This design comes from an exercise in tuning for small area and few clock cycles per item on the open sky130 flow, not from production work.
At most, simulation tests tie the RTL to the original design; equivalence was not proved.
Some runs may be left out. An edit can pass the tests and still lose a function that they never use.
Only the layout flow was run in run 3; the RTL was not checked for function there.

### Supply network, run 1

Scale: 0.5 px per µm. Pins as bars on the die edge.
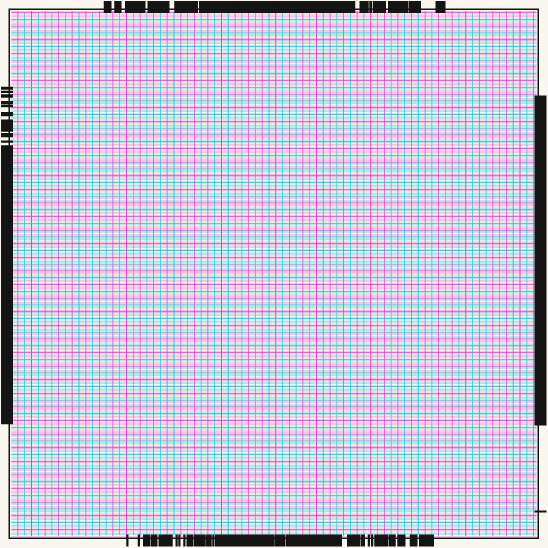
### Placed cells, one colour a class, run 1

Fill, decap, tap and diode cells in grey.
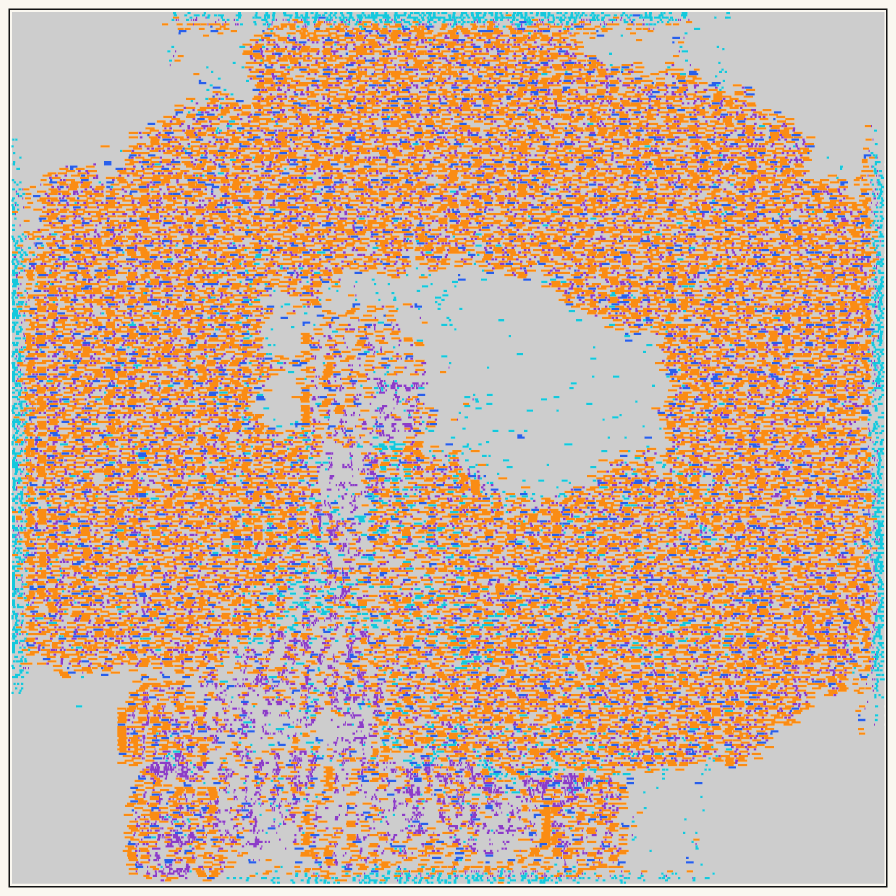
### Clock distribution, run 1

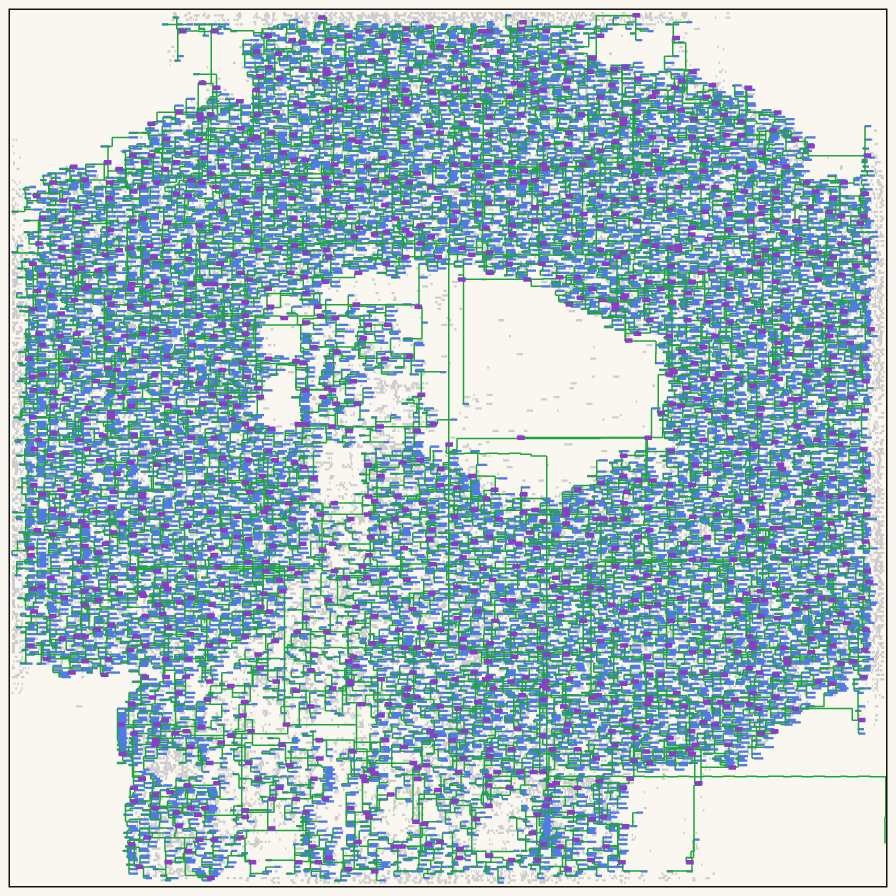
--- flow/design.v: outline only ---
// module dff_s: 13 lines
// module dffrl_async: 15 lines
// module mux2ds: 18 lines
// module mux3ds: 24 lines
// module mux4ds: 34 lines
// module dff_s_cg: 14 lines
// module ccx_arb: 179 lines
// module ccx_arb_atomq: 39 lines
// module ccx_arb_srcq: 126 lines
// module ccx_arbc: 98 lines
// module ccx_arbctl: 471 lines
// module ccx_arbdp: 395 lines
// module pcx: 645 lines
// module pcx_buf_fpio: 11 lines
// module pcx_buf_p0: 24 lines
// module pcx_buf_p0_even: 48 lines
// module pcx_buf_p0_odd: 67 lines
// module pcx_buf_p1: 163 lines
// module pcx_buf_p3: 143 lines
// module pcx_buf_p4: 24 lines
// module pcx_buf_p4_even: 43 lines
// module pcx_buf_p4_odd: 64 lines
// module pcx_buf_pdl: 8 lines
// module pcx_buf_pdl_even: 43 lines
// module pcx_buf_pdl_odd: 64 lines
// module pcx_buf_pdr: 8 lines
// module pcx_buf_pdr_even: 43 lines
// module pcx_buf_pdr_odd: 64 lines
// module pcx_buf_pm: 11 lines
// module pcx_buf_pm_even: 43 lines
// module pcx_buf_pm_odd: 64 lines
// module pcx_buf_pt: 23 lines
// module pcx_buf_pt1: 23 lines
// module pcx_buf_scache: 11 lines
// module pcx_buf_top: 1294 lines
// module pcx_data_px2: 32 lines
// module pcx_databuf_pa: 11 lines
// module pcx_dp0: 148 lines
// module pcx_dp1: 148 lines
// module pcx_dp2: 148 lines
// module pcx_dp3: 148 lines
// module pcx_dp4: 148 lines
// module pcx_dp_array: 123 lines
// module pcx_dp_array02: 74 lines
// module pcx_dp_array134: 103 lines
// module pcx_dp_maca_l: 54 lines
// module pcx_dp_maca_r: 54 lines
// module pcx_dp_macb_l: 57 lines
// module pcx_dp_macb_r: 57 lines
// module pcx_dp_macc_l: 58 lines
// module pcx_dp_macc_r: 58 lines
// module pcx_top: 199 lines
module pcx_top (
	clk,
	rst_l,
	spc0_pcx_req_pq,
	spc0_pcx_atom_pq,
	spc0_pcx_data_pa,
	spc1_pcx_req_pq,
	spc1_pcx_atom_pq,
	spc1_pcx_data_pa,
	spc2_pcx_req_pq,
	spc2_pcx_atom_pq,
	spc2_pcx_data_pa,
	spc3_pcx_req_pq,
	spc3_pcx_atom_pq,
	spc3_pcx_data_pa,
	spc4_pcx_req_pq,
	spc4_pcx_atom_pq,
	spc4_pcx_data_pa,
	spc5_pcx_req_pq,
	spc5_pcx_atom_pq,
	spc5_pcx_data_pa,
	spc6_pcx_req_pq,
	spc6_pcx_atom_pq,
	spc6_pcx_data_pa,
	spc7_pcx_req_pq,
	spc7_pcx_atom_pq,
	spc7_pcx_data_pa,
	sctag0_pcx_stall_pq,
	sctag1_pcx_stall_pq,
	sctag2_pcx_stall_pq,
	sctag3_pcx_stall_pq,
	io_pcx_stall_pq,
	pcx_spc0_grant_px,
	pcx_spc1_grant_px,
	pcx_spc2_grant_px,
	pcx_spc3_grant_px,
	pcx_spc4_grant_px,
	pcx_spc5_grant_px,
	pcx_spc6_grant_px,
	pcx_spc7_grant_px,
	pcx_sctag0_data_rdy_px1,
	pcx_sctag0_atm_px1,
	pcx_sctag0_data_px2,
	pcx_sctag1_data_rdy_px1,
	pcx_sctag1_atm_px1,
	pcx_sctag1_data_px2,
	pcx_sctag2_data_rdy_px1,
	pcx_sctag2_atm_px1,
	pcx_sctag2_data_px2,
	pcx_sctag3_data_rdy_px1,
	pcx_sctag3_atm_px1,
	pcx_sctag3_data_px2,
	pcx_fpio_data_rdy_px2,
	pcx_fpio_data_px2,
	pcx_io_data_rdy_px2,
	pcx_io_data_px2
);
  // ...
==> flow/run.sh <==
#!/bin/bash
# synth_recipe.tcl (not shown) runs the flow's synth.tcl, then flattens the netlist and writes it again
# the make line also repeats each setting of config.mk as NAME=value (left out here)
make -C /OpenROAD-flow-scripts/flow DESIGN_CONFIG=/design/flow/config.mk WORK_HOME=/design/flow/orfs CLKGATE_MAP_FILE= SYNTH_SCRIPT=/design/flow/synth_recipe.tcl finish
==> flow/config.mk <==
export PLATFORM = sky130hd
export DESIGN_NAME = pcx_top
export DESIGN_NICKNAME = pcx_top
export VERILOG_FILES = /design/flow/design.v
export SDC_FILE = /design/flow/constraint.sdc
export NUM_CORES = 8
export LEC_CHECK = 0
export CAP_MARGIN = 30
export CORE_MARGIN = 2
export CORE_UTILIZATION = 40
export SLEW_MARGIN = 50
==> flow/constraint.sdc <==
create_clock -name core_clock -period 5.5 [get_ports {clk}]
set_input_delay 1.1000 -clock core_clock [delete_from_list [all_inputs] [get_ports {clk}]]
set_output_delay 1.1000 -clock core_clock [all_outputs]
set_load 0.01 [all_outputs]
==> impl_metrics.env, run 1 <==
export IMPL_status="timing/DRC/antenna clean"
export IMPL_final_cell_mix="10.6k x edfxtp_1, 4,967 x a22o_1, 2,530 x a22oi_1"
export IMPL_endpoint_kind="flop"
export IMPL_cp_cell_sequence="inv_4 -> buf_4 -> buf_4 -> nor3_1 -> and2_4 -> or2_4 -> buf_12 -> buf_16"
export IMPL_hold_path_class="in -> reg"
export IMPL_hold_path_depth=1
export IMPL_drc=0
export IMPL_fill_cells=93000
export IMPL_clkTransAtPathRegs_ns=0.07
export IMPL_syn_inst=25800
export IMPL_drt_wl_total_mm=2200
export IMPL_multi_input_area_share_pct=16.4
export IMPL_hold_violations=0
export IMPL_die_width_mm=1.06
export IMPL_cp_start_kind="flop"
export IMPL_busiest_layer="met2"
export IMPL_slowest_stage="dfrtp_4"
export IMPL_worstSetupPathType="reg -> reg"
export IMPL_grtUsageMet1_pct=44.5
export IMPL_fin_nets=29200
export IMPL_setup_slack_ns=0.951
export IMPL_seq_cell_count=11900
export IMPL_synth_seq_cells=11900
export IMPL_grt_util_met3_pct=13.1
export IMPL_crit_buf_inv=5
export IMPL_cp_data_arrival_time_ns=5.43
export IMPL_synth_most_common_cell="edfxtp_1"
export IMPL_muxShareOfSynthArea_pct=0.203
export IMPL_synthToLayoutAreaGrowth_pct=19.8
export IMPL_final_seq_area_um2=345000
export IMPL_grt_util_met2_pct=55.7
export IMPL_r2r_slack_ns=0.95
export IMPL_met2WireLength_mm=954
export IMPL_setup_tns_ns=0
export IMPL_yosys_area_share_xor_xnor_pct=0.134
export IMPL_hpwl_mm=1490
Testbench counts for the RTL of run 1, summed over its fixed seeds: cycles 4,132, packets 13,484.
## Picture notes: 'Supply network'
legend:
  cyan:
    net: VDD
  magenta:
    net: VSS
met1 rails: 387
met5 straps: 77
met4 straps: 77
rows: 386

## Picture notes: 'Placed cells, one colour a class'
legend:
  blue:
    class: clock drivers and dummy loads
    cells: 2,293
  cyan:
    class: remaining buffers and delay cells
    cells: 3,032
  orange:
    class: registers
    cells: 11,889
  purple:
    class: remaining logic cells
    cells: 11,878

## Picture notes: 'Clock distribution'
legend:
  green:
    item: clock wires
    length: 144 mm
  purple:
    item: clock-net drivers
    count: 1,318
  blue:
    item: flip-flops
    count: 11,889
flops lie: all over the die
routed clock nets: 1,319
Clock Latency Late Sink: 1.39 ns
Worst Skew: 0.187 ns

### Routed metal, one colour a layer, run 1

Two of the layers only.
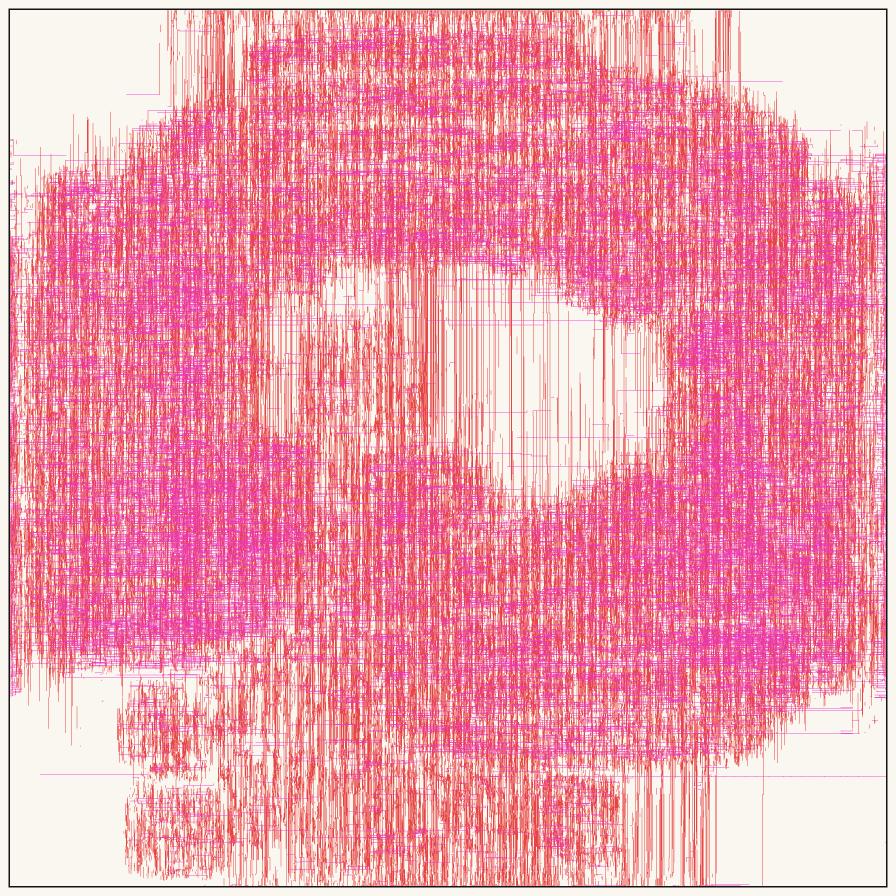

## Run 2: files that changed since run 1, shown whole
==> flow/design.v <==
module pcx_top (
	clk,
	rst_l,
	spc0_pcx_req_pq,
	spc0_pcx_atom_pq,
	spc0_pcx_data_pa,
	spc1_pcx_req_pq,
	spc1_pcx_atom_pq,
	spc1_pcx_data_pa,
	spc2_pcx_req_pq,
	spc2_pcx_atom_pq,
	spc2_pcx_data_pa,
	spc3_pcx_req_pq,
	spc3_pcx_atom_pq,
	spc3_pcx_data_pa,
	spc4_pcx_req_pq,
	spc4_pcx_atom_pq,
	spc4_pcx_data_pa,
	spc5_pcx_req_pq,
	spc5_pcx_atom_pq,
	spc5_pcx_data_pa,
	spc6_pcx_req_pq,
	spc6_pcx_atom_pq,
	spc6_pcx_data_pa,
	spc7_pcx_req_pq,
	spc7_pcx_atom_pq,
	spc7_pcx_data_pa,
	sctag0_pcx_stall_pq,
	sctag1_pcx_stall_pq,
	sctag2_pcx_stall_pq,
	sctag3_pcx_stall_pq,
	io_pcx_stall_pq,
	pcx_spc0_grant_px,
	pcx_spc1_grant_px,
	pcx_spc2_grant_px,
	pcx_spc3_grant_px,
	pcx_spc4_grant_px,
	pcx_spc5_grant_px,
	pcx_spc6_grant_px,
	pcx_spc7_grant_px,
	pcx_sctag0_data_rdy_px1,
	pcx_sctag0_atm_px1,
	pcx_sctag0_data_px2,
	pcx_sctag1_data_rdy_px1,
	pcx_sctag1_atm_px1,
	pcx_sctag1_data_px2,
	pcx_sctag2_data_rdy_px1,
	pcx_sctag2_atm_px1,
	pcx_sctag2_data_px2,
	pcx_sctag3_data_rdy_px1,
	pcx_sctag3_atm_px1,
	pcx_sctag3_data_px2,
	pcx_fpio_data_rdy_px2,
	pcx_fpio_data_px2,
	pcx_io_data_rdy_px2,
	pcx_io_data_px2
);
input clk;
input rst_l;
input [4:0] spc0_pcx_req_pq;
input spc0_pcx_atom_pq;
input [123:0] spc0_pcx_data_pa;
input [4:0] spc1_pcx_req_pq;
input spc1_pcx_atom_pq;
input [123:0] spc1_pcx_data_pa;
input [4:0] spc2_pcx_req_pq;
input spc2_pcx_atom_pq;
input [123:0] spc2_pcx_data_pa;
input [4:0] spc3_pcx_req_pq;
input spc3_pcx_atom_pq;
input [123:0] spc3_pcx_data_pa;
input [4:0] spc4_pcx_req_pq;
input spc4_pcx_atom_pq;
input [123:0] spc4_pcx_data_pa;
input [4:0] spc5_pcx_req_pq;
input spc5_pcx_atom_pq;
input [123:0] spc5_pcx_data_pa;
input [4:0] spc6_pcx_req_pq;
input spc6_pcx_atom_pq;
input [123:0] spc6_pcx_data_pa;
input [4:0] spc7_pcx_req_pq;
input spc7_pcx_atom_pq;
input [123:0] spc7_pcx_data_pa;
input sctag0_pcx_stall_pq;
input sctag1_pcx_stall_pq;
input sctag2_pcx_stall_pq;
input sctag3_pcx_stall_pq;
input io_pcx_stall_pq;
output [4:0] pcx_spc0_grant_px;
output [4:0] pcx_spc1_grant_px;
output [4:0] pcx_spc2_grant_px;
output [4:0] pcx_spc3_grant_px;
output [4:0] pcx_spc4_grant_px;
output [4:0] pcx_spc5_grant_px;
output [4:0] pcx_spc6_grant_px;
output [4:0] pcx_spc7_grant_px;
output pcx_sctag0_data_rdy_px1;
output pcx_sctag0_atm_px1;
output [123:0] pcx_sctag0_data_px2;
output pcx_sctag1_data_rdy_px1;
output pcx_sctag1_atm_px1;
output [123:0] pcx_sctag1_data_px2;
output pcx_sctag2_data_rdy_px1;
output pcx_sctag2_atm_px1;
output [123:0] pcx_sctag2_data_px2;
output pcx_sctag3_data_rdy_px1;
output pcx_sctag3_atm_px1;
output [123:0] pcx_sctag3_data_px2;
output pcx_fpio_data_rdy_px2;
output [123:0] pcx_fpio_data_px2;
output pcx_io_data_rdy_px2;
output [123:0] pcx_io_data_px2;
localparam NS = 8;
localparam ND = 5;
localparam W  = 124;
wire [NS*5-1:0] req_in = {spc7_pcx_req_pq, spc6_pcx_req_pq, spc5_pcx_req_pq, spc4_pcx_req_pq,
                          spc3_pcx_req_pq, spc2_pcx_req_pq, spc1_pcx_req_pq, spc0_pcx_req_pq};
wire [NS-1:0]   atom_in = {spc7_pcx_atom_pq, spc6_pcx_atom_pq, spc5_pcx_atom_pq, spc4_pcx_atom_pq,
                           spc3_pcx_atom_pq, spc2_pcx_atom_pq, spc1_pcx_atom_pq, spc0_pcx_atom_pq};
wire [NS*W-1:0] din = {spc7_pcx_data_pa, spc6_pcx_data_pa, spc5_pcx_data_pa, spc4_pcx_data_pa,
                       spc3_pcx_data_pa, spc2_pcx_data_pa, spc1_pcx_data_pa, spc0_pcx_data_pa};
wire [ND-1:0]   stall_in = {io_pcx_stall_pq, sctag3_pcx_stall_pq, sctag2_pcx_stall_pq,
                            sctag1_pcx_stall_pq, sctag0_pcx_stall_pq};
reg [ND-1:0] stall_r;
always @(posedge clk or negedge rst_l)
  if (!rst_l) stall_r <= {ND{1'b0}};
  else        stall_r <= stall_in;
reg  [NS*ND-1:0] wp;         
reg  [NS*ND-1:0] rp;         
reg  [NS*ND-1:0] c1;         
reg  [NS*ND-1:0] c2;
reg  [NS*ND-1:0] af0, af1;   
wire [NS*ND-1:0] gnt;        
reg  [NS*ND-1:0] w1;         
reg  [NS-1:0]    w1s;
reg  [NS-1:0]    w1a;        
reg  [NS*ND-1:0] w2;         
reg  [NS-1:0]    w2s;
wire [NS*ND*W*2-1:0] ent;    
wire [ND*W-1:0]  dout;       
wire [ND-1:0]    rdy1, atm1, rdy2;
genvar s, d;
generate
  for (s = 0; s < NS; s = s + 1) begin : src
    wire [ND-1:0] rq = req_in[s*5 +: 5];
    always @(posedge clk or negedge rst_l)
      if (!rst_l) begin
        w1[s*ND +: ND] <= {ND{1'b0}};
        w2[s*ND +: ND] <= {ND{1'b0}};
        w1s[s] <= 1'b0;
        w1a[s] <= 1'b0;
        w2s[s] <= 1'b0;
      end else begin
        w1[s*ND +: ND] <= rq;
        w1s[s] <= |(rq & wp[s*ND +: ND]);
        w1a[s] <= atom_in[s];
        w2[s*ND +: ND] <= w1a[s] ? w1[s*ND +: ND] : {ND{1'b0}};
        w2s[s] <= ~w1s[s];
      end
    for (d = 0; d < ND; d = d + 1) begin : dst
      localparam integer I = s*ND + d;
      wire r  = rq[d];
      wire a  = atom_in[s];
      wire g  = gnt[I];
      wire [1:0] cnt  = {c2[I], c1[I]};
      wire [1:0] cnt_n = cnt - {1'b0, g} + (r ? (a ? 2'd2 : 2'd1) : 2'd0);
      always @(posedge clk or negedge rst_l)
        if (!rst_l) begin
          wp[I] <= 1'b0; rp[I] <= 1'b0; c1[I] <= 1'b0; c2[I] <= 1'b0;
          af0[I] <= 1'b0; af1[I] <= 1'b0;
        end else begin
          c1[I] <= cnt_n[0];
          c2[I] <= cnt_n[1];
          if (g) rp[I] <= ~rp[I];
          if (r) begin
            if (!a) wp[I] <= ~wp[I];
            if (wp[I]) begin af1[I] <= a; if (a) af0[I] <= 1'b0; end
            else       begin af0[I] <= a; if (a) af1[I] <= 1'b0; end
          end
        end
      wire we0 = (w1[I] & ~w1s[s]) | (w2[I] & ~w2s[s]);
      wire we1 = (w1[I] &  w1s[s]) | (w2[I] &  w2s[s]);
      reg [W-1:0] e0, e1;
      always @(posedge clk) begin
        if (we0) e0 <= din[s*W +: W];
        if (we1) e1 <= din[s*W +: W];
      end
      assign ent[(I*2+0)*W +: W] = e0;
      assign ent[(I*2+1)*W +: W] = e1;
    end
  end
  for (d = 0; d < ND; d = d + 1) begin : arb
    wire [NS-1:0] booked;
    wire [NS-1:0] afh;       
    wire [NS-1:0] rph;
    for (s = 0; s < NS; s = s + 1) begin : col
      assign booked[s] = c1[s*ND+d] | c2[s*ND+d];
      assign rph[s]    = rp[s*ND+d];
      assign afh[s]    = rp[s*ND+d] ? af1[s*ND+d] : af0[s*ND+d];
    end
    reg  [NS-1:0] lockv;     
    reg  [NS-1:0] last;      
    wire [NS-1:0] elig = stall_r[d] ? {NS{1'b0}} : ((|lockv) ? lockv : booked);
    wire [NS-1:0] hi = elig & ~(({last[NS-2:0],1'b0}) - 1'b1) & ~last;
    wire [NS-1:0] pick_hi = hi & (~hi + 1'b1);
    wire [NS-1:0] pick_lo = elig & (~elig + 1'b1);
    wire [NS-1:0] win = (|hi) ? pick_hi : pick_lo;
    for (s = 0; s < NS; s = s + 1) begin : gn
      assign gnt[s*ND+d] = win[s];
    end
    wire any = |win;
    wire watm = |(win & afh);
    wire wslot = |(win & rph);
    wire [2:0] wsrc = {|(win & 8'hf0), |(win & 8'hcc), |(win & 8'haa)};
    reg v1, a1, v2;
    reg [2:0] src1, src2;
    reg sl1, sl2;
    always @(posedge clk or negedge rst_l)
      if (!rst_l) begin
        lockv <= {NS{1'b0}};
        last  <= {{(NS-1){1'b0}}, 1'b1};
        v1 <= 1'b0; a1 <= 1'b0; v2 <= 1'b0;
      end else begin
        if (any) begin
          lockv <= watm ? win : {NS{1'b0}};
          last  <= win;
        end
        v1 <= any;
        a1 <= watm;
        v2 <= v1;
      end
    always @(posedge clk) begin
      src1 <= wsrc; sl1 <= wslot;
      src2 <= src1; sl2 <= sl1;
    end
    wire [NS*2-1:0] sel;
    for (s = 0; s < NS; s = s + 1) begin : dec
      assign sel[s*2+0] = (src2 == s) & ~sl2;
      assign sel[s*2+1] = (src2 == s) &  sl2;
    end
    wire [(NS*2+1)*W-1:0] acc;
    assign acc[W-1:0] = {W{1'b0}};
    for (s = 0; s < NS*2; s = s + 1) begin : orr
      assign acc[(s+1)*W +: W] = acc[s*W +: W] | ({W{sel[s]}} & ent[((s/2)*ND*2 + d*2 + (s%2))*W +: W]);
    end
    assign dout[d*W +: W] = acc[NS*2*W +: W];
    assign rdy1[d] = v1;
    assign atm1[d] = a1;
    assign rdy2[d] = v2;
  end
endgenerate
assign {pcx_spc7_grant_px, pcx_spc6_grant_px, pcx_spc5_grant_px, pcx_spc4_grant_px,
        pcx_spc3_grant_px, pcx_spc2_grant_px, pcx_spc1_grant_px, pcx_spc0_grant_px} = gnt;
assign pcx_sctag0_data_rdy_px1 = rdy1[0];
assign pcx_sctag1_data_rdy_px1 = rdy1[1];
assign pcx_sctag2_data_rdy_px1 = rdy1[2];
assign pcx_sctag3_data_rdy_px1 = rdy1[3];
assign pcx_sctag0_atm_px1 = atm1[0];
assign pcx_sctag1_atm_px1 = atm1[1];
assign pcx_sctag2_atm_px1 = atm1[2];
assign pcx_sctag3_atm_px1 = atm1[3];
assign pcx_sctag0_data_px2 = dout[0*W +: W];
assign pcx_sctag1_data_px2 = dout[1*W +: W];
assign pcx_sctag2_data_px2 = dout[2*W +: W];
assign pcx_sctag3_data_px2 = dout[3*W +: W];
assign pcx_fpio_data_rdy_px2 = rdy2[4];
assign pcx_io_data_rdy_px2   = rdy2[4];
assign pcx_fpio_data_px2 = dout[4*W +: W];
assign pcx_io_data_px2   = dout[4*W +: W];
endmodule
### Routed metal, one colour a layer, run 2

Two of the layers only.
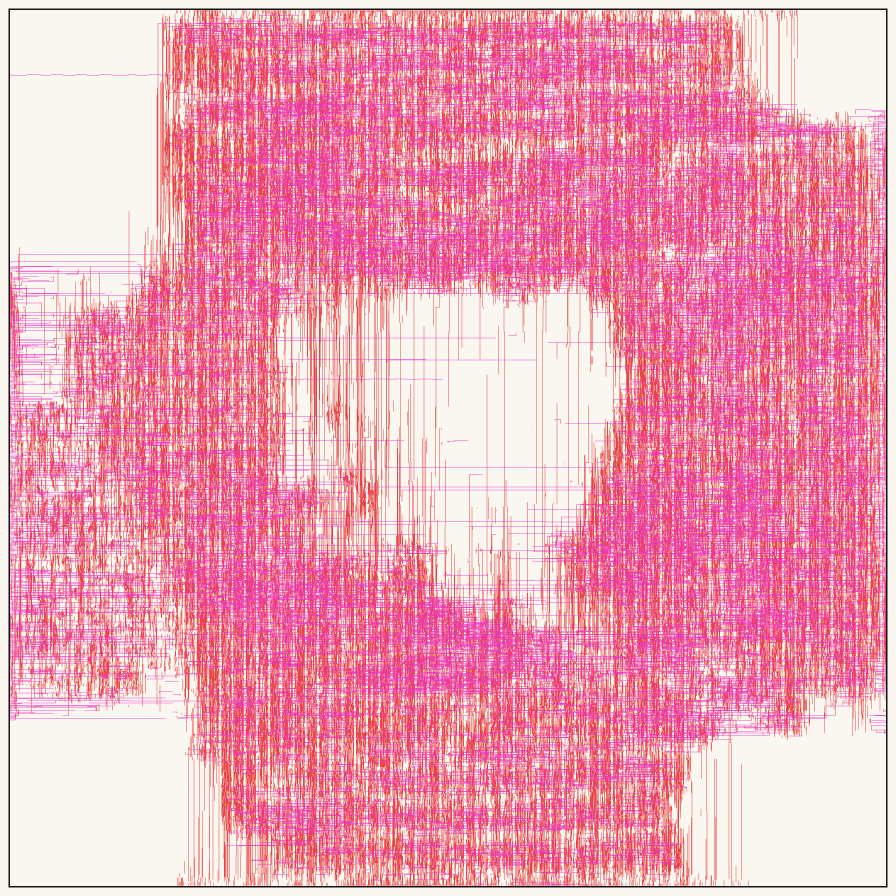
legend:
  magenta:
    layer: M3
    wire_length: 342 mm
  red:
    layer: M2
    wire_length: 754 mm
WL/cell: 51.7 µm
DR vias: 257k

### Clock routing, run 2

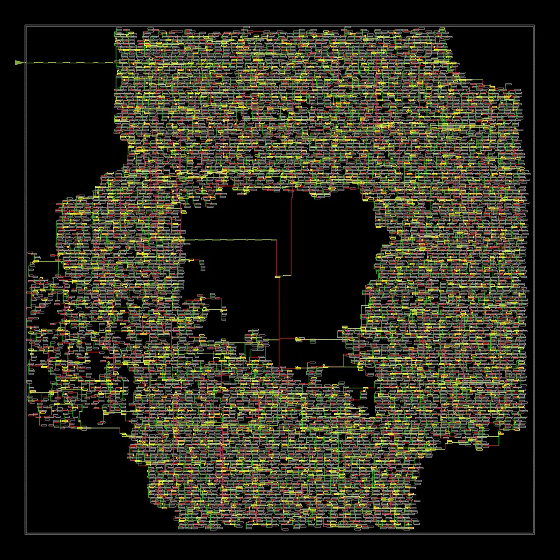
Clock Latency Late Sink: 1.18 ns
CTS Sinks: 10.4k
seq_cells: 10.4k
Worst Skew: 0.108 ns
CTS Buf Count: 1,090

==> run 2 against run 1 <==
Compared with the run above: now fails the layout checks on negative setup slack; wire length is 16% lower; critical path depth down 1; via count decreased by 17%; global-route usage decreased by 0.10 points; worst hold slack better by 0.19 ns; flip-flop and latch count shrank 1490; first-iteration DRC count fell by 13%.
==> impl_metrics.env, run 2 <==
export IMPL_status="complete, but fails checks"
export IMPL_so_violations="negative setup slack"
export IMPL_slowest_stage="clkdlybuf4s50_1"
export IMPL_endpoint_kind="output port"
export IMPL_fin_nets=23100
export IMPL_setup_tns_ns=-5.44
export IMPL_muxShareOfSynthArea_pct=0.121
export IMPL_final_seq_area_um2=310000
export IMPL_r2r_slack_ns=1.77
export IMPL_worstSetupPathType="reg -> out"
export IMPL_met2WireLength_mm=754
export IMPL_crit_buf_inv=3
export IMPL_grt_util_met2_pct=52.3
export IMPL_hold_path_class="in -> reg"
export IMPL_setup_slack_ns=-0.182
export IMPL_yosys_area_share_xor_xnor_pct=0.499
export IMPL_final_setup_viol_count=92
export IMPL_multi_input_area_share_pct=13.2
export IMPL_cp_cell_sequence="nand2b_2 -> nor3_4 -> bufbuf_16 -> buf_4 -> a221oi_1 -> nand4_1 -> clkdlybuf4s50_1"
export IMPL_hold_violations=0
export IMPL_drc=0
export IMPL_synth_seq_cells=10400
export IMPL_cp_start_kind="flop"
export IMPL_syn_inst=19100
export IMPL_drt_wl_total_mm=1840
export IMPL_die_width_um=971
export IMPL_grt_util_met3_pct=17.1
export IMPL_synth_most_common_cell="edfxtp_1"
export IMPL_hold_path_depth=1
export IMPL_synthToLayoutAreaGrowth_pct=21.9
export IMPL_fill_cells=75600
Testbench counts for the RTL of run 2, summed over its fixed seeds: cycles 3,902, packets 13,484.
### Supply network, run 2

Scale: 0.5 px per µm. Pins as bars on the die edge.
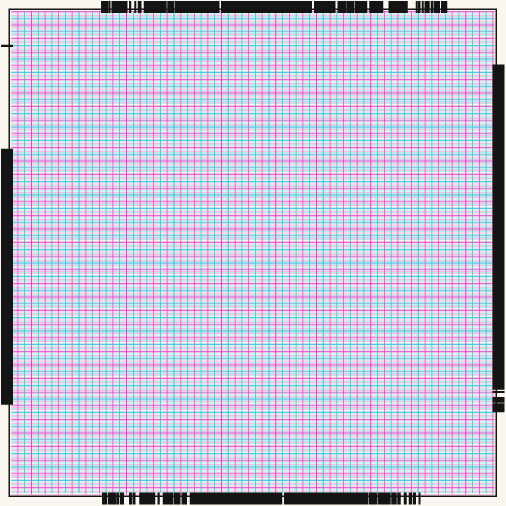
legend:
  cyan:
    net: VDD
  magenta:
    net: VSS
met4 straps: 71
met5 straps: 71
signal pins: 1,841

### Placed cells, one colour a class, run 2

Fill, decap, tap and diode cells in grey.
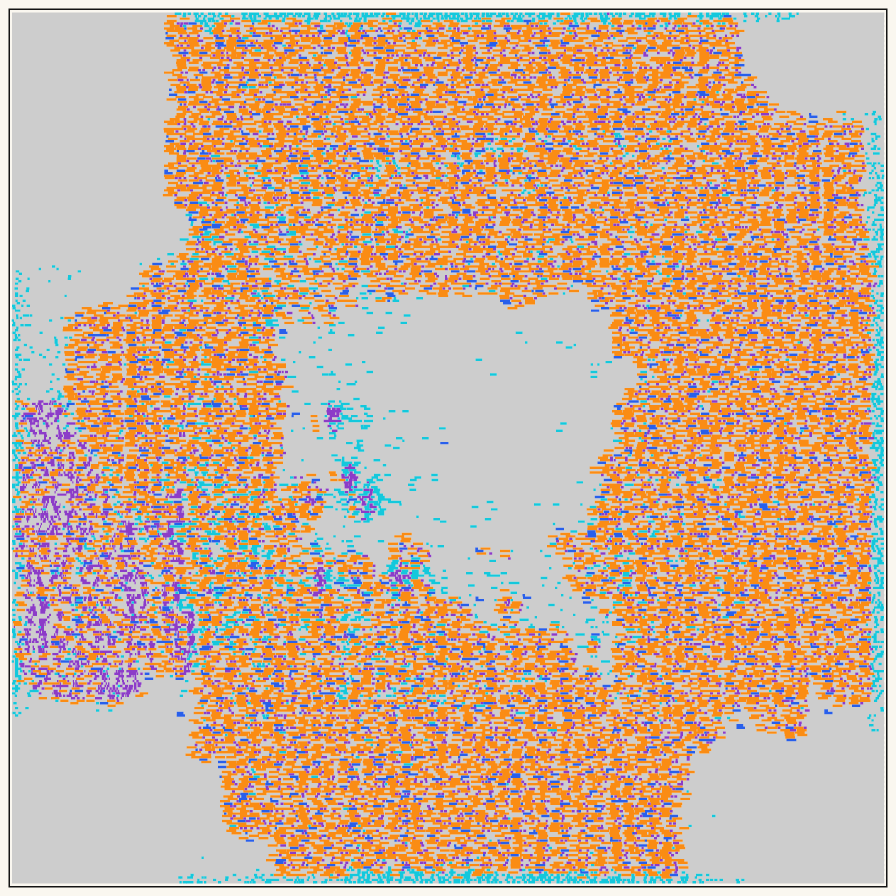

## Run 3: files that changed since run 2, shown whole
==> flow/design.v <==
module pcx_top (
	clk,
	rst_l,
	spc0_pcx_req_pq,
	spc0_pcx_atom_pq,
	spc0_pcx_data_pa,
	spc1_pcx_req_pq,
	spc1_pcx_atom_pq,
	spc1_pcx_data_pa,
	spc2_pcx_req_pq,
	spc2_pcx_atom_pq,
	spc2_pcx_data_pa,
	spc3_pcx_req_pq,
	spc3_pcx_atom_pq,
	spc3_pcx_data_pa,
	spc4_pcx_req_pq,
	spc4_pcx_atom_pq,
	spc4_pcx_data_pa,
	spc5_pcx_req_pq,
	spc5_pcx_atom_pq,
	spc5_pcx_data_pa,
	spc6_pcx_req_pq,
	spc6_pcx_atom_pq,
	spc6_pcx_data_pa,
	spc7_pcx_req_pq,
	spc7_pcx_atom_pq,
	spc7_pcx_data_pa,
	sctag0_pcx_stall_pq,
	sctag1_pcx_stall_pq,
	sctag2_pcx_stall_pq,
	sctag3_pcx_stall_pq,
	io_pcx_stall_pq,
	pcx_spc0_grant_px,
	pcx_spc1_grant_px,
	pcx_spc2_grant_px,
	pcx_spc3_grant_px,
	pcx_spc4_grant_px,
	pcx_spc5_grant_px,
	pcx_spc6_grant_px,
	pcx_spc7_grant_px,
	pcx_sctag0_data_rdy_px1,
	pcx_sctag0_atm_px1,
	pcx_sctag0_data_px2,
	pcx_sctag1_data_rdy_px1,
	pcx_sctag1_atm_px1,
	pcx_sctag1_data_px2,
	pcx_sctag2_data_rdy_px1,
	pcx_sctag2_atm_px1,
	pcx_sctag2_data_px2,
	pcx_sctag3_data_rdy_px1,
	pcx_sctag3_atm_px1,
	pcx_sctag3_data_px2,
	pcx_fpio_data_rdy_px2,
	pcx_fpio_data_px2,
	pcx_io_data_rdy_px2,
	pcx_io_data_px2
);
input clk;
input rst_l;
input [4:0] spc0_pcx_req_pq;
input spc0_pcx_atom_pq;
input [123:0] spc0_pcx_data_pa;
input [4:0] spc1_pcx_req_pq;
input spc1_pcx_atom_pq;
input [123:0] spc1_pcx_data_pa;
input [4:0] spc2_pcx_req_pq;
input spc2_pcx_atom_pq;
input [123:0] spc2_pcx_data_pa;
input [4:0] spc3_pcx_req_pq;
input spc3_pcx_atom_pq;
input [123:0] spc3_pcx_data_pa;
input [4:0] spc4_pcx_req_pq;
input spc4_pcx_atom_pq;
input [123:0] spc4_pcx_data_pa;
input [4:0] spc5_pcx_req_pq;
input spc5_pcx_atom_pq;
input [123:0] spc5_pcx_data_pa;
input [4:0] spc6_pcx_req_pq;
input spc6_pcx_atom_pq;
input [123:0] spc6_pcx_data_pa;
input [4:0] spc7_pcx_req_pq;
input spc7_pcx_atom_pq;
input [123:0] spc7_pcx_data_pa;
input sctag0_pcx_stall_pq;
input sctag1_pcx_stall_pq;
input sctag2_pcx_stall_pq;
input sctag3_pcx_stall_pq;
input io_pcx_stall_pq;
output [4:0] pcx_spc0_grant_px;
output [4:0] pcx_spc1_grant_px;
output [4:0] pcx_spc2_grant_px;
output [4:0] pcx_spc3_grant_px;
output [4:0] pcx_spc4_grant_px;
output [4:0] pcx_spc5_grant_px;
output [4:0] pcx_spc6_grant_px;
output [4:0] pcx_spc7_grant_px;
output pcx_sctag0_data_rdy_px1;
output pcx_sctag0_atm_px1;
output [123:0] pcx_sctag0_data_px2;
output pcx_sctag1_data_rdy_px1;
output pcx_sctag1_atm_px1;
output [123:0] pcx_sctag1_data_px2;
output pcx_sctag2_data_rdy_px1;
output pcx_sctag2_atm_px1;
output [123:0] pcx_sctag2_data_px2;
output pcx_sctag3_data_rdy_px1;
output pcx_sctag3_atm_px1;
output [123:0] pcx_sctag3_data_px2;
output pcx_fpio_data_rdy_px2;
output [123:0] pcx_fpio_data_px2;
output pcx_io_data_rdy_px2;
output [123:0] pcx_io_data_px2;
localparam NS = 8;
localparam ND = 5;
localparam W  = 124;
wire [NS*5-1:0] req_in = {spc7_pcx_req_pq, spc6_pcx_req_pq, spc5_pcx_req_pq, spc4_pcx_req_pq,
                          spc3_pcx_req_pq, spc2_pcx_req_pq, spc1_pcx_req_pq, spc0_pcx_req_pq};
wire [NS-1:0]   atom_in = {spc7_pcx_atom_pq, spc6_pcx_atom_pq, spc5_pcx_atom_pq, spc4_pcx_atom_pq,
                           spc3_pcx_atom_pq, spc2_pcx_atom_pq, spc1_pcx_atom_pq, spc0_pcx_atom_pq};
wire [NS*W-1:0] din = {spc7_pcx_data_pa, spc6_pcx_data_pa, spc5_pcx_data_pa, spc4_pcx_data_pa,
                       spc3_pcx_data_pa, spc2_pcx_data_pa, spc1_pcx_data_pa, spc0_pcx_data_pa};
wire [ND-1:0]   stall_in = {io_pcx_stall_pq, sctag3_pcx_stall_pq, sctag2_pcx_stall_pq,
                            sctag1_pcx_stall_pq, sctag0_pcx_stall_pq};
reg  [NS*ND-1:0] rp;         
reg  [NS*ND-1:0] c1;         
reg  [NS*ND-1:0] c2;
reg  [NS*ND-1:0] af;         
wire [NS*ND-1:0] wp = rp ^ c1;    
wire [NS*ND-1:0] sel;        
wire [NS*ND-1:0] gnt;        
reg  [NS*ND-1:0] w1;         
reg  [NS-1:0]    w1s;
reg  [NS-1:0]    w1a;        
reg  [NS*ND-1:0] w2;         
reg  [NS-1:0]    w2s;
wire [NS*ND*W*2-1:0] ent;    
wire [ND*W-1:0]  dout;       
wire [ND-1:0]    rdy_b, atm_b, rdy_f;
wire [NS*3-1:0]  gsum;
genvar s, t, d;
generate
  for (s = 0; s < NS; s = s + 1) begin : src
    wire [ND-1:0] rq = req_in[s*5 +: 5];
    wire [ND-1:0] gs = gnt[s*ND +: ND];
    assign gsum[s*3 +: 3] = gs[0] + gs[1] + gs[2] + gs[3] + gs[4];
    always @(posedge clk) begin
      w1[s*ND +: ND] <= rq;
      w1s[s] <= |(rq & wp[s*ND +: ND]);
      w1a[s] <= atom_in[s];
      w2[s*ND +: ND] <= w1a[s] ? w1[s*ND +: ND] : {ND{1'b0}};
      w2s[s] <= ~w1s[s];
    end
    for (d = 0; d < ND; d = d + 1) begin : dst
      localparam integer I = s*ND + d;
      wire r  = rq[d];
      wire a  = atom_in[s];
      wire g  = sel[I];
      wire [1:0] cnt   = {c2[I], c1[I]};
      wire [1:0] cnt_n = cnt - {1'b0, g} + (r ? (a ? 2'd2 : 2'd1) : 2'd0);
      always @(posedge clk or negedge rst_l)
        if (!rst_l) begin
          rp[I] <= 1'b0; c1[I] <= 1'b0; c2[I] <= 1'b0;
        end else begin
          c1[I] <= cnt_n[0];
          c2[I] <= cnt_n[1];
          if (g) rp[I] <= ~rp[I];
        end
      always @(posedge clk)
        if (r)      af[I] <= a & ~g;
        else if (g) af[I] <= 1'b0;
      wire we0 = (w1[I] & ~w1s[s]) | (w2[I] & ~w2s[s]);
      wire we1 = (w1[I] &  w1s[s]) | (w2[I] &  w2s[s]);
      reg [W-1:0] e0, e1;
      always @(posedge clk) begin
        if (we0) e0 <= din[s*W +: W];
        if (we1) e1 <= din[s*W +: W];
      end
      assign ent[(I*2+0)*W +: W] = e0;
      assign ent[(I*2+1)*W +: W] = e1;
    end
  end
  wire [NS*NS-1:0] le;       
  for (s = 0; s < NS; s = s + 1) begin : lsf
    assign le[s*NS+s] = 1'b1;
    for (t = s + 1; t < NS; t = t + 1) begin : pr
      reg  signed [2:0] df;
      wire signed [4:0] nx = df + $signed({2'b00, gsum[s*3 +: 3]}) - $signed({2'b00, gsum[t*3 +: 3]});
      always @(posedge clk or negedge rst_l)
        if (!rst_l)           df <= 3'sd0;
        else if (nx > 5'sd3)  df <= 3'sd3;
        else if (nx < -5'sd3) df <= -3'sd3;
        else                  df <= nx[2:0];
      assign le[s*NS+t] = (df <= 3'sd0);
      assign le[t*NS+s] = (df >= 3'sd0);
    end
  end
  for (d = 0; d < ND; d = d + 1) begin : arb
    wire [NS-1:0] avail;     
    wire [NS-1:0] afh;       
    wire [NS-1:0] rph;       
    for (s = 0; s < NS; s = s + 1) begin : col
      wire booked = c1[s*ND+d] | c2[s*ND+d];
      assign avail[s] = booked | req_in[s*5+d];
      assign rph[s]   = rp[s*ND+d];
      assign afh[s]   = booked ? af[s*ND+d] : atom_in[s];
    end
    reg  [NS-1:0] lockv;     
    reg  [NS-1:0] last;      
    wire [NS-1:0] elig = stall_in[d] ? {NS{1'b0}} : ((|lockv) ? lockv : avail);
    wire [NS-1:0] least;
    for (s = 0; s < NS; s = s + 1) begin : lst
      assign least[s] = elig[s] & &(le[s*NS +: NS] | ~elig);
    end
    wire [NS-1:0] e2 = (|least) ? least : elig;
    wire [NS-1:0] hi = e2 & ~(({last[NS-2:0],1'b0}) - 1'b1) & ~last;
    wire [NS-1:0] pick_hi = hi & (~hi + 1'b1);
    wire [NS-1:0] pick_lo = e2 & (~e2 + 1'b1);
    wire [NS-1:0] win = (|hi) ? pick_hi : pick_lo;
    for (s = 0; s < NS; s = s + 1) begin : gn
      assign sel[s*ND+d] = win[s];
    end
    wire any = |win;
    wire watm = |(win & afh);
    wire wslot = |(win & rph);
    wire [2:0] wsrc = {|(win & 8'hf0), |(win & 8'hcc), |(win & 8'haa)};
    reg  [NS-1:0] g1;
    reg  v2, a2, v3;
    reg  [2:0] src1, src2;
    reg  sl1, sl2, a1;
    reg  [NS*2-1:0] osel;
    always @(posedge clk or negedge rst_l)
      if (!rst_l) begin
        lockv <= {NS{1'b0}};
        last  <= {{(NS-1){1'b0}}, 1'b1};
        g1 <= {NS{1'b0}};
        v2 <= 1'b0; v3 <= 1'b0;
      end else begin
        if (any) begin
          lockv <= watm ? win : {NS{1'b0}};
          last  <= win;
        end
        g1 <= win;
        v2 <= |g1;
        v3 <= v2;
      end
    always @(posedge clk) begin
      src1 <= wsrc; sl1 <= wslot; a1 <= watm;
      src2 <= src1; sl2 <= sl1;   a2 <= a1;
    end
    for (s = 0; s < NS; s = s + 1) begin : dec
      always @(posedge clk) begin
        osel[s*2+0] <= (src2 == s) & ~sl2;
        osel[s*2+1] <= (src2 == s) &  sl2;
      end
      assign gnt[s*ND+d] = g1[s];
    end
    wire [(NS*2+1)*W-1:0] acc;
    assign acc[W-1:0] = {W{1'b0}};
    for (s = 0; s < NS*2; s = s + 1) begin : orr
      assign acc[(s+1)*W +: W] = acc[s*W +: W] | ({W{osel[s]}} & ent[((s/2)*ND*2 + d*2 + (s%2))*W +: W]);
    end
    assign dout[d*W +: W] = acc[NS*2*W +: W];
    assign rdy_b[d] = v2;
    assign atm_b[d] = a2;
    assign rdy_f[d] = v3;
  end
endgenerate
assign {pcx_spc7_grant_px, pcx_spc6_grant_px, pcx_spc5_grant_px, pcx_spc4_grant_px,
        pcx_spc3_grant_px, pcx_spc2_grant_px, pcx_spc1_grant_px, pcx_spc0_grant_px} = gnt;
assign pcx_sctag0_data_rdy_px1 = rdy_b[0];
assign pcx_sctag1_data_rdy_px1 = rdy_b[1];
assign pcx_sctag2_data_rdy_px1 = rdy_b[2];
assign pcx_sctag3_data_rdy_px1 = rdy_b[3];
assign pcx_sctag0_atm_px1 = atm_b[0];
assign pcx_sctag1_atm_px1 = atm_b[1];
assign pcx_sctag2_atm_px1 = atm_b[2];
assign pcx_sctag3_atm_px1 = atm_b[3];
assign pcx_sctag0_data_px2 = dout[0*W +: W];
assign pcx_sctag1_data_px2 = dout[1*W +: W];
assign pcx_sctag2_data_px2 = dout[2*W +: W];
assign pcx_sctag3_data_px2 = dout[3*W +: W];
assign pcx_fpio_data_rdy_px2 = rdy_f[4];
assign pcx_io_data_rdy_px2   = rdy_f[4];
assign pcx_fpio_data_px2 = dout[4*W +: W];
assign pcx_io_data_px2   = dout[4*W +: W];
endmodule
### Placed cells, one colour a class, run 3

Fill, decap, tap and diode cells in grey.
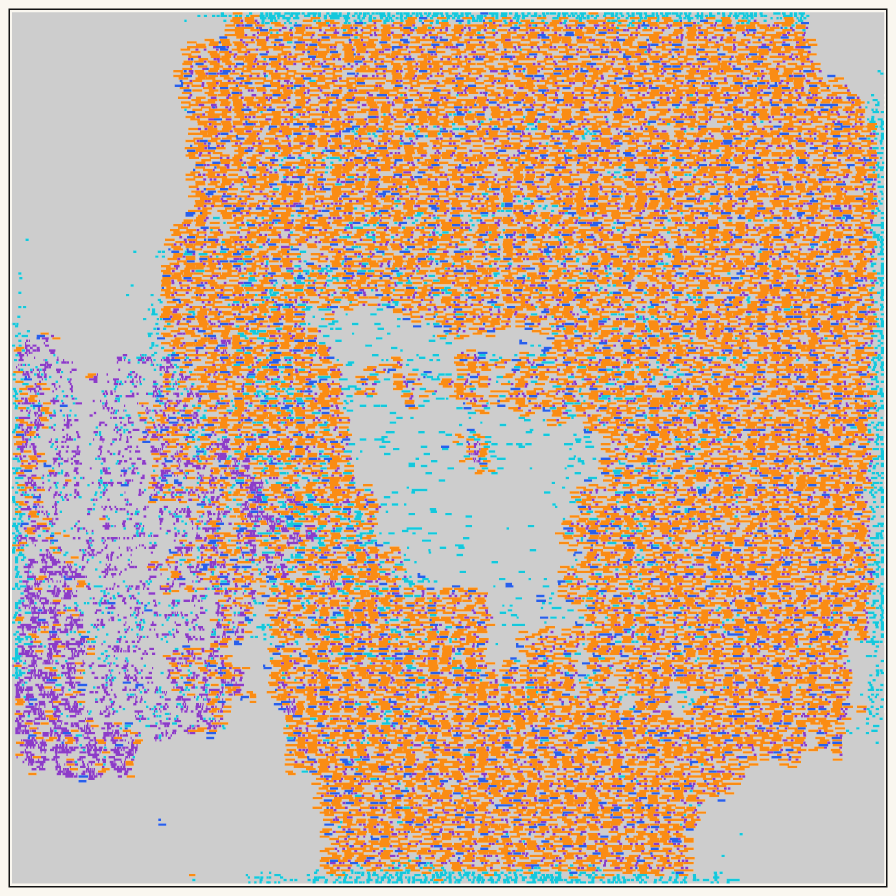
legend:
  blue:
    class: clock drivers and dummy loads
    cells: 1,972
  orange:
    class: registers
    cells: 10,522
  purple:
    class: remaining logic cells
    cells: 8,929
  cyan:
    class: remaining buffers and delay cells
    cells: 3,484
core area: 970,000 µm²
Final Util: 48.9%
Rows: 362

### Clock distribution, run 3

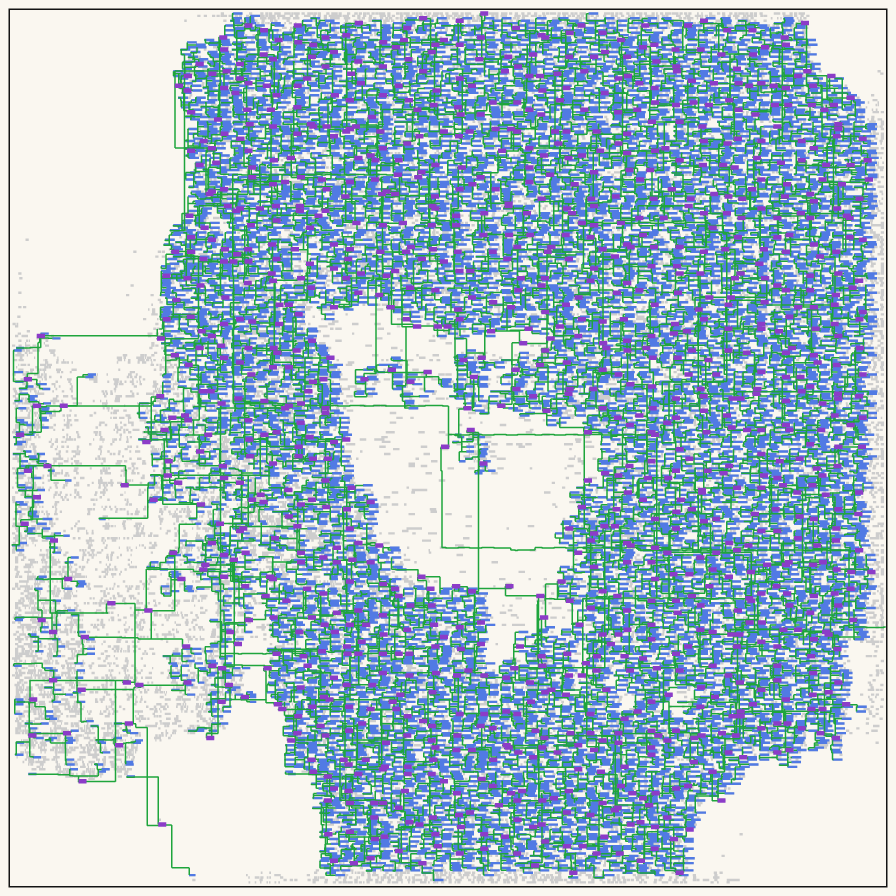
legend:
  blue:
    item: flip-flops
    count: 10,522
  purple:
    item: clock-net drivers
    count: 1,108
  green:
    item: clock wires
    length: 121 mm
routed clock nets: 1,109

==> run 3 against run 2 <==
Compared with the run above: final cell count rose by 7.4%; via count rose by 8.3%; final area up 4.0%; flip-flop and latch count is 123 higher; critical path depth decreased by 2; non-clock buffer count is 381 higher; critical endpoint is now pcx_fpio_data_px2[77]; maximum frequency is 1.7% higher; the layout still fails its checks (negative setup slack); worst setup slack better by 0.095 ns; global-route usage increased by 3.1 points; largest cell class unchanged.
==> impl_metrics.env, run 3 <==
export IMPL_insertion_delay_ns=1.20
export IMPL_setup_slack_ns=-0.0862
export IMPL_fin_nets=25400
export IMPL_multi_input_area_share_pct=14.8
export IMPL_syn_inst=20900
export IMPL_skew_ns=0.160
export IMPL_routedWlPerCell_um=54.1
export IMPL_inverters=496
export IMPL_so_violations="negative setup slack"
export IMPL_yosysTopAreaCell="edfxtp_1"
export IMPL_hold_violations=0
export IMPL_ctsHoldBuffers=1
export IMPL_cts_buffers=1108
export IMPL_drt_wl_total_mm=2070
export IMPL_crit_buf_inv=3
export IMPL_multi_input_gates=8433
export IMPL_synth_seq_cells=10500
export IMPL_drc=0
export IMPL_ys_warn_count=1
export IMPL_r2r_cells=14
export IMPL_hold_path_class="reg -> reg"
export IMPL_cp_cell_sequence="buf_4 -> buf_4 -> a221oi_1 -> nand4_1 -> clkdlybuf4s50_1"
export IMPL_synthToLayoutAreaGrowth_pct=22.0
export IMPL_vias=278000
export IMPL_dr_max_layer_used="met5"
export IMPL_fin_crit_sh_pct=102
export IMPL_cp_start_kind="flop"
export IMPL_fill_cells=79700
export IMPL_setup_tns_ns=-0.240
export IMPL_cp_common_cell="buf_4"
export IMPL_hold_path_depth=0
export IMPL_die_width_um=990
export IMPL_fp_dieH_um=990
export IMPL_muxShareOfSynthArea_pct=0.0846
export IMPL_final_setup_viol_count=5
export IMPL_seq_cell_count=10500
export IMPL_cts_sinks=10500
export IMPL_r2r_slack_ns=0.56
export IMPL_clk_share_pct=7.36
export IMPL_yosys_most_used_dff="edfxtp_1"
export IMPL_ioPinCount=1841
export IMPL_placed_cells=35800
export IMPL_synth_most_common_cell="edfxtp_1"
export IMPL_yosys_area_share_xor_xnor_pct=0.676
export IMPL_endpoint_kind="output port"
export IMPL_status="complete, but fails checks"
export IMPL_worstSetupPathType="reg -> out"
export IMPL_slowest_stage="dfxtp_4"
export IMPL_final_seq_area_um2=312000
export IMPL_met2WireLength_mm=838
### Track usage over the die, run 3

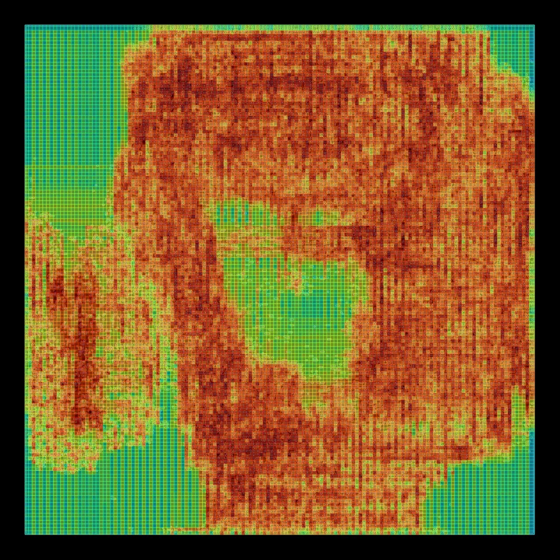
global-route met3 utilization: 18.5%
Tot GR Track Use: 40.9%
met1 Resource Use GR: 50.0%
GR met2 Demand/Resource: 56.6%

### Supply network, run 3

Scale: 0.5 px per µm. Pins as bars on the die edge.
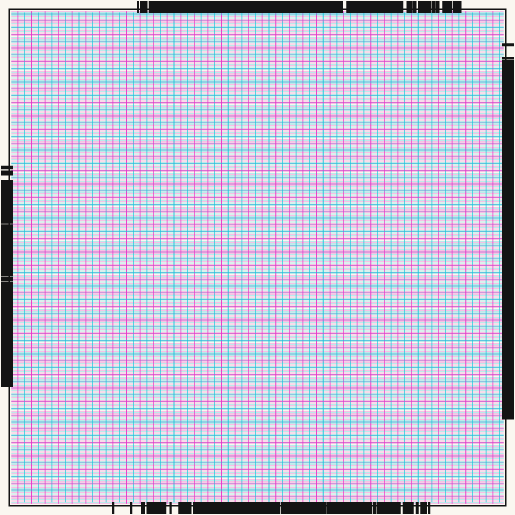

==> run 3 -> run 4 <==
--- a/flow/design.v
+++ b/flow/design.v
@@ -123,2 +123,5 @@
                             sctag1_pcx_stall_pq, sctag0_pcx_stall_pq};
+reg [ND-1:0] stall_r;
+always @(posedge clk)
+  stall_r <= stall_in;
 reg  [NS*ND-1:0] rp;         
@@ -130,7 +133,5 @@
 wire [NS*ND-1:0] gnt;        
-reg  [NS*ND-1:0] w1;         
+reg  [NS*ND-1:0] w1;
 reg  [NS-1:0]    w1s;
-reg  [NS-1:0]    w1a;        
-reg  [NS*ND-1:0] w2;         
-reg  [NS-1:0]    w2s;
+reg  [NS-1:0]    w1a;
 wire [NS*ND*W*2-1:0] ent;    
@@ -138,3 +139,3 @@
 wire [ND-1:0]    rdy_b, atm_b, rdy_f;
-wire [NS*3-1:0]  gsum;
+wire [NS-1:0]    anyreq;     
 genvar s, t, d;
@@ -143,11 +144,12 @@
     wire [ND-1:0] rq = req_in[s*5 +: 5];
-    wire [ND-1:0] gs = gnt[s*ND +: ND];
-    assign gsum[s*3 +: 3] = gs[0] + gs[1] + gs[2] + gs[3] + gs[4];
-    always @(posedge clk) begin
-      w1[s*ND +: ND] <= rq;
-      w1s[s] <= |(rq & wp[s*ND +: ND]);
-      w1a[s] <= atom_in[s];
-      w2[s*ND +: ND] <= w1a[s] ? w1[s*ND +: ND] : {ND{1'b0}};
-      w2s[s] <= ~w1s[s];
-    end
+    assign anyreq[s] = |rq;
+    always @(posedge clk)
+      if (w1a[s]) begin
+        w1s[s] <= ~w1s[s];
+        w1a[s] <= 1'b0;
+      end else begin
+        w1[s*ND +: ND] <= rq;
+        w1s[s] <= |(rq & wp[s*ND +: ND]);
+        w1a[s] <= atom_in[s] & |rq;
+      end
     for (d = 0; d < ND; d = d + 1) begin : dst
@@ -170,4 +172,4 @@
         else if (g) af[I] <= 1'b0;
-      wire we0 = (w1[I] & ~w1s[s]) | (w2[I] & ~w2s[s]);
-      wire we1 = (w1[I] &  w1s[s]) | (w2[I] &  w2s[s]);
+      wire we0 = w1[I] & ~w1s[s];
+      wire we1 = w1[I] &  w1s[s];
       reg [W-1:0] e0, e1;
@@ -181,15 +183,27 @@
   end
+  wire idle = ~|{c1, c2, anyreq};
+  wire [NS-1:0] top;
+  wire [NS*8-1:0] rc;
+  for (s = 0; s < NS; s = s + 1) begin : lsf
+    reg [7:0] n;
+    always @(posedge clk or negedge rst_l)
+      if (!rst_l)
+        n <= 8'd0;
+      else if (idle)
+        n <= 8'd0;
+      else
+        n <= {n[7] & ~&top, n[6:0]} + {7'd0, anyreq[s] & ~&n};
+    assign top[s] = n[7];
+    assign rc[s*8 +: 8] = n;
+  end
   wire [NS*NS-1:0] le;       
-  for (s = 0; s < NS; s = s + 1) begin : lsf
-    assign le[s*NS+s] = 1'b1;
-    for (t = s + 1; t < NS; t = t + 1) begin : pr
-      reg  signed [2:0] df;
-      wire signed [4:0] nx = df + $signed({2'b00, gsum[s*3 +: 3]}) - $signed({2'b00, gsum[t*3 +: 3]});
-      always @(posedge clk or negedge rst_l)
-        if (!rst_l)           df <= 3'sd0;
-        else if (nx > 5'sd3)  df <= 3'sd3;
-        else if (nx < -5'sd3) df <= -3'sd3;
-        else                  df <= nx[2:0];
-      assign le[s*NS+t] = (df <= 3'sd0);
-      assign le[t*NS+s] = (df >= 3'sd0);
+  for (s = 0; s < NS; s = s + 1) begin : cmp
+    for (t = 0; t < NS; t = t + 1) begin : pr
+      if (t == s) begin : eq
+        assign le[s*NS+t] = 1'b1;
+      end else if (t > s) begin : lo
+        assign le[s*NS+t] = rc[s*8 +: 8] <= rc[t*8 +: 8];
+      end else begin : hi
+        assign le[s*NS+t] = ~le[t*NS+s] | (rc[s*8 +: 8] == rc[t*8 +: 8]);
+      end
     end
@@ -206,5 +220,7 @@
     end
-    reg  [NS-1:0] lockv;     
-    reg  [NS-1:0] last;      
-    wire [NS-1:0] elig = stall_in[d] ? {NS{1'b0}} : ((|lockv) ? lockv : avail);
+    reg  [2:0] src1;         
+    reg  lock;               
+    reg  v1, sl1;
+    wire [NS-1:0] last = 8'd1 << src1;
+    wire [NS-1:0] elig = stall_r[d] ? {NS{1'b0}} : (lock ? last : avail);
     wire [NS-1:0] least;
@@ -213,4 +229,9 @@
     end
-    wire [NS-1:0] e2 = (|least) ? least : elig;
-    wire [NS-1:0] hi = e2 & ~(({last[NS-2:0],1'b0}) - 1'b1) & ~last;
+    reg  [3:0] fc;
+    reg  [2:0] rrp;
+    wire fair = &fc & ~lock;
+    wire [NS-1:0] e2 = (fair | ~|least) ? elig : least;
+    wire [NS-1:0] rrbase = 8'd1 << (fair ? rrp : src1);
+    wire [NS-1:0] above = ~((rrbase << 1) - 1'b1);
+    wire [NS-1:0] hi = e2 & above;
     wire [NS-1:0] pick_hi = hi & (~hi + 1'b1);
@@ -225,6 +246,3 @@
     wire [2:0] wsrc = {|(win & 8'hf0), |(win & 8'hcc), |(win & 8'haa)};
-    reg  [NS-1:0] g1;
-    reg  v2, a2, v3;
-    reg  [2:0] src1, src2;
-    reg  sl1, sl2, a1;
+    reg  v2;
     reg  [NS*2-1:0] osel;
@@ -232,25 +250,23 @@
       if (!rst_l) begin
-        lockv <= {NS{1'b0}};
-        last  <= {{(NS-1){1'b0}}, 1'b1};
-        g1 <= {NS{1'b0}};
-        v2 <= 1'b0; v3 <= 1'b0;
+        src1 <= 3'd0; lock <= 1'b0;
+        fc <= 4'd0; rrp <= 3'd0;
+        v1 <= 1'b0; v2 <= 1'b0;
       end else begin
         if (any) begin
-          lockv <= watm ? win : {NS{1'b0}};
-          last  <= win;
+          src1 <= wsrc;
+          lock <= watm;
         end
-        g1 <= win;
-        v2 <= |g1;
-        v3 <= v2;
-      end
-    always @(posedge clk) begin
-      src1 <= wsrc; sl1 <= wslot; a1 <= watm;
-      src2 <= src1; sl2 <= sl1;   a2 <= a1;
-    end
+        if (any & ~lock) fc <= fc + 4'd1;
+        if (any & fair) rrp <= wsrc;
+        v1 <= any;
+        v2 <= v1;
+      end
+    always @(posedge clk)
+      sl1 <= wslot;
     for (s = 0; s < NS; s = s + 1) begin : dec
       always @(posedge clk) begin
-        osel[s*2+0] <= (src2 == s) & ~sl2;
-        osel[s*2+1] <= (src2 == s) &  sl2;
-      end
-      assign gnt[s*ND+d] = g1[s];
+        osel[s*2+0] <= (src1 == s) & ~sl1;
+        osel[s*2+1] <= (src1 == s) &  sl1;
+      end
+      assign gnt[s*ND+d] = v1 & (src1 == s);
     end
@@ -262,5 +278,5 @@
     assign dout[d*W +: W] = acc[NS*2*W +: W];
-    assign rdy_b[d] = v2;
-    assign atm_b[d] = a2;
-    assign rdy_f[d] = v3;
+    assign rdy_b[d] = v1;
+    assign atm_b[d] = lock;
+    assign rdy_f[d] = v2;
   end
==> flow/flow/run.sh (new file) <==
#!/bin/bash
# Own flow: the standard layout (standard.sh, unchanged synthesis), with
# two layout choices the flow settings cannot express:
#   * the port buffers are sky130_fd_sc_hd__buf_2 instead of the default
#     delay cell (every input and output port still gets its own buffer);
#   * clock tree synthesis without dummy loads, with larger sink clusters.
# Each tool's full output stays in orfs/logs/; make's own output in make.log.
set -euo pipefail
bash standard.sh \
  "BUFFER_PORTS_ARGS=-buffer_cell sky130_fd_sc_hd__buf_2" \
  "CTS_ARGS=-sink_clustering_enable -repair_clock_nets -sink_clustering_size 25 -sink_clustering_max_diameter 70 -dont_use_dummy_load" \
  finish > make.log 2>&1
==> flow/standard.sh (new file) <==
#!/bin/bash
# synth_recipe.tcl (not shown) runs the flow's synth.tcl, then flattens the netlist and writes it again
# the make line also repeats each setting of config.mk as NAME=value (left out here)
make -C /OpenROAD-flow-scripts/flow DESIGN_CONFIG=/design/flow/config.mk WORK_HOME=/design/flow/orfs CLKGATE_MAP_FILE= SYNTH_SCRIPT=/design/flow/synth_recipe.tcl "${@:-finish}"
--- a/flow/config.mk
+++ b/flow/config.mk
@@ -9,3 +9,3 @@
 export CORE_MARGIN = 2
-export CORE_UTILIZATION = 40
+export CORE_UTILIZATION = 50
 export SLEW_MARGIN = 50
removed: flow/run.sh
### Supply network, run 4

Scale: 0.5 px per µm. Pins as bars on the die edge.
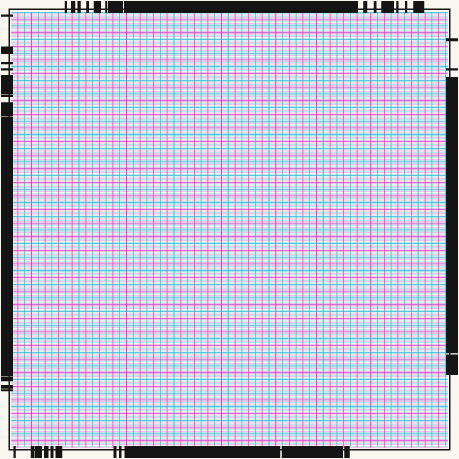
legend:
  magenta:
    net: VSS
  cyan:
    net: VDD
signal pins: 1,841
rows: 320
met4 straps: 64

### Placed cells, one colour a class, run 4

Fill, decap, tap and diode cells in grey.
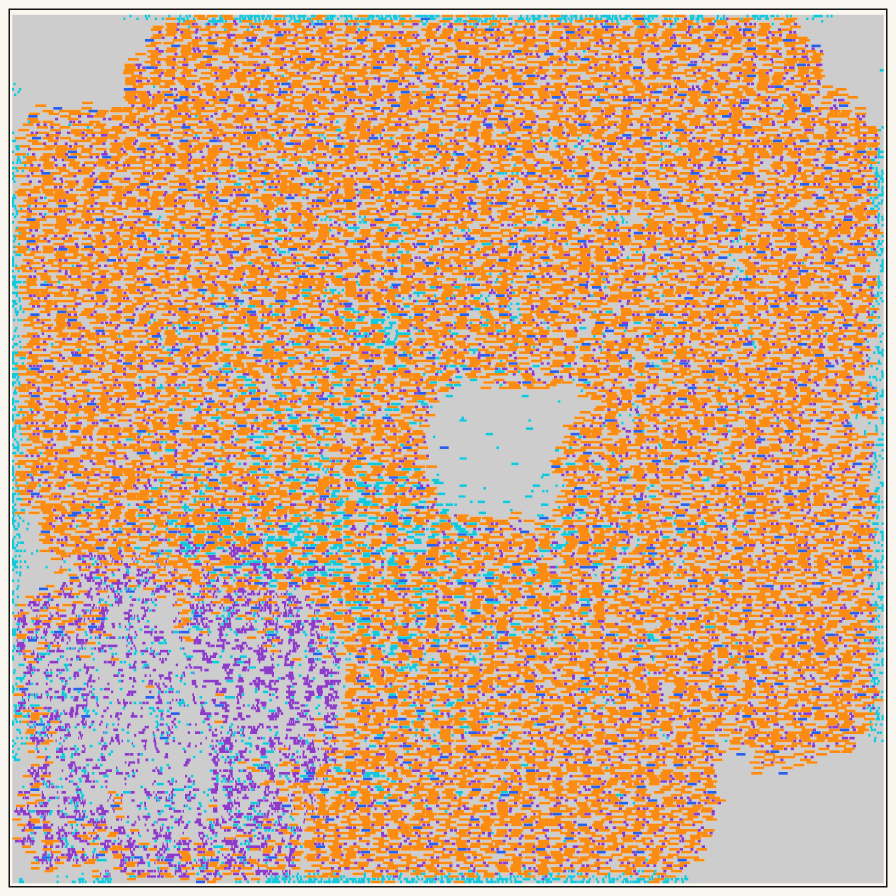
legend:
  orange:
    class: registers
    cells: 10,351
  purple:
    class: remaining logic cells
    cells: 8,439
  cyan:
    class: remaining buffers and delay cells
    cells: 3,495
  blue:
    class: clock-net drivers
    cells: 558
sequential cell area share: 71.1%
core area: 760,000 µm²
design area: 434,000 µm²
Final Util: 57.2%

==> run 4 against run 3 <==
Compared with the run above: now clean on timing, DRC and antenna; critical path depth is 18 higher; sequential share of layout area rose by 5.2 points; maximum frequency rose by 4.2%; worst hold slack got worse by 0.20 ns; final area fell by 8.4%; synthesized area decreased by 1.8%; die area down 21%; register-to-register slack worse by 0.42 ns; largest cell class unchanged.
==> impl_metrics.env, run 4 <==
export IMPL_status="timing/DRC/antenna clean"
export IMPL_grt_util_met3_pct=24.6
export IMPL_yosysTopAreaCell="edfxtp_1"
export IMPL_muxShareOfSynthArea_pct=0.174
export IMPL_fill_cells=57600
export IMPL_r2r_cells=23
export IMPL_die_width_um=878
export IMPL_ioPinCount=1841
export IMPL_setup_tns_ns=0
export IMPL_grtUsageMet1_pct=62.2
export IMPL_endpoint_kind="flop"
export IMPL_ys_warn_count=1
export IMPL_clk_share_pct=3.21
export IMPL_grt_util_met2_pct=68.4
export IMPL_ctsHoldBuffers=5
export IMPL_synth_seq_cells=10400
export IMPL_crit_buf_inv=7
export IMPL_cp_start_kind="flop"
export IMPL_fin_crit_sh_pct=97.5
export IMPL_yosys_most_used_dff="edfxtp_1"
export IMPL_skew_ns=0.102
export IMPL_rows=320
export IMPL_hold_violations=0
export IMPL_hold_path_class="in -> reg"
export IMPL_drt_wl_total_mm=2020
export IMPL_drc=0
export IMPL_cp_cell_sequence="inv_1 -> ha_1 -> a21oi_1 -> o21ai_0 -> buf_4 -> o22ai_2 -> buf_4 -> o22ai_1 -> nor4_2 -> buf_4 -> nor4_4 -> a211oi_2 -> o211ai_1 -> buf_4 -> nor4_2 -> o21ai_2 -> inv_2 -> ha_1 -> inv_1 -> ha_1 -> xnor2_1 -> xnor2_1 -> xnor2_1"
export IMPL_inverters=168
Testbench counts for the RTL of run 4, summed over its fixed seeds: cycles 3,820, packets 13,484.
### Clock routing, run 4

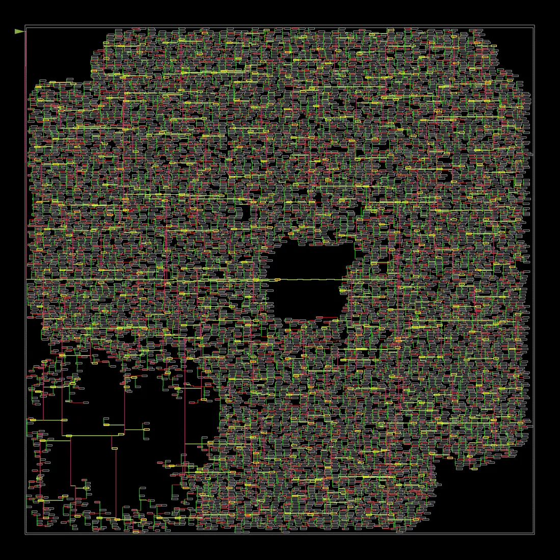
Clock Latency Late Sink: 1.21 ns
CTS Buf Count: 558
Layout clock buffers: 558
CTS Sinks: 10.4k

### Track usage over the die, run 4

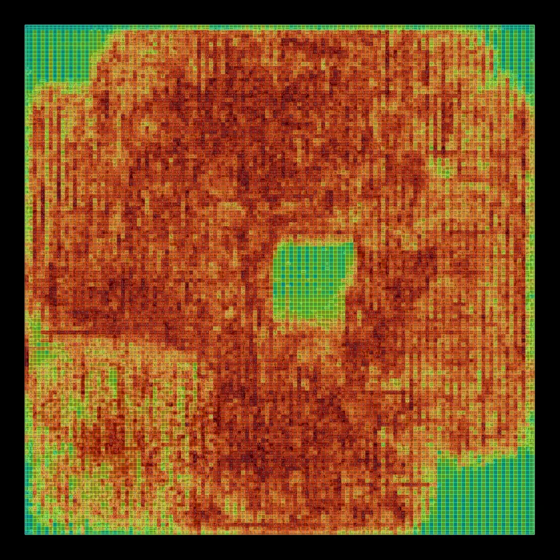

==> run 4 -> run 5 <==
--- a/flow/design.v
+++ b/flow/design.v
@@ -198,3 +198,3 @@
   end
-  wire [NS*NS-1:0] le;       
+  wire [NS*NS-1:0] le;
   for (s = 0; s < NS; s = s + 1) begin : cmp
@@ -203,6 +203,6 @@
         assign le[s*NS+t] = 1'b1;
-      end else if (t > s) begin : lo
-        assign le[s*NS+t] = rc[s*8 +: 8] <= rc[t*8 +: 8];
-      end else begin : hi
-        assign le[s*NS+t] = ~le[t*NS+s] | (rc[s*8 +: 8] == rc[t*8 +: 8]);
+      end else begin : ne
+        reg r;
+        always @(posedge clk) r <= rc[s*8 +: 8] <= rc[t*8 +: 8];
+        assign le[s*NS+t] = r;
       end
--- a/flow/config.mk
+++ b/flow/config.mk
@@ -7,5 +7,5 @@
 export LEC_CHECK = 0
-export CAP_MARGIN = 30
+export CAP_MARGIN = 20
 export CORE_MARGIN = 2
 export CORE_UTILIZATION = 50
-export SLEW_MARGIN = 50
+export SLEW_MARGIN = 20
### Track usage over the die, run 5

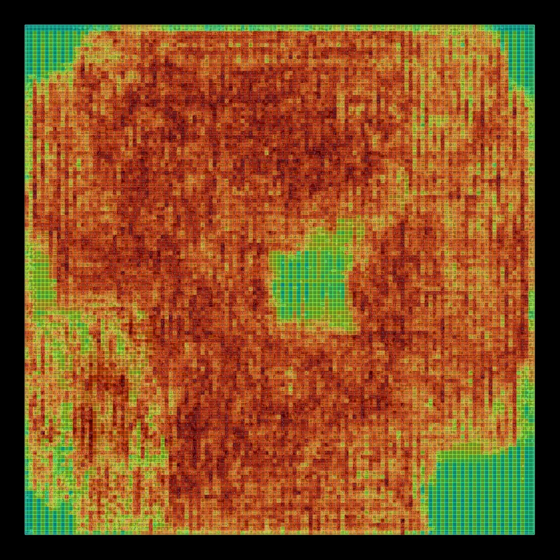
GR met2 Demand/Resource: 67.3%
global-route met3 utilization: 24.7%
met1 Resource Use GR: 61.7%

### Routed metal, one colour a layer, run 5

Two of the layers only.
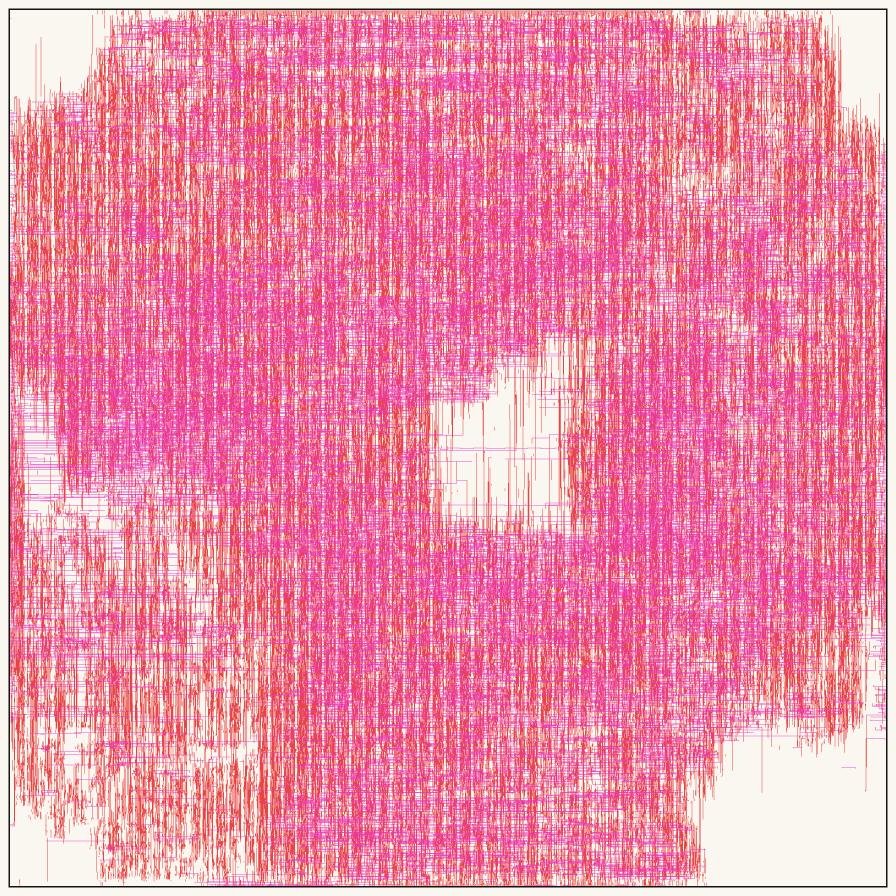
legend:
  red:
    layer: M2
    wire_length: 799 mm
  magenta:
    layer: M3
    wire_length: 379 mm

==> run 5 against run 4 <==
Compared with the run above: now fails the layout checks on max-slew violations, negative setup slack; worst setup slack worse by 0.25 ns; worst hold slack better by 0.061 ns; non-clock buffer count down 547; flip-flop and latch count up 56; final area down 1.5%; critical path type is now reg -> out.
==> impl_metrics.env, run 5 <==
export IMPL_status="complete, but fails checks"
export IMPL_so_violations="max-slew violations, negative setup slack"
export IMPL_ctsHoldBuffers=1
export IMPL_ys_warn_count=1
export IMPL_synth_nets=21600
export IMPL_drc=0
export IMPL_inverters=120
export IMPL_yosys_most_used_dff="edfxtp_1"
export IMPL_fill_cells=58600
export IMPL_muxShareOfSynthArea_pct=0.281
export IMPL_setup_tns_ns=-0.424
export IMPL_rows=321
export IMPL_synth_seq_cells=10400
export IMPL_fin_crit_sh_pct=102
export IMPL_cp_cell_sequence="buf_4 -> a22o_1 -> a221oi_1 -> nand4_1 -> buf_2"
export IMPL_clk_share_pct=3.25
export IMPL_ioPinCount=1841
export IMPL_yosysTopAreaCell="edfxtp_1"
export IMPL_yosys_area_share_xor_xnor_pct=0.615
export IMPL_drt_wl_total_mm=2000
export IMPL_final_setup_viol_count=8
export IMPL_synth_top_area_share_pct=78.4
export IMPL_hold_violations=0
export IMPL_antenna_left=0
export IMPL_viasPerCell=8.27
export IMPL_endpoint_kind="output port"
export IMPL_insertion_delay_ns=1.25
export IMPL_period_minus_slack_ns=5.61
export IMPL_setup_slack_ns=-0.109
export IMPL_hold_path_class="in -> reg"
export IMPL_finalInstanceArea_um2=428000
export IMPL_cts_buffers=556
export IMPL_skew_ns=0.160
export IMPL_crit_buf_inv=2
export IMPL_cts_sinks=10400
export IMPL_slew_violations=21
export IMPL_antenna_found_initial=653
export IMPL_max_cap_viol_count=0
Testbench counts for the RTL of run 5, summed over its fixed seeds: cycles 3,822, packets 13,484.
### Supply network, run 5

Scale: 0.5 px per µm. Pins as bars on the die edge.
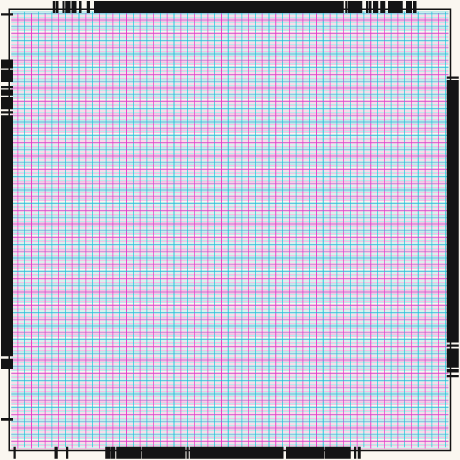
legend:
  magenta:
    net: VSS
  cyan:
    net: VDD
signal pins: 1,841
met1 rails: 322
rows: 321
Die W: 879 µm
core area: 764,000 µm²
die height: 879 µm

### Placed cells, one colour a class, run 5

Fill, decap, tap and diode cells in grey.
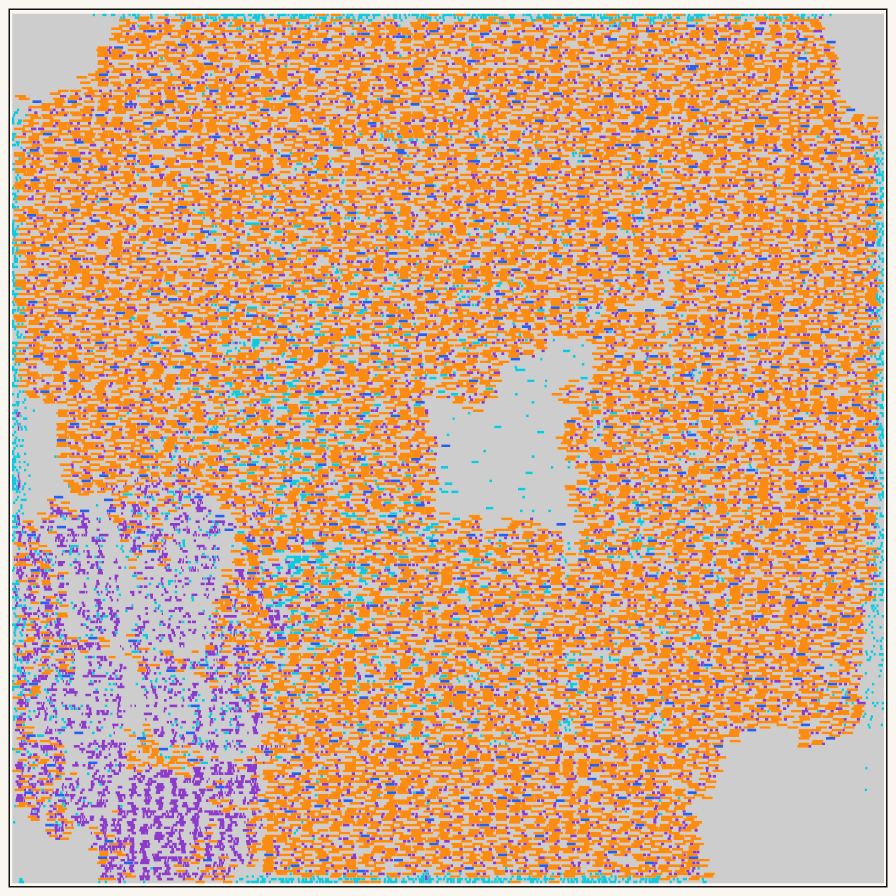

==> run 5 -> run 6 <==
--- a/flow/flow/run.sh
+++ b/flow/flow/run.sh
@@ -10,3 +10,3 @@
   "BUFFER_PORTS_ARGS=-buffer_cell sky130_fd_sc_hd__buf_2" \
-  "CTS_ARGS=-sink_clustering_enable -repair_clock_nets -sink_clustering_size 25 -sink_clustering_max_diameter 70 -dont_use_dummy_load" \
+  "CTS_ARGS=-sink_clustering_enable -repair_clock_nets -sink_clustering_size 30 -sink_clustering_max_diameter 60 -dont_use_dummy_load" \
   finish > make.log 2>&1
--- a/flow/config.mk
+++ b/flow/config.mk
@@ -9,3 +9,3 @@
 export CORE_MARGIN = 2
-export CORE_UTILIZATION = 50
+export CORE_UTILIZATION = 55
 export SLEW_MARGIN = 20
### Placed cells, one colour a class, run 6

Scale: 1 px per µm. Fill, decap, tap and diode cells in grey.
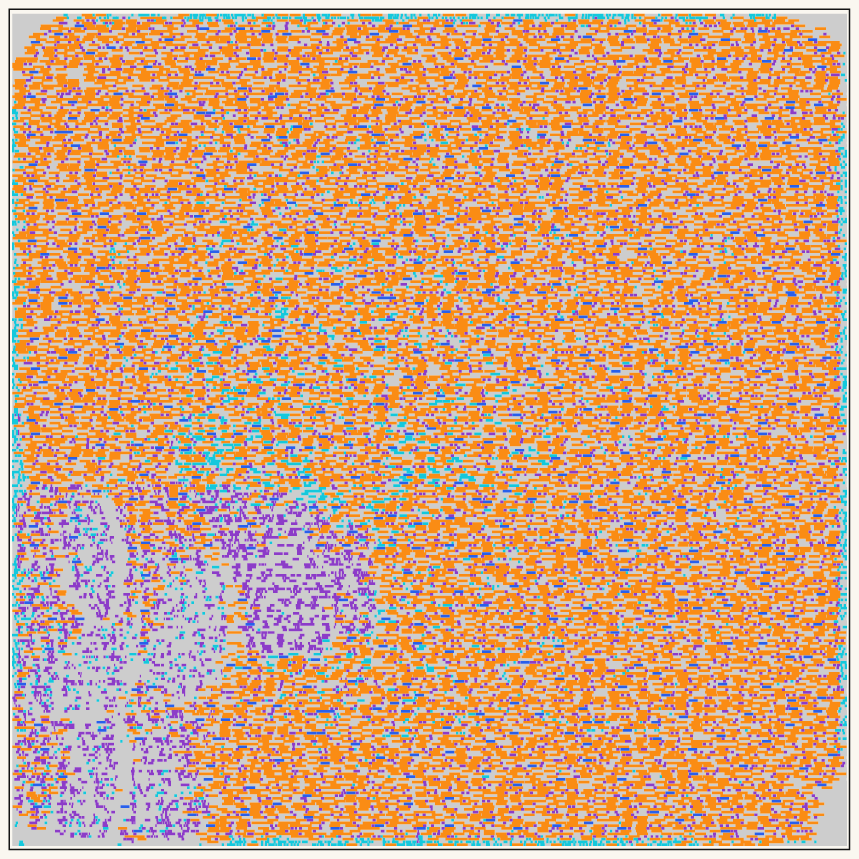
legend:
  cyan:
    class: remaining buffers and delay cells
    cells: 3,003
  purple:
    class: remaining logic cells
    cells: 8,453
  blue:
    class: clock-net drivers
    cells: 622
  orange:
    class: registers
    cells: 10,407
design area: 429,000 µm²
core area: 695,000 µm²
Rows: 306

### Clock distribution, run 6

Scale: 1 px per µm.
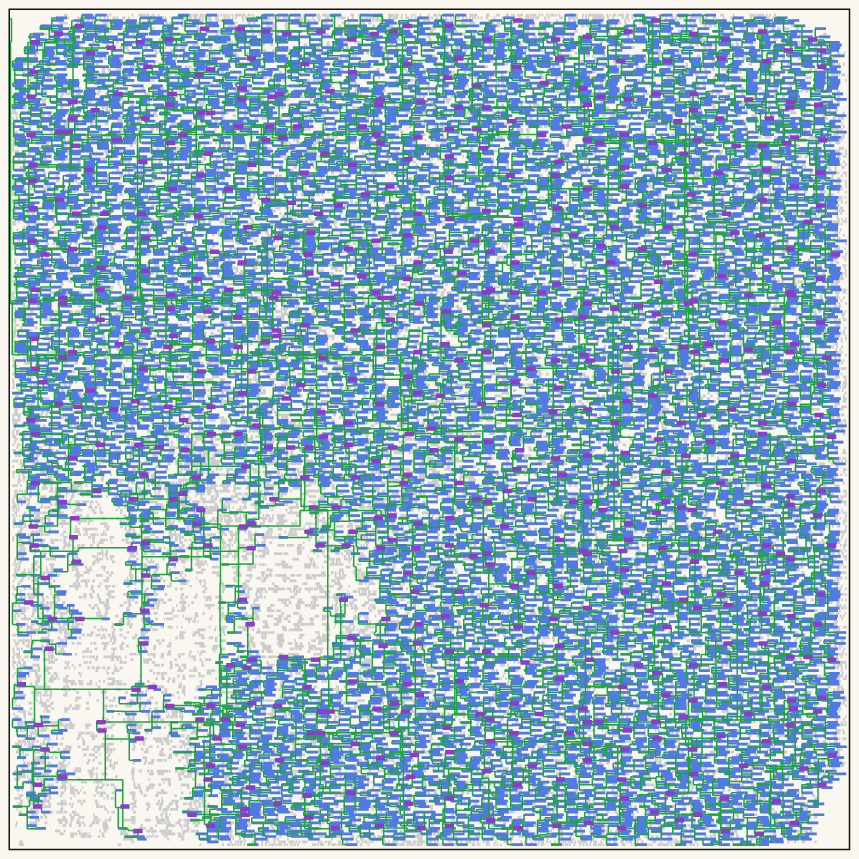
legend:
  purple:
    item: clock-net drivers
    count: 622
  blue:
    item: flip-flops
    count: 10,407
  green:
    item: clock wires
    length: 103 mm
flops lie: all over the die
Worst Skew: 0.107 ns
Clock Latency Late Sink: 1.19 ns

==> run 6 against run 5 <==
Compared with the run above: still fails the layout checks on max-slew violations, negative setup slack; global-route usage grew 6.5 points; non-clock buffer count grew 55; worst setup slack gained 0.034 ns; flip-flop and latch count is the same; synthesized area is the same; via count grew 2.0%; wire length grew 2.2%; clock skew shrank 0.053 ns; critical path depth shrank 1; worst hold slack lost 0.059 ns; largest cell class unchanged.
==> impl_metrics.env, run 6 <==
export IMPL_fp_dieH_um=839
export IMPL_cp_cell_sequence="buf_4 -> a221oi_1 -> nand4_1 -> buf_2"
export IMPL_crit_buf_inv=2
export IMPL_synth_top_area_share_pct=78.4
export IMPL_so_violations="max-slew violations, negative setup slack"
export IMPL_status="complete, but fails checks"
export IMPL_final_setup_viol_count=5
export IMPL_slew_violations=44
export IMPL_drt_wl_total_mm=2050
export IMPL_period_minus_slack_ns=5.58
export IMPL_grt_util_met2_pct=74.3
export IMPL_endpoint_kind="output port"
export IMPL_hold_violations=0
export IMPL_antenna_left=0
export IMPL_hold_path_class="in -> reg"
export IMPL_clk_share_pct=3.63
export IMPL_yosys_area_share_xor_xnor_pct=0.615
export IMPL_ys_warn_count=1
export IMPL_fin_crit_sh_pct=101
export IMPL_grtUsageMet1_pct=68.8
export IMPL_setup_slack_ns=-0.0754
export IMPL_cts_buffers=622
export IMPL_yosys_most_used_dff="edfxtp_1"
export IMPL_max_cap_viol_count=0
### Supply network, run 6

Scale: 0.5 px per µm. Pins as bars on the die edge.
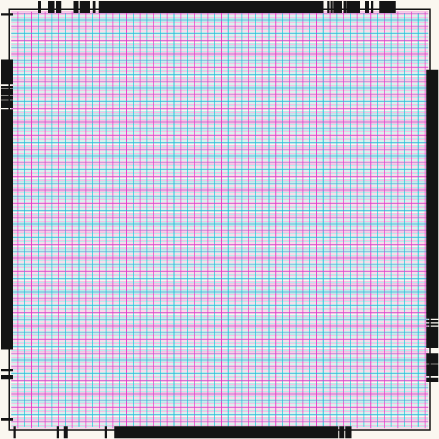
legend:
  cyan:
    net: VDD
  magenta:
    net: VSS
rows: 306
met4 straps: 61

### Routed metal, one colour a layer, run 6

Scale: 1 px per µm. Two of the layers only.
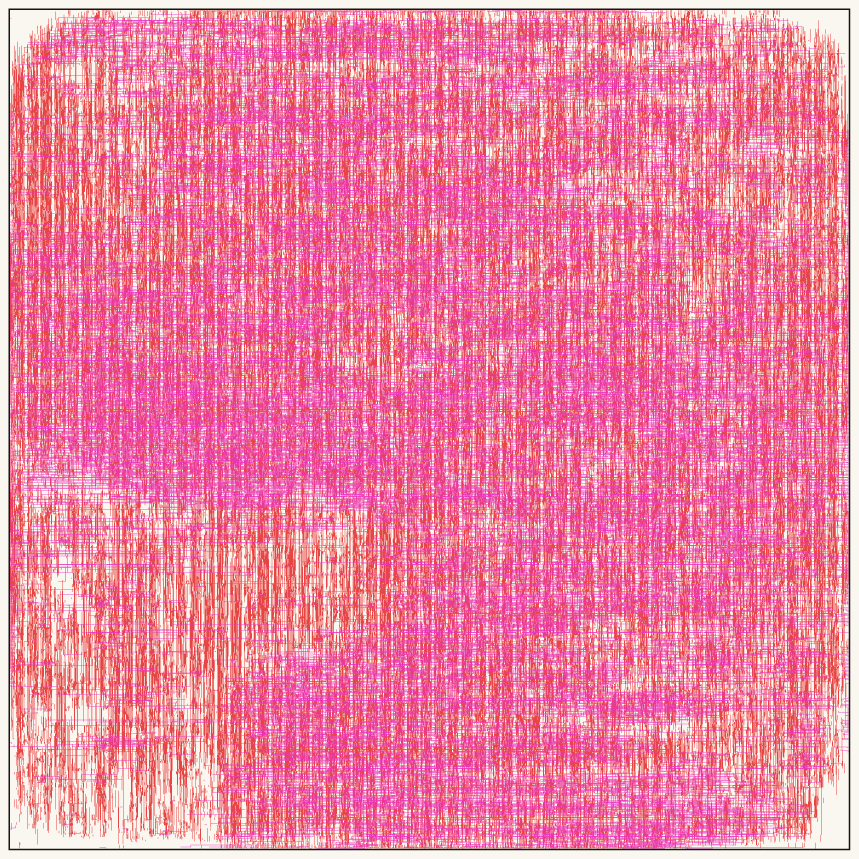

==> run 6 -> run 7 <==
--- a/flow/design.v
+++ b/flow/design.v
@@ -115,2 +115,3 @@
 localparam W  = 124;
+localparam CW = 5;   
 wire [NS*5-1:0] req_in = {spc7_pcx_req_pq, spc6_pcx_req_pq, spc5_pcx_req_pq, spc4_pcx_req_pq,
@@ -185,14 +186,14 @@
   wire [NS-1:0] top;
-  wire [NS*8-1:0] rc;
+  wire [NS*CW-1:0] rc;
   for (s = 0; s < NS; s = s + 1) begin : lsf
-    reg [7:0] n;
+    reg [CW-1:0] n;
     always @(posedge clk or negedge rst_l)
       if (!rst_l)
-        n <= 8'd0;
+        n <= {CW{1'b0}};
       else if (idle)
-        n <= 8'd0;
+        n <= {CW{1'b0}};
       else
-        n <= {n[7] & ~&top, n[6:0]} + {7'd0, anyreq[s] & ~&n};
-    assign top[s] = n[7];
-    assign rc[s*8 +: 8] = n;
+        n <= {n[CW-1] & ~&top, n[CW-2:0]} + {{(CW-1){1'b0}}, anyreq[s] & ~&n};
+    assign top[s] = n[CW-1];
+    assign rc[s*CW +: CW] = n;
   end
@@ -205,3 +206,3 @@
         reg r;
-        always @(posedge clk) r <= rc[s*8 +: 8] <= rc[t*8 +: 8];
+        always @(posedge clk) r <= rc[s*CW +: CW] <= rc[t*CW +: CW];
         assign le[s*NS+t] = r;
--- a/flow/flow/run.sh
+++ b/flow/flow/run.sh
@@ -10,3 +10,3 @@
   "BUFFER_PORTS_ARGS=-buffer_cell sky130_fd_sc_hd__buf_2" \
-  "CTS_ARGS=-sink_clustering_enable -repair_clock_nets -sink_clustering_size 30 -sink_clustering_max_diameter 60 -dont_use_dummy_load" \
+  "CTS_ARGS=-sink_clustering_enable -repair_clock_nets -sink_clustering_size 25 -sink_clustering_max_diameter 70 -dont_use_dummy_load" \
   finish > make.log 2>&1
--- a/flow/config.mk
+++ b/flow/config.mk
@@ -7,5 +7,5 @@
 export LEC_CHECK = 0
-export CAP_MARGIN = 20
+export CAP_MARGIN = 30
 export CORE_MARGIN = 2
-export CORE_UTILIZATION = 55
-export SLEW_MARGIN = 20
+export CORE_UTILIZATION = 50
+export SLEW_MARGIN = 50
### Routed metal, one colour a layer, run 7

Two of the layers only.
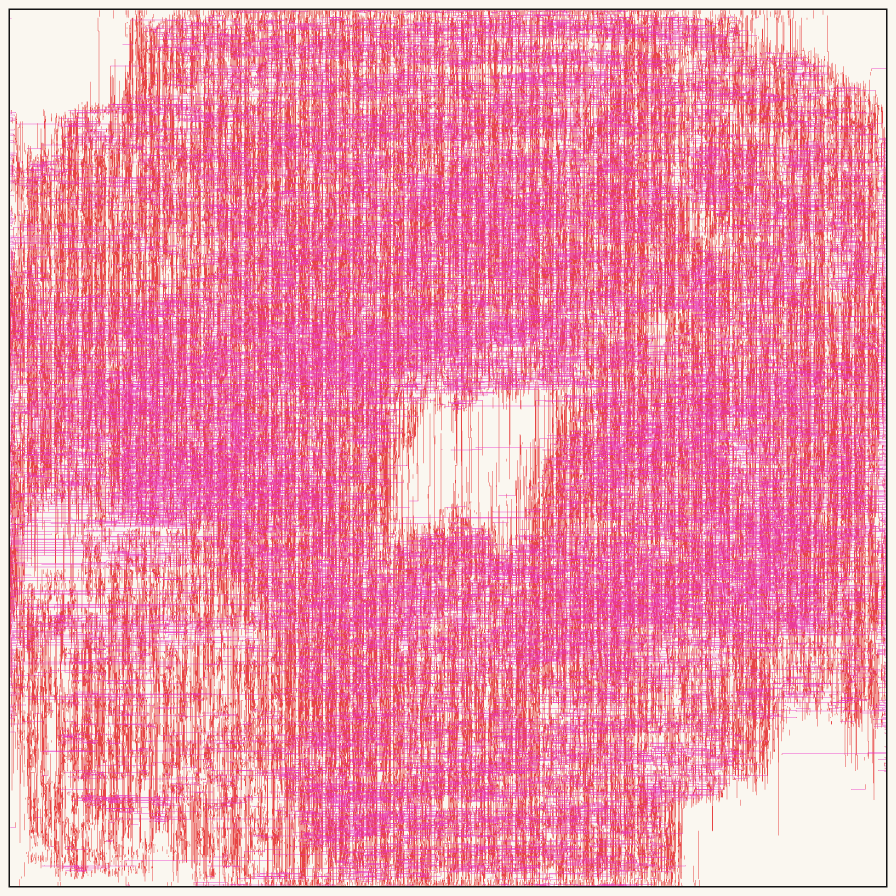
legend:
  magenta:
    layer: M3
    wire_length: 365 mm
  red:
    layer: M2
    wire_length: 791 mm

### Track usage over the die, run 7

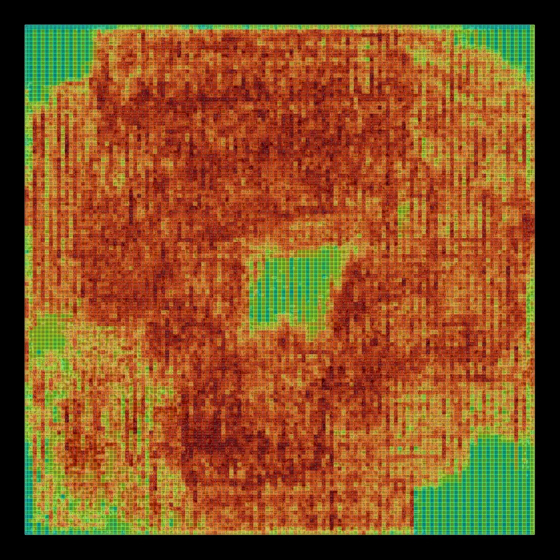
gr busiest metal: met2
global-route met3 utilization: 23.2%
Tot GR Track Use: 49.6%
Final Util: 56.8%

### Clock distribution, run 7

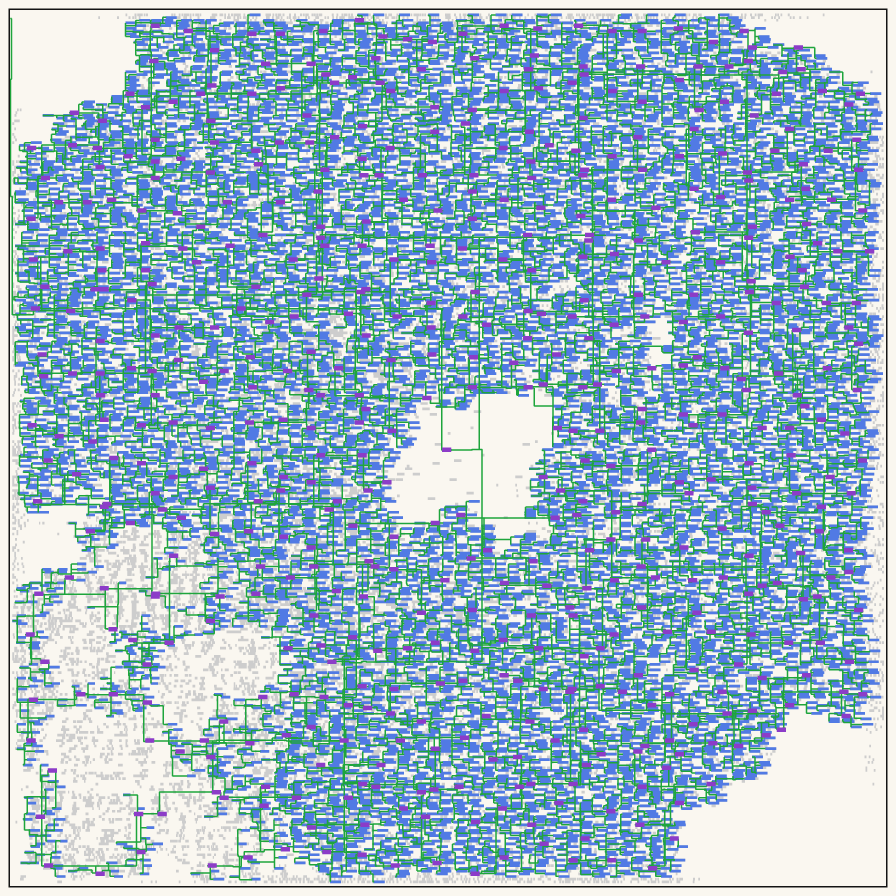
legend:
  green:
    item: clock wires
    length: 104 mm
  blue:
    item: flip-flops
    count: 10,383
  purple:
    item: clock-net drivers
    count: 554
routed clock nets: 555

==> run 7 against run 6 <==
Compared with the run above: the run now finishes clean; die area grew 9.2%; non-clock buffer count up 247; worst setup slack gained 0.21 ns; sequential share of layout area down 0.55 points.
==> impl_metrics.env, run 7 <==
export IMPL_status="timing/DRC/antenna clean"
export IMPL_insertion_delay_ns=1.26
export IMPL_ys_warn_count=1
export IMPL_grt_pass1_wl_mm=2480
export IMPL_setup_slack_ns=0.133
export IMPL_hold_path_class="in -> reg"
export IMPL_endpoint_kind="output port"
export IMPL_clk_share_pct=3.21
export IMPL_final_setup_viol_count=0
export IMPL_ioPinCount=1841
export IMPL_slowest_stage="nand4_1"
export IMPL_cp_cell_sequence="buf_12 -> buf_16 -> buf_12 -> buf_12 -> a221oi_1 -> nand4_1 -> buf_2"
export IMPL_multi_input_area_um2=66100
export IMPL_slew_violations=0
export IMPL_drt_wl_total_mm=1960
export IMPL_fp_dieH_um=877
export IMPL_grtUsageMet1_pct=60.8
export IMPL_dr_max_layer_used="met5"
export IMPL_crit_buf_inv=5
export IMPL_cts_buffers=554
export IMPL_skew_ns=0.152
export IMPL_max_cap_viol_count=0
export IMPL_yosys_area_share_xor_xnor_pct=0.566
export IMPL_multi_input_gates=8052
export IMPL_core_um2=759000
export IMPL_hold_violations=0
export IMPL_rows=320
export IMPL_finalInstanceArea_um2=431000
export IMPL_worstPathMaxFanout=27
export IMPL_yosys_most_used_dff="edfxtp_1"
export IMPL_period_minus_slack_ns=5.37
export IMPL_grt_util_met2_pct=67.0
Testbench counts for the RTL of run 7, summed over its fixed seeds: cycles 3,825, packets 13,484.
### Placed cells, one colour a class, run 7

Fill, decap, tap and diode cells in grey.
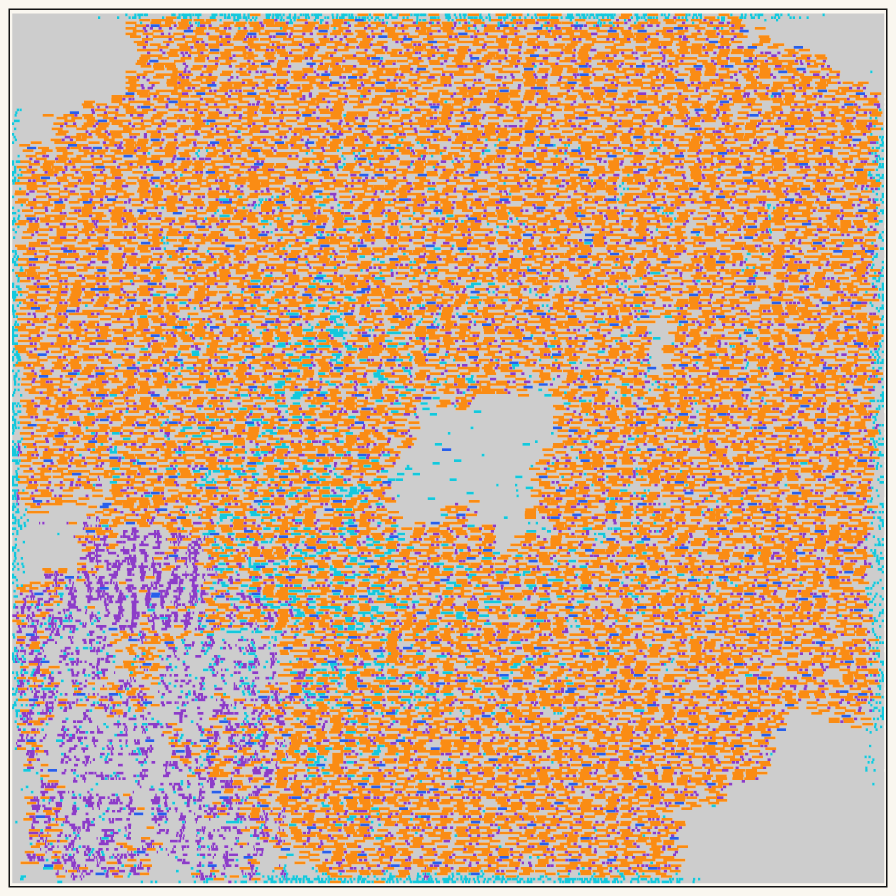

==> run 7 -> run 8 <==
--- a/flow/flow/run.sh
+++ b/flow/flow/run.sh
@@ -10,3 +10,3 @@
   "BUFFER_PORTS_ARGS=-buffer_cell sky130_fd_sc_hd__buf_2" \
-  "CTS_ARGS=-sink_clustering_enable -repair_clock_nets -sink_clustering_size 25 -sink_clustering_max_diameter 70 -dont_use_dummy_load" \
+  "CTS_ARGS=-sink_clustering_enable -repair_clock_nets -sink_clustering_size 30 -sink_clustering_max_diameter 80 -dont_use_dummy_load" \
   finish > make.log 2>&1
--- a/flow/config.mk
+++ b/flow/config.mk
@@ -9,3 +9,3 @@
 export CORE_MARGIN = 2
-export CORE_UTILIZATION = 50
+export CORE_UTILIZATION = 60
 export SLEW_MARGIN = 50
### Placed cells, one colour a class, run 8

Scale: 1 px per µm. Fill, decap, tap and diode cells in grey.
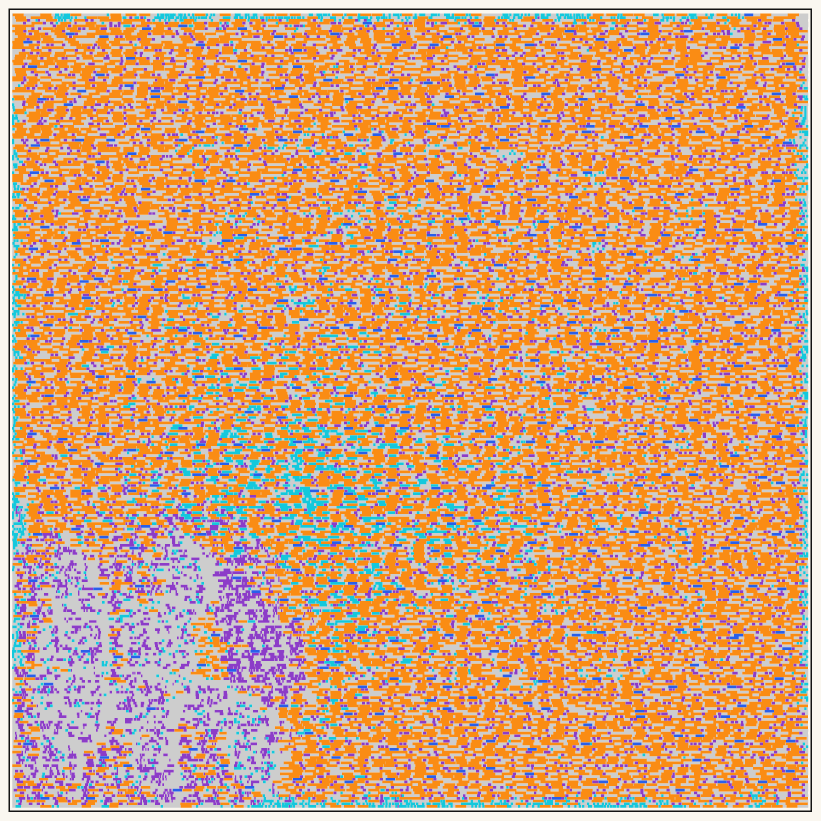
legend:
  orange:
    class: registers
    cells: 10,383
  blue:
    class: clock-net drivers
    cells: 462
  purple:
    class: remaining logic cells
    cells: 8,188
  cyan:
    class: remaining buffers and delay cells
    cells: 3,172

### Clock distribution, run 8

Scale: 1 px per µm.
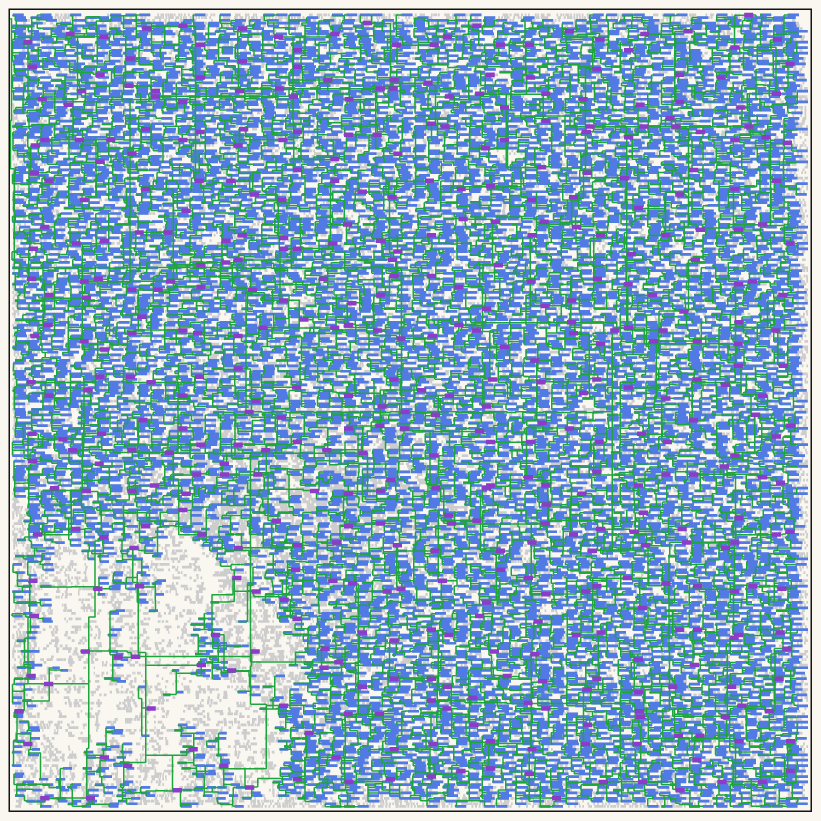
legend:
  blue:
    item: flip-flops
    count: 10,383
  purple:
    item: clock-net drivers
    count: 462
  green:
    item: clock wires
    length: 97.5 mm
routed clock nets: 463
flops lie: all over the die
Clock Latency Late Sink: 1.22 ns
Worst Skew: 0.156 ns

### Clock routing, run 8

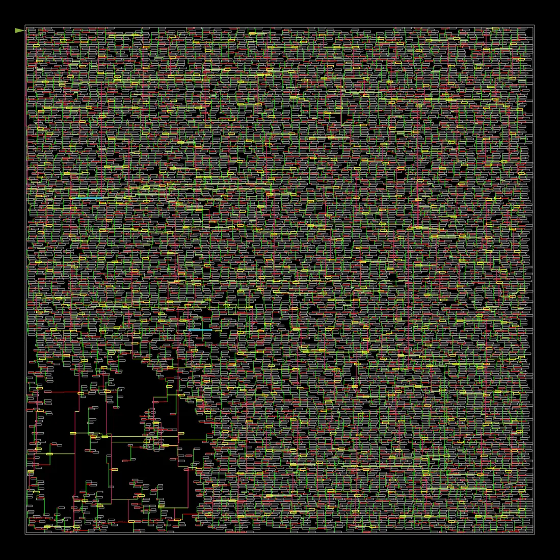
CTS Sinks: 10.4k
seq_cells: 10.4k
CTS Buf Count: 462
Layout clock buffers: 462

==> run 8 against run 7 <==
Compared with the run above: the layout now fails its checks (antenna violations, negative setup slack); maximum frequency shrank 2.4%; synthesized area unchanged; utilization rose by 11 points; register-to-register slack got worse by 0.05 ns; synthesized cell count unchanged; critical path type unchanged; critical endpoint is now pcx_io_data_px2[116].
==> impl_metrics.env, run 8 <==
export IMPL_cp_cell_sequence="buf_12 -> buf_4 -> buf_4 -> a22o_1 -> a221oi_1 -> nand4_1 -> buf_2"
export IMPL_max_cap_viol_count=0
export IMPL_htreeDepth=5
export IMPL_period_minus_slack_ns=5.50
export IMPL_fin_util_pct=67.4
export IMPL_multi_input_gates=8052
export IMPL_so_violations="antenna violations, negative setup slack"
export IMPL_clk_share_pct=2.71
export IMPL_fin_nets=23500
export IMPL_setup_slack_ns=-0.000532
export IMPL_cp_start_kind="flop"
export IMPL_ioPinCount=1841
export IMPL_core_um2=632000
export IMPL_crit_buf_inv=4
export IMPL_busiest_layer="met2"
export IMPL_synth_nets=21200
export IMPL_slowest_stage="dfxtp_4"
export IMPL_hold_violations=0
export IMPL_grt_ovfl_total=0
export IMPL_rows=292
export IMPL_ys_warn_count=1
export IMPL_yosys_most_used_dff="edfxtp_1"
export IMPL_multi_input_area_um2=66000
export IMPL_drt_wl_total_mm=1930
export IMPL_yosys_area_share_xor_xnor_pct=0.566
export IMPL_ctsResizeCount=0
export IMPL_endpoint_kind="output port"
export IMPL_slew_violations=0
export IMPL_yosysTopAreaCell="edfxtp_1"
export IMPL_r2r_cells=17
export IMPL_status="complete, but fails checks"
export IMPL_dr_max_layer_used="met5"
export IMPL_grtUsageMet1_pct=69.7
export IMPL_hold_path_class="in -> reg"
export IMPL_grt_pass1_wl_mm=2430
export IMPL_worstPathMaxFanout=19
export IMPL_finalInstanceArea_um2=426000
export IMPL_grt_util_met3_pct=33.7
export IMPL_synthTopCellsByCount="10.0k x edfxtp_1, 2,484 x a221oi_1, 2,481 x a22o_1"
export IMPL_antenna_left=1
export IMPL_grt_util_met2_pct=76.0
export IMPL_grt_usage_pct=58.6
export IMPL_fp_dieH_um=801
export IMPL_final_setup_viol_count=1
export IMPL_multi_input_area_share_pct=15.5
export IMPL_pre_cts_slack_ns=-0.0441
export IMPL_seq_share_pct=72.6
export IMPL_final_nonclk_buf_share_pct=6.19
export IMPL_vias=277000
### Track usage over the die, run 8

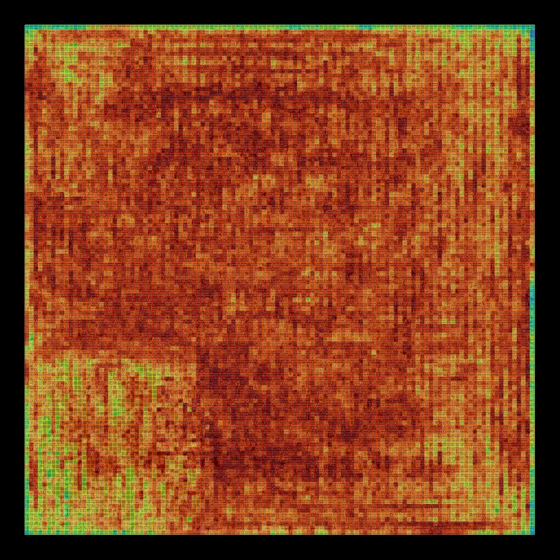

==> run 8 -> run 9 <==
--- a/flow/design.v
+++ b/flow/design.v
@@ -225,3 +225,4 @@
     wire [NS-1:0] last = 8'd1 << src1;
-    wire [NS-1:0] elig = stall_r[d] ? {NS{1'b0}} : (lock ? last : avail);
+    wire stl = (d == 4) ? stall_in[d] : stall_r[d];
+    wire [NS-1:0] elig = stl ? {NS{1'b0}} : (lock ? last : avail);
     wire [NS-1:0] least;
@@ -278,6 +279,18 @@
     end
-    assign dout[d*W +: W] = acc[NS*2*W +: W];
+    if (d == 4) begin : oreg
+      reg [W-1:0] dreg;
+      reg v3;
+      always @(posedge clk)
+        dreg <= acc[NS*2*W +: W];
+      always @(posedge clk or negedge rst_l)
+        if (!rst_l) v3 <= 1'b0;
+        else        v3 <= v2;
+      assign dout[d*W +: W] = dreg;
+      assign rdy_f[d] = v3;
+    end else begin : ocomb
+      assign dout[d*W +: W] = acc[NS*2*W +: W];
+      assign rdy_f[d] = v2;
+    end
     assign rdy_b[d] = v1;
     assign atm_b[d] = lock;
-    assign rdy_f[d] = v2;
   end
### Track usage over the die, run 9

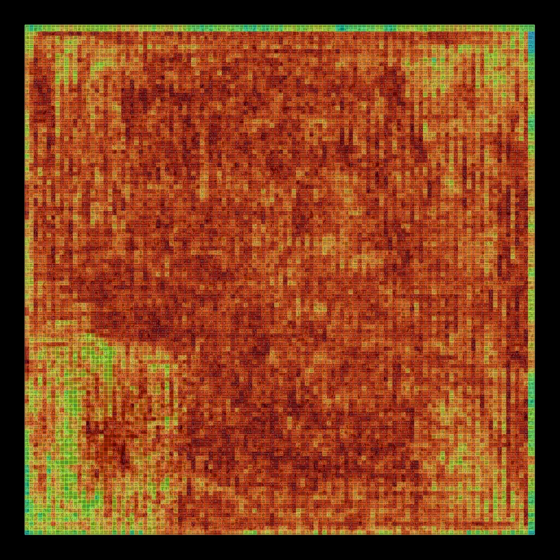
Tot GR Track Use: 58.8%
WL/cell: 62.0 µm
global-route met3 utilization: 34.0%
met1 Resource Use GR: 70.4%
GR met2 Demand/Resource: 75.2%

### Clock routing, run 9

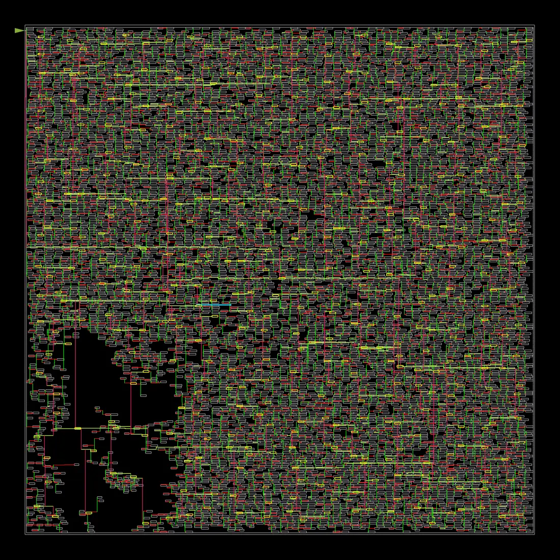
CTS Sinks: 10.5k
CTS Buf Count: 468
Layout clock buffers: 468
Worst Skew: 0.163 ns

### Supply network, run 9

Scale: 0.5 px per µm. Pins as bars on the die edge.
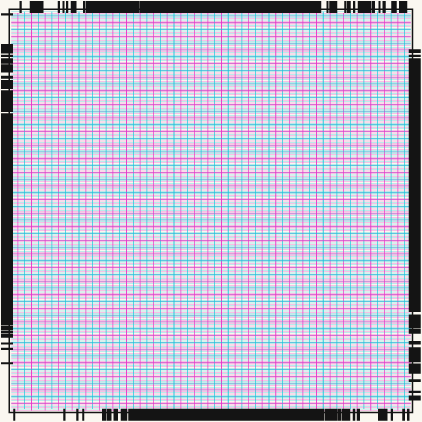
legend:
  magenta:
    net: VSS
  cyan:
    net: VDD
met1 rails: 294
met5 straps: 58

==> run 9 against run 8 <==
Compared with the run above: flip-flop and latch count increased by 124; now clean on timing, DRC and antenna; worst hold slack improved by 0.021 ns; clock skew increased by 0.0075 ns; critical path depth decreased by 1; worst setup slack improved by 0.29 ns.
==> impl_metrics.env, run 9 <==
export IMPL_clk_share_pct=2.74
export IMPL_slew_violations=0
export IMPL_rows=293
export IMPL_slowest_stage="dfxtp_4"
export IMPL_yosysTopAreaCell="edfxtp_1"
export IMPL_drt_wl_total_mm=1940
export IMPL_r2r_cells=17
export IMPL_yosys_most_used_dff="edfxtp_1"
export IMPL_cp_cell_sequence="buf_12 -> buf_16 -> a22o_1 -> a221oi_1 -> nand4_1 -> buf_2"
export IMPL_htreeDepth=5
export IMPL_status="timing/DRC/antenna clean"
export IMPL_dr_max_layer_used="met5"
export IMPL_yosys_area_share_xor_xnor_pct=0.562
export IMPL_period_minus_slack_ns=5.21
export IMPL_hold_path_class="in -> reg"
export IMPL_hold_violations=0
export IMPL_grt_ovfl_total=0
export IMPL_multi_input_area_um2=66200
export IMPL_fin_nets=23500
export IMPL_multi_input_gates=8015
export IMPL_max_cap_viol_count=0
export IMPL_ctsResizeCount=0
export IMPL_busiest_layer="met2"
export IMPL_synth_nets=21300
export IMPL_fp_dieH_um=803
export IMPL_grt_pass1_wl_mm=2440
export IMPL_ioPinCount=1841
export IMPL_antenna_left=0
export IMPL_seq_share_pct=72.9
export IMPL_vias=278000
export IMPL_seq_cell_count=10500
export IMPL_insertion_delay_ns=1.25
export IMPL_fin_util_pct=67.2
export IMPL_endpoint_kind="output port"
export IMPL_ys_warn_count=1
export IMPL_worstPathMaxFanout=37
export IMPL_finalInstanceArea_um2=428000
export IMPL_core_um2=637000
export IMPL_synthTopCellsByCount="10.0k x edfxtp_1, 2,484 x a221oi_1, 2,481 x a22o_1"
export IMPL_final_setup_viol_count=0
Testbench counts for the RTL of run 9, summed over its fixed seeds: cycles 3,842, packets 13,484.
### Placed cells, one colour a class, run 9

Scale: 1 px per µm. Fill, decap, tap and diode cells in grey.
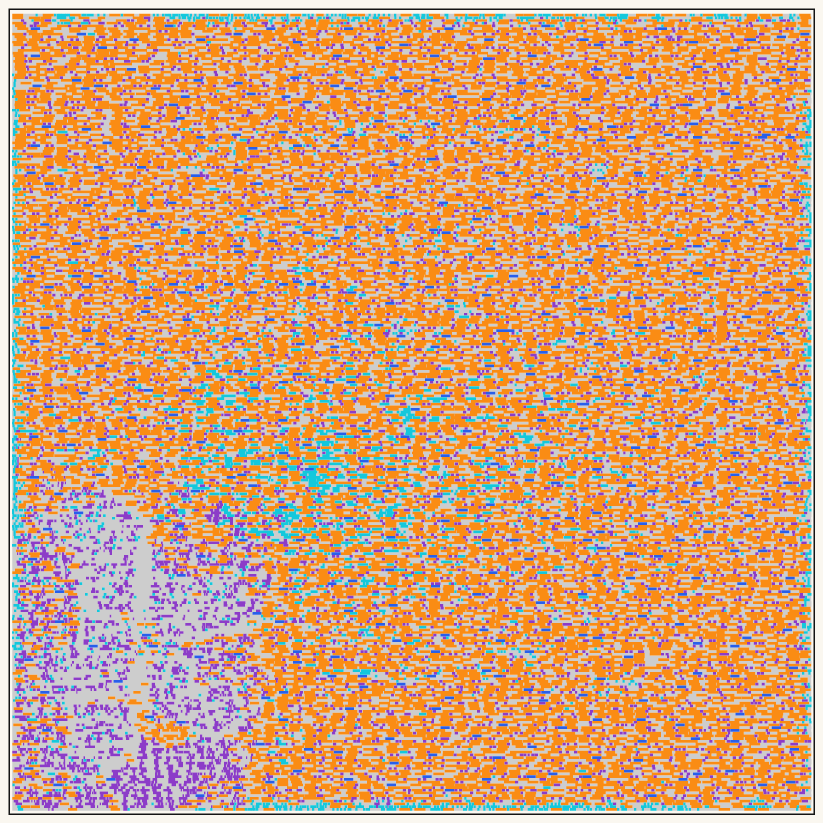

==> run 9 -> run 10 <==
==> flow/flow/run.sh (replaced) <==
#!/bin/bash
# Own flow: the standard layout (standard.sh, unchanged synthesis), with
# two layout choices the flow settings cannot express:
#   * the port buffers are sky130_fd_sc_hd__buf_1 instead of the default
#     delay cell (every input and output port still gets its own buffer);
#   * clock tree synthesis without dummy loads, with larger sink clusters.
# Each tool's full output stays in orfs/logs/; make's own output in make.log.
set -euo pipefail
bash standard.sh \
  "BUFFER_PORTS_ARGS=-buffer_cell sky130_fd_sc_hd__buf_1" \
  "CTS_ARGS=-sink_clustering_enable -repair_clock_nets -sink_clustering_size 25 -sink_clustering_max_diameter 70 -dont_use_dummy_load" \
  finish > make.log 2>&1
### Placed cells, one colour a class, run 10

Scale: 1 px per µm. Fill, decap, tap and diode cells in grey.
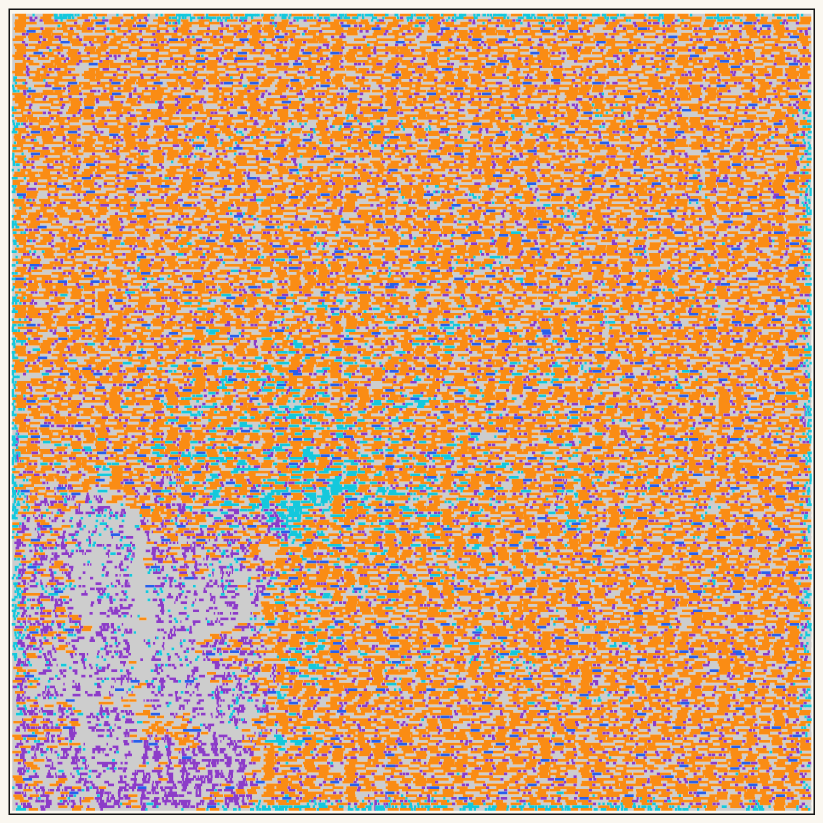
legend:
  orange:
    class: registers
    cells: 10,507
  cyan:
    class: remaining buffers and delay cells
    cells: 3,120
  purple:
    class: remaining logic cells
    cells: 8,148
  blue:
    class: clock-net drivers
    cells: 553
Final Util: 67.3%
sequential cell area share: 72.7%
core area: 637,000 µm²
design area: 429,000 µm²

### Clock distribution, run 10

Scale: 1 px per µm.
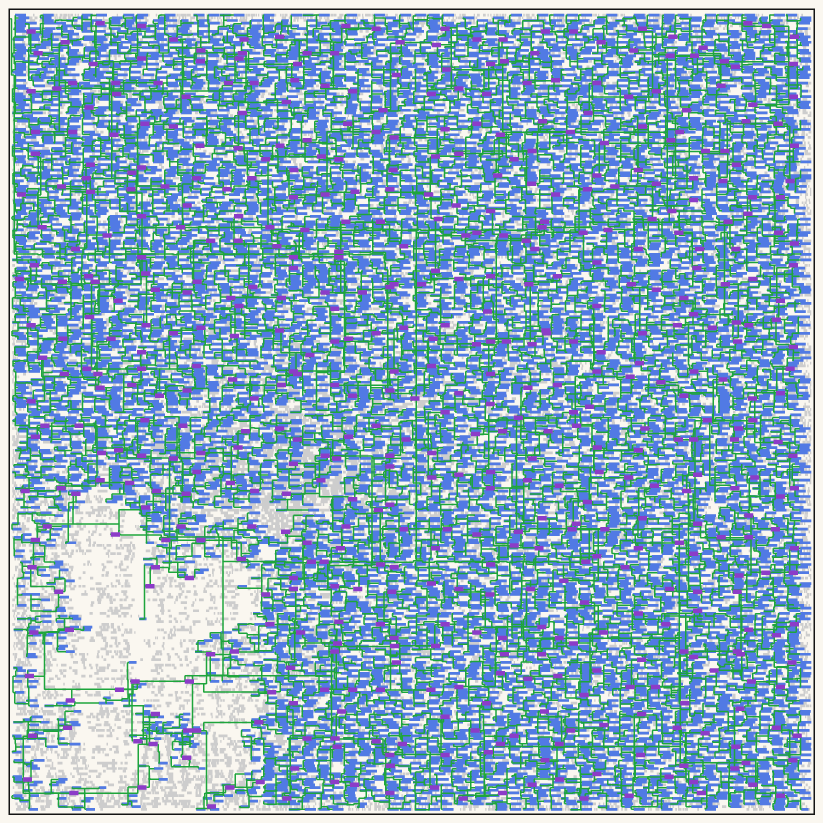
legend:
  blue:
    item: flip-flops
    count: 10,507
  green:
    item: clock wires
    length: 101 mm
  purple:
    item: clock-net drivers
    count: 553
routed clock nets: 554

### Track usage over the die, run 10

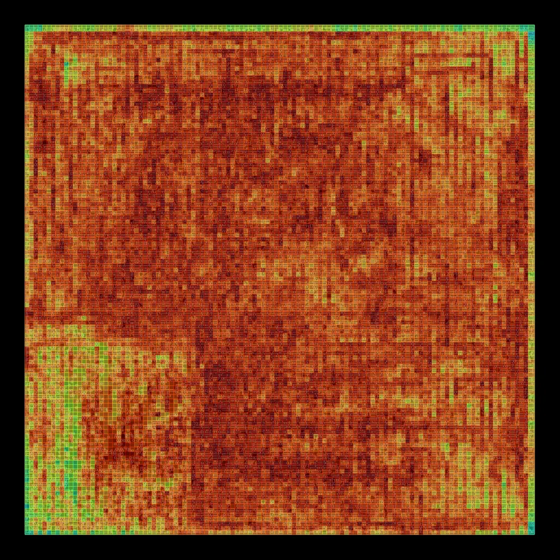
Tot GR Track Use: 59.0%
GR met2 Demand/Resource: 76.0%
global-route met3 utilization: 33.9%
WL/cell: 62.1 µm

==> run 10 against run 9 <==
Compared with the run above: still clean on timing, DRC and antenna; maximum frequency decreased by 2.8%; final cell count unchanged; via count is 0.37% lower; worst hold slack lost 0.022 ns; critical path type unchanged.
==> impl_metrics.env, run 10 <==
export IMPL_start_util_pct=60.2
export IMPL_antenna_left=0
export IMPL_fp_dieH_um=803
export IMPL_yosys_most_used_dff="edfxtp_1"
export IMPL_fin_nets=23600
export IMPL_worstPathMaxFanout=15
export IMPL_multi_input_gates=8015
export IMPL_htreeDepth=6
export IMPL_r2r_cells=16
export IMPL_dpl_cell_area_um2=412000
export IMPL_cts_sinks=10500
export IMPL_synthTopCellsByCount="10.0k x edfxtp_1, 2,484 x a221oi_1, 2,481 x a22o_1"
export IMPL_yosys_area_share_xor_xnor_pct=0.562
export IMPL_antenna_found_initial=572
export IMPL_rows=293
export IMPL_ioPinCount=1841
export IMPL_clkbuf_count=553
export IMPL_multi_input_area_um2=66200
export IMPL_buffers_excl_clock=3120
export IMPL_slew_violations=0
export IMPL_synth_compound_area_share_pct=12.8
export IMPL_slowest_stage="nand4_1"
export IMPL_grt_ovfl_total=0
export IMPL_insertion_delay_ns=1.25
export IMPL_grt_pass1_wl_mm=2450
export IMPL_status="timing/DRC/antenna clean"
export IMPL_hold_path_class="in -> reg"
export IMPL_clockBufferDepth=4
export IMPL_seq_cell_count=10500
export IMPL_ys_warn_count=1
export IMPL_die_width_um=803
export IMPL_grtUsageMet1_pct=70.3
export IMPL_final_common_cell="edfxtp_1"
export IMPL_clk_share_pct=3.23
export IMPL_m1WireLength_mm=565
export IMPL_endpoint_kind="output port"
export IMPL_cp_cell_sequence="buf_12 -> buf_4 -> a22o_1 -> a221oi_1 -> nand4_1 -> buf_1"
export IMPL_drt_wl_total_mm=1940
export IMPL_cts_buffers=553
export IMPL_hold_violations=0
export IMPL_period_minus_slack_ns=5.36
export IMPL_whs_ns=0.0910
export IMPL_max_cap_viol_count=0
export IMPL_busiest_layer="met2"
export IMPL_final_setup_viol_count=0
export IMPL_dr_max_layer_used="met5"
export IMPL_skew_ns=0.126

## port drivers added, routing unchanged
In the flow no input, the clock included, has a driving cell. The finished layouts below were timed again as built, in two steps.
Step 1 (the two cells are an assumption about what drives the block):
set clk [get_ports {clk}]
set_driving_cell -lib_cell sky130_fd_sc_hd__clkbuf_16 $clk
set_driving_cell -lib_cell sky130_fd_sc_hd__buf_2 [delete_from_list [all_inputs] $clk]
Step 2 moves the port delays by t, midway between the first and last clock arrival at a register: inputs arrive t later, outputs are due t later. That takes back most of the time a late clock gives input paths.
Three values: ideal ports, drivers, drivers and shift; two values: the first two.
run | shift t [ns] | setup WS [ns] | hold slack, ns | latest minus earliest clock arrival (ns) | worst register clock-pin slew, ns
run 1 | 1.454 | 0.951 / 0.951 / 0.951 | 0.177 / 0.050 / 0.320 | 0.198 / 0.198 | 0.10 / 0.10
run 2 | 1.275 | -0.182 / -0.347 / 0.928 | 0.372 / 0.232 / 0.421 | 0.144 / 0.144 | 0.07 / 0.07
run 3 | 1.261 | -0.086 / -0.228 / -0.403 | 0.264 / 0.255 / 0.264 | 0.170 / 0.170 | 0.08 / 0.08
run 4 | 1.341 | 0.140 / -0.025 / -0.137 | 0.063 / -0.077 / 0.406 | 0.152 / 0.151 | 0.10 / 0.10
run 5 | 1.335 | -0.109 / -0.278 / -0.291 | 0.124 / -0.023 / 0.451 | 0.160 / 0.160 | 0.11 / 0.11
run 6 | 1.331 | -0.075 / -0.245 / -0.145 | 0.066 / -0.052 / 0.456 | 0.160 / 0.161 | 0.11 / 0.11
run 7 | 1.351 | 0.133 / -0.036 / -0.222 | 0.049 / -0.053 / 0.447 | 0.153 / 0.153 | 0.11 / 0.11
run 8 | 1.293 | -0.001 / -0.166 / -0.181 | 0.091 / -0.050 / 0.392 | 0.189 / 0.189 | 0.12 / 0.12
run 9 | 1.321 | 0.289 / 0.121 / -0.138 | 0.113 / -0.036 / 0.447 | 0.190 / 0.190 | 0.12 / 0.12
run 10 | 1.356 | 0.138 / -0.029 / -0.066 | 0.091 / -0.050 / 0.349 | 0.138 / 0.138 | 0.10 / 0.10
With both steps, setup timing fails in run 4, run 7, run 9 and run 10, where it was met with ideal ports. For run 9, which loses most, drivers alone change the setup slack by -0.168 ns; drivers and shift together by -0.427 ns.
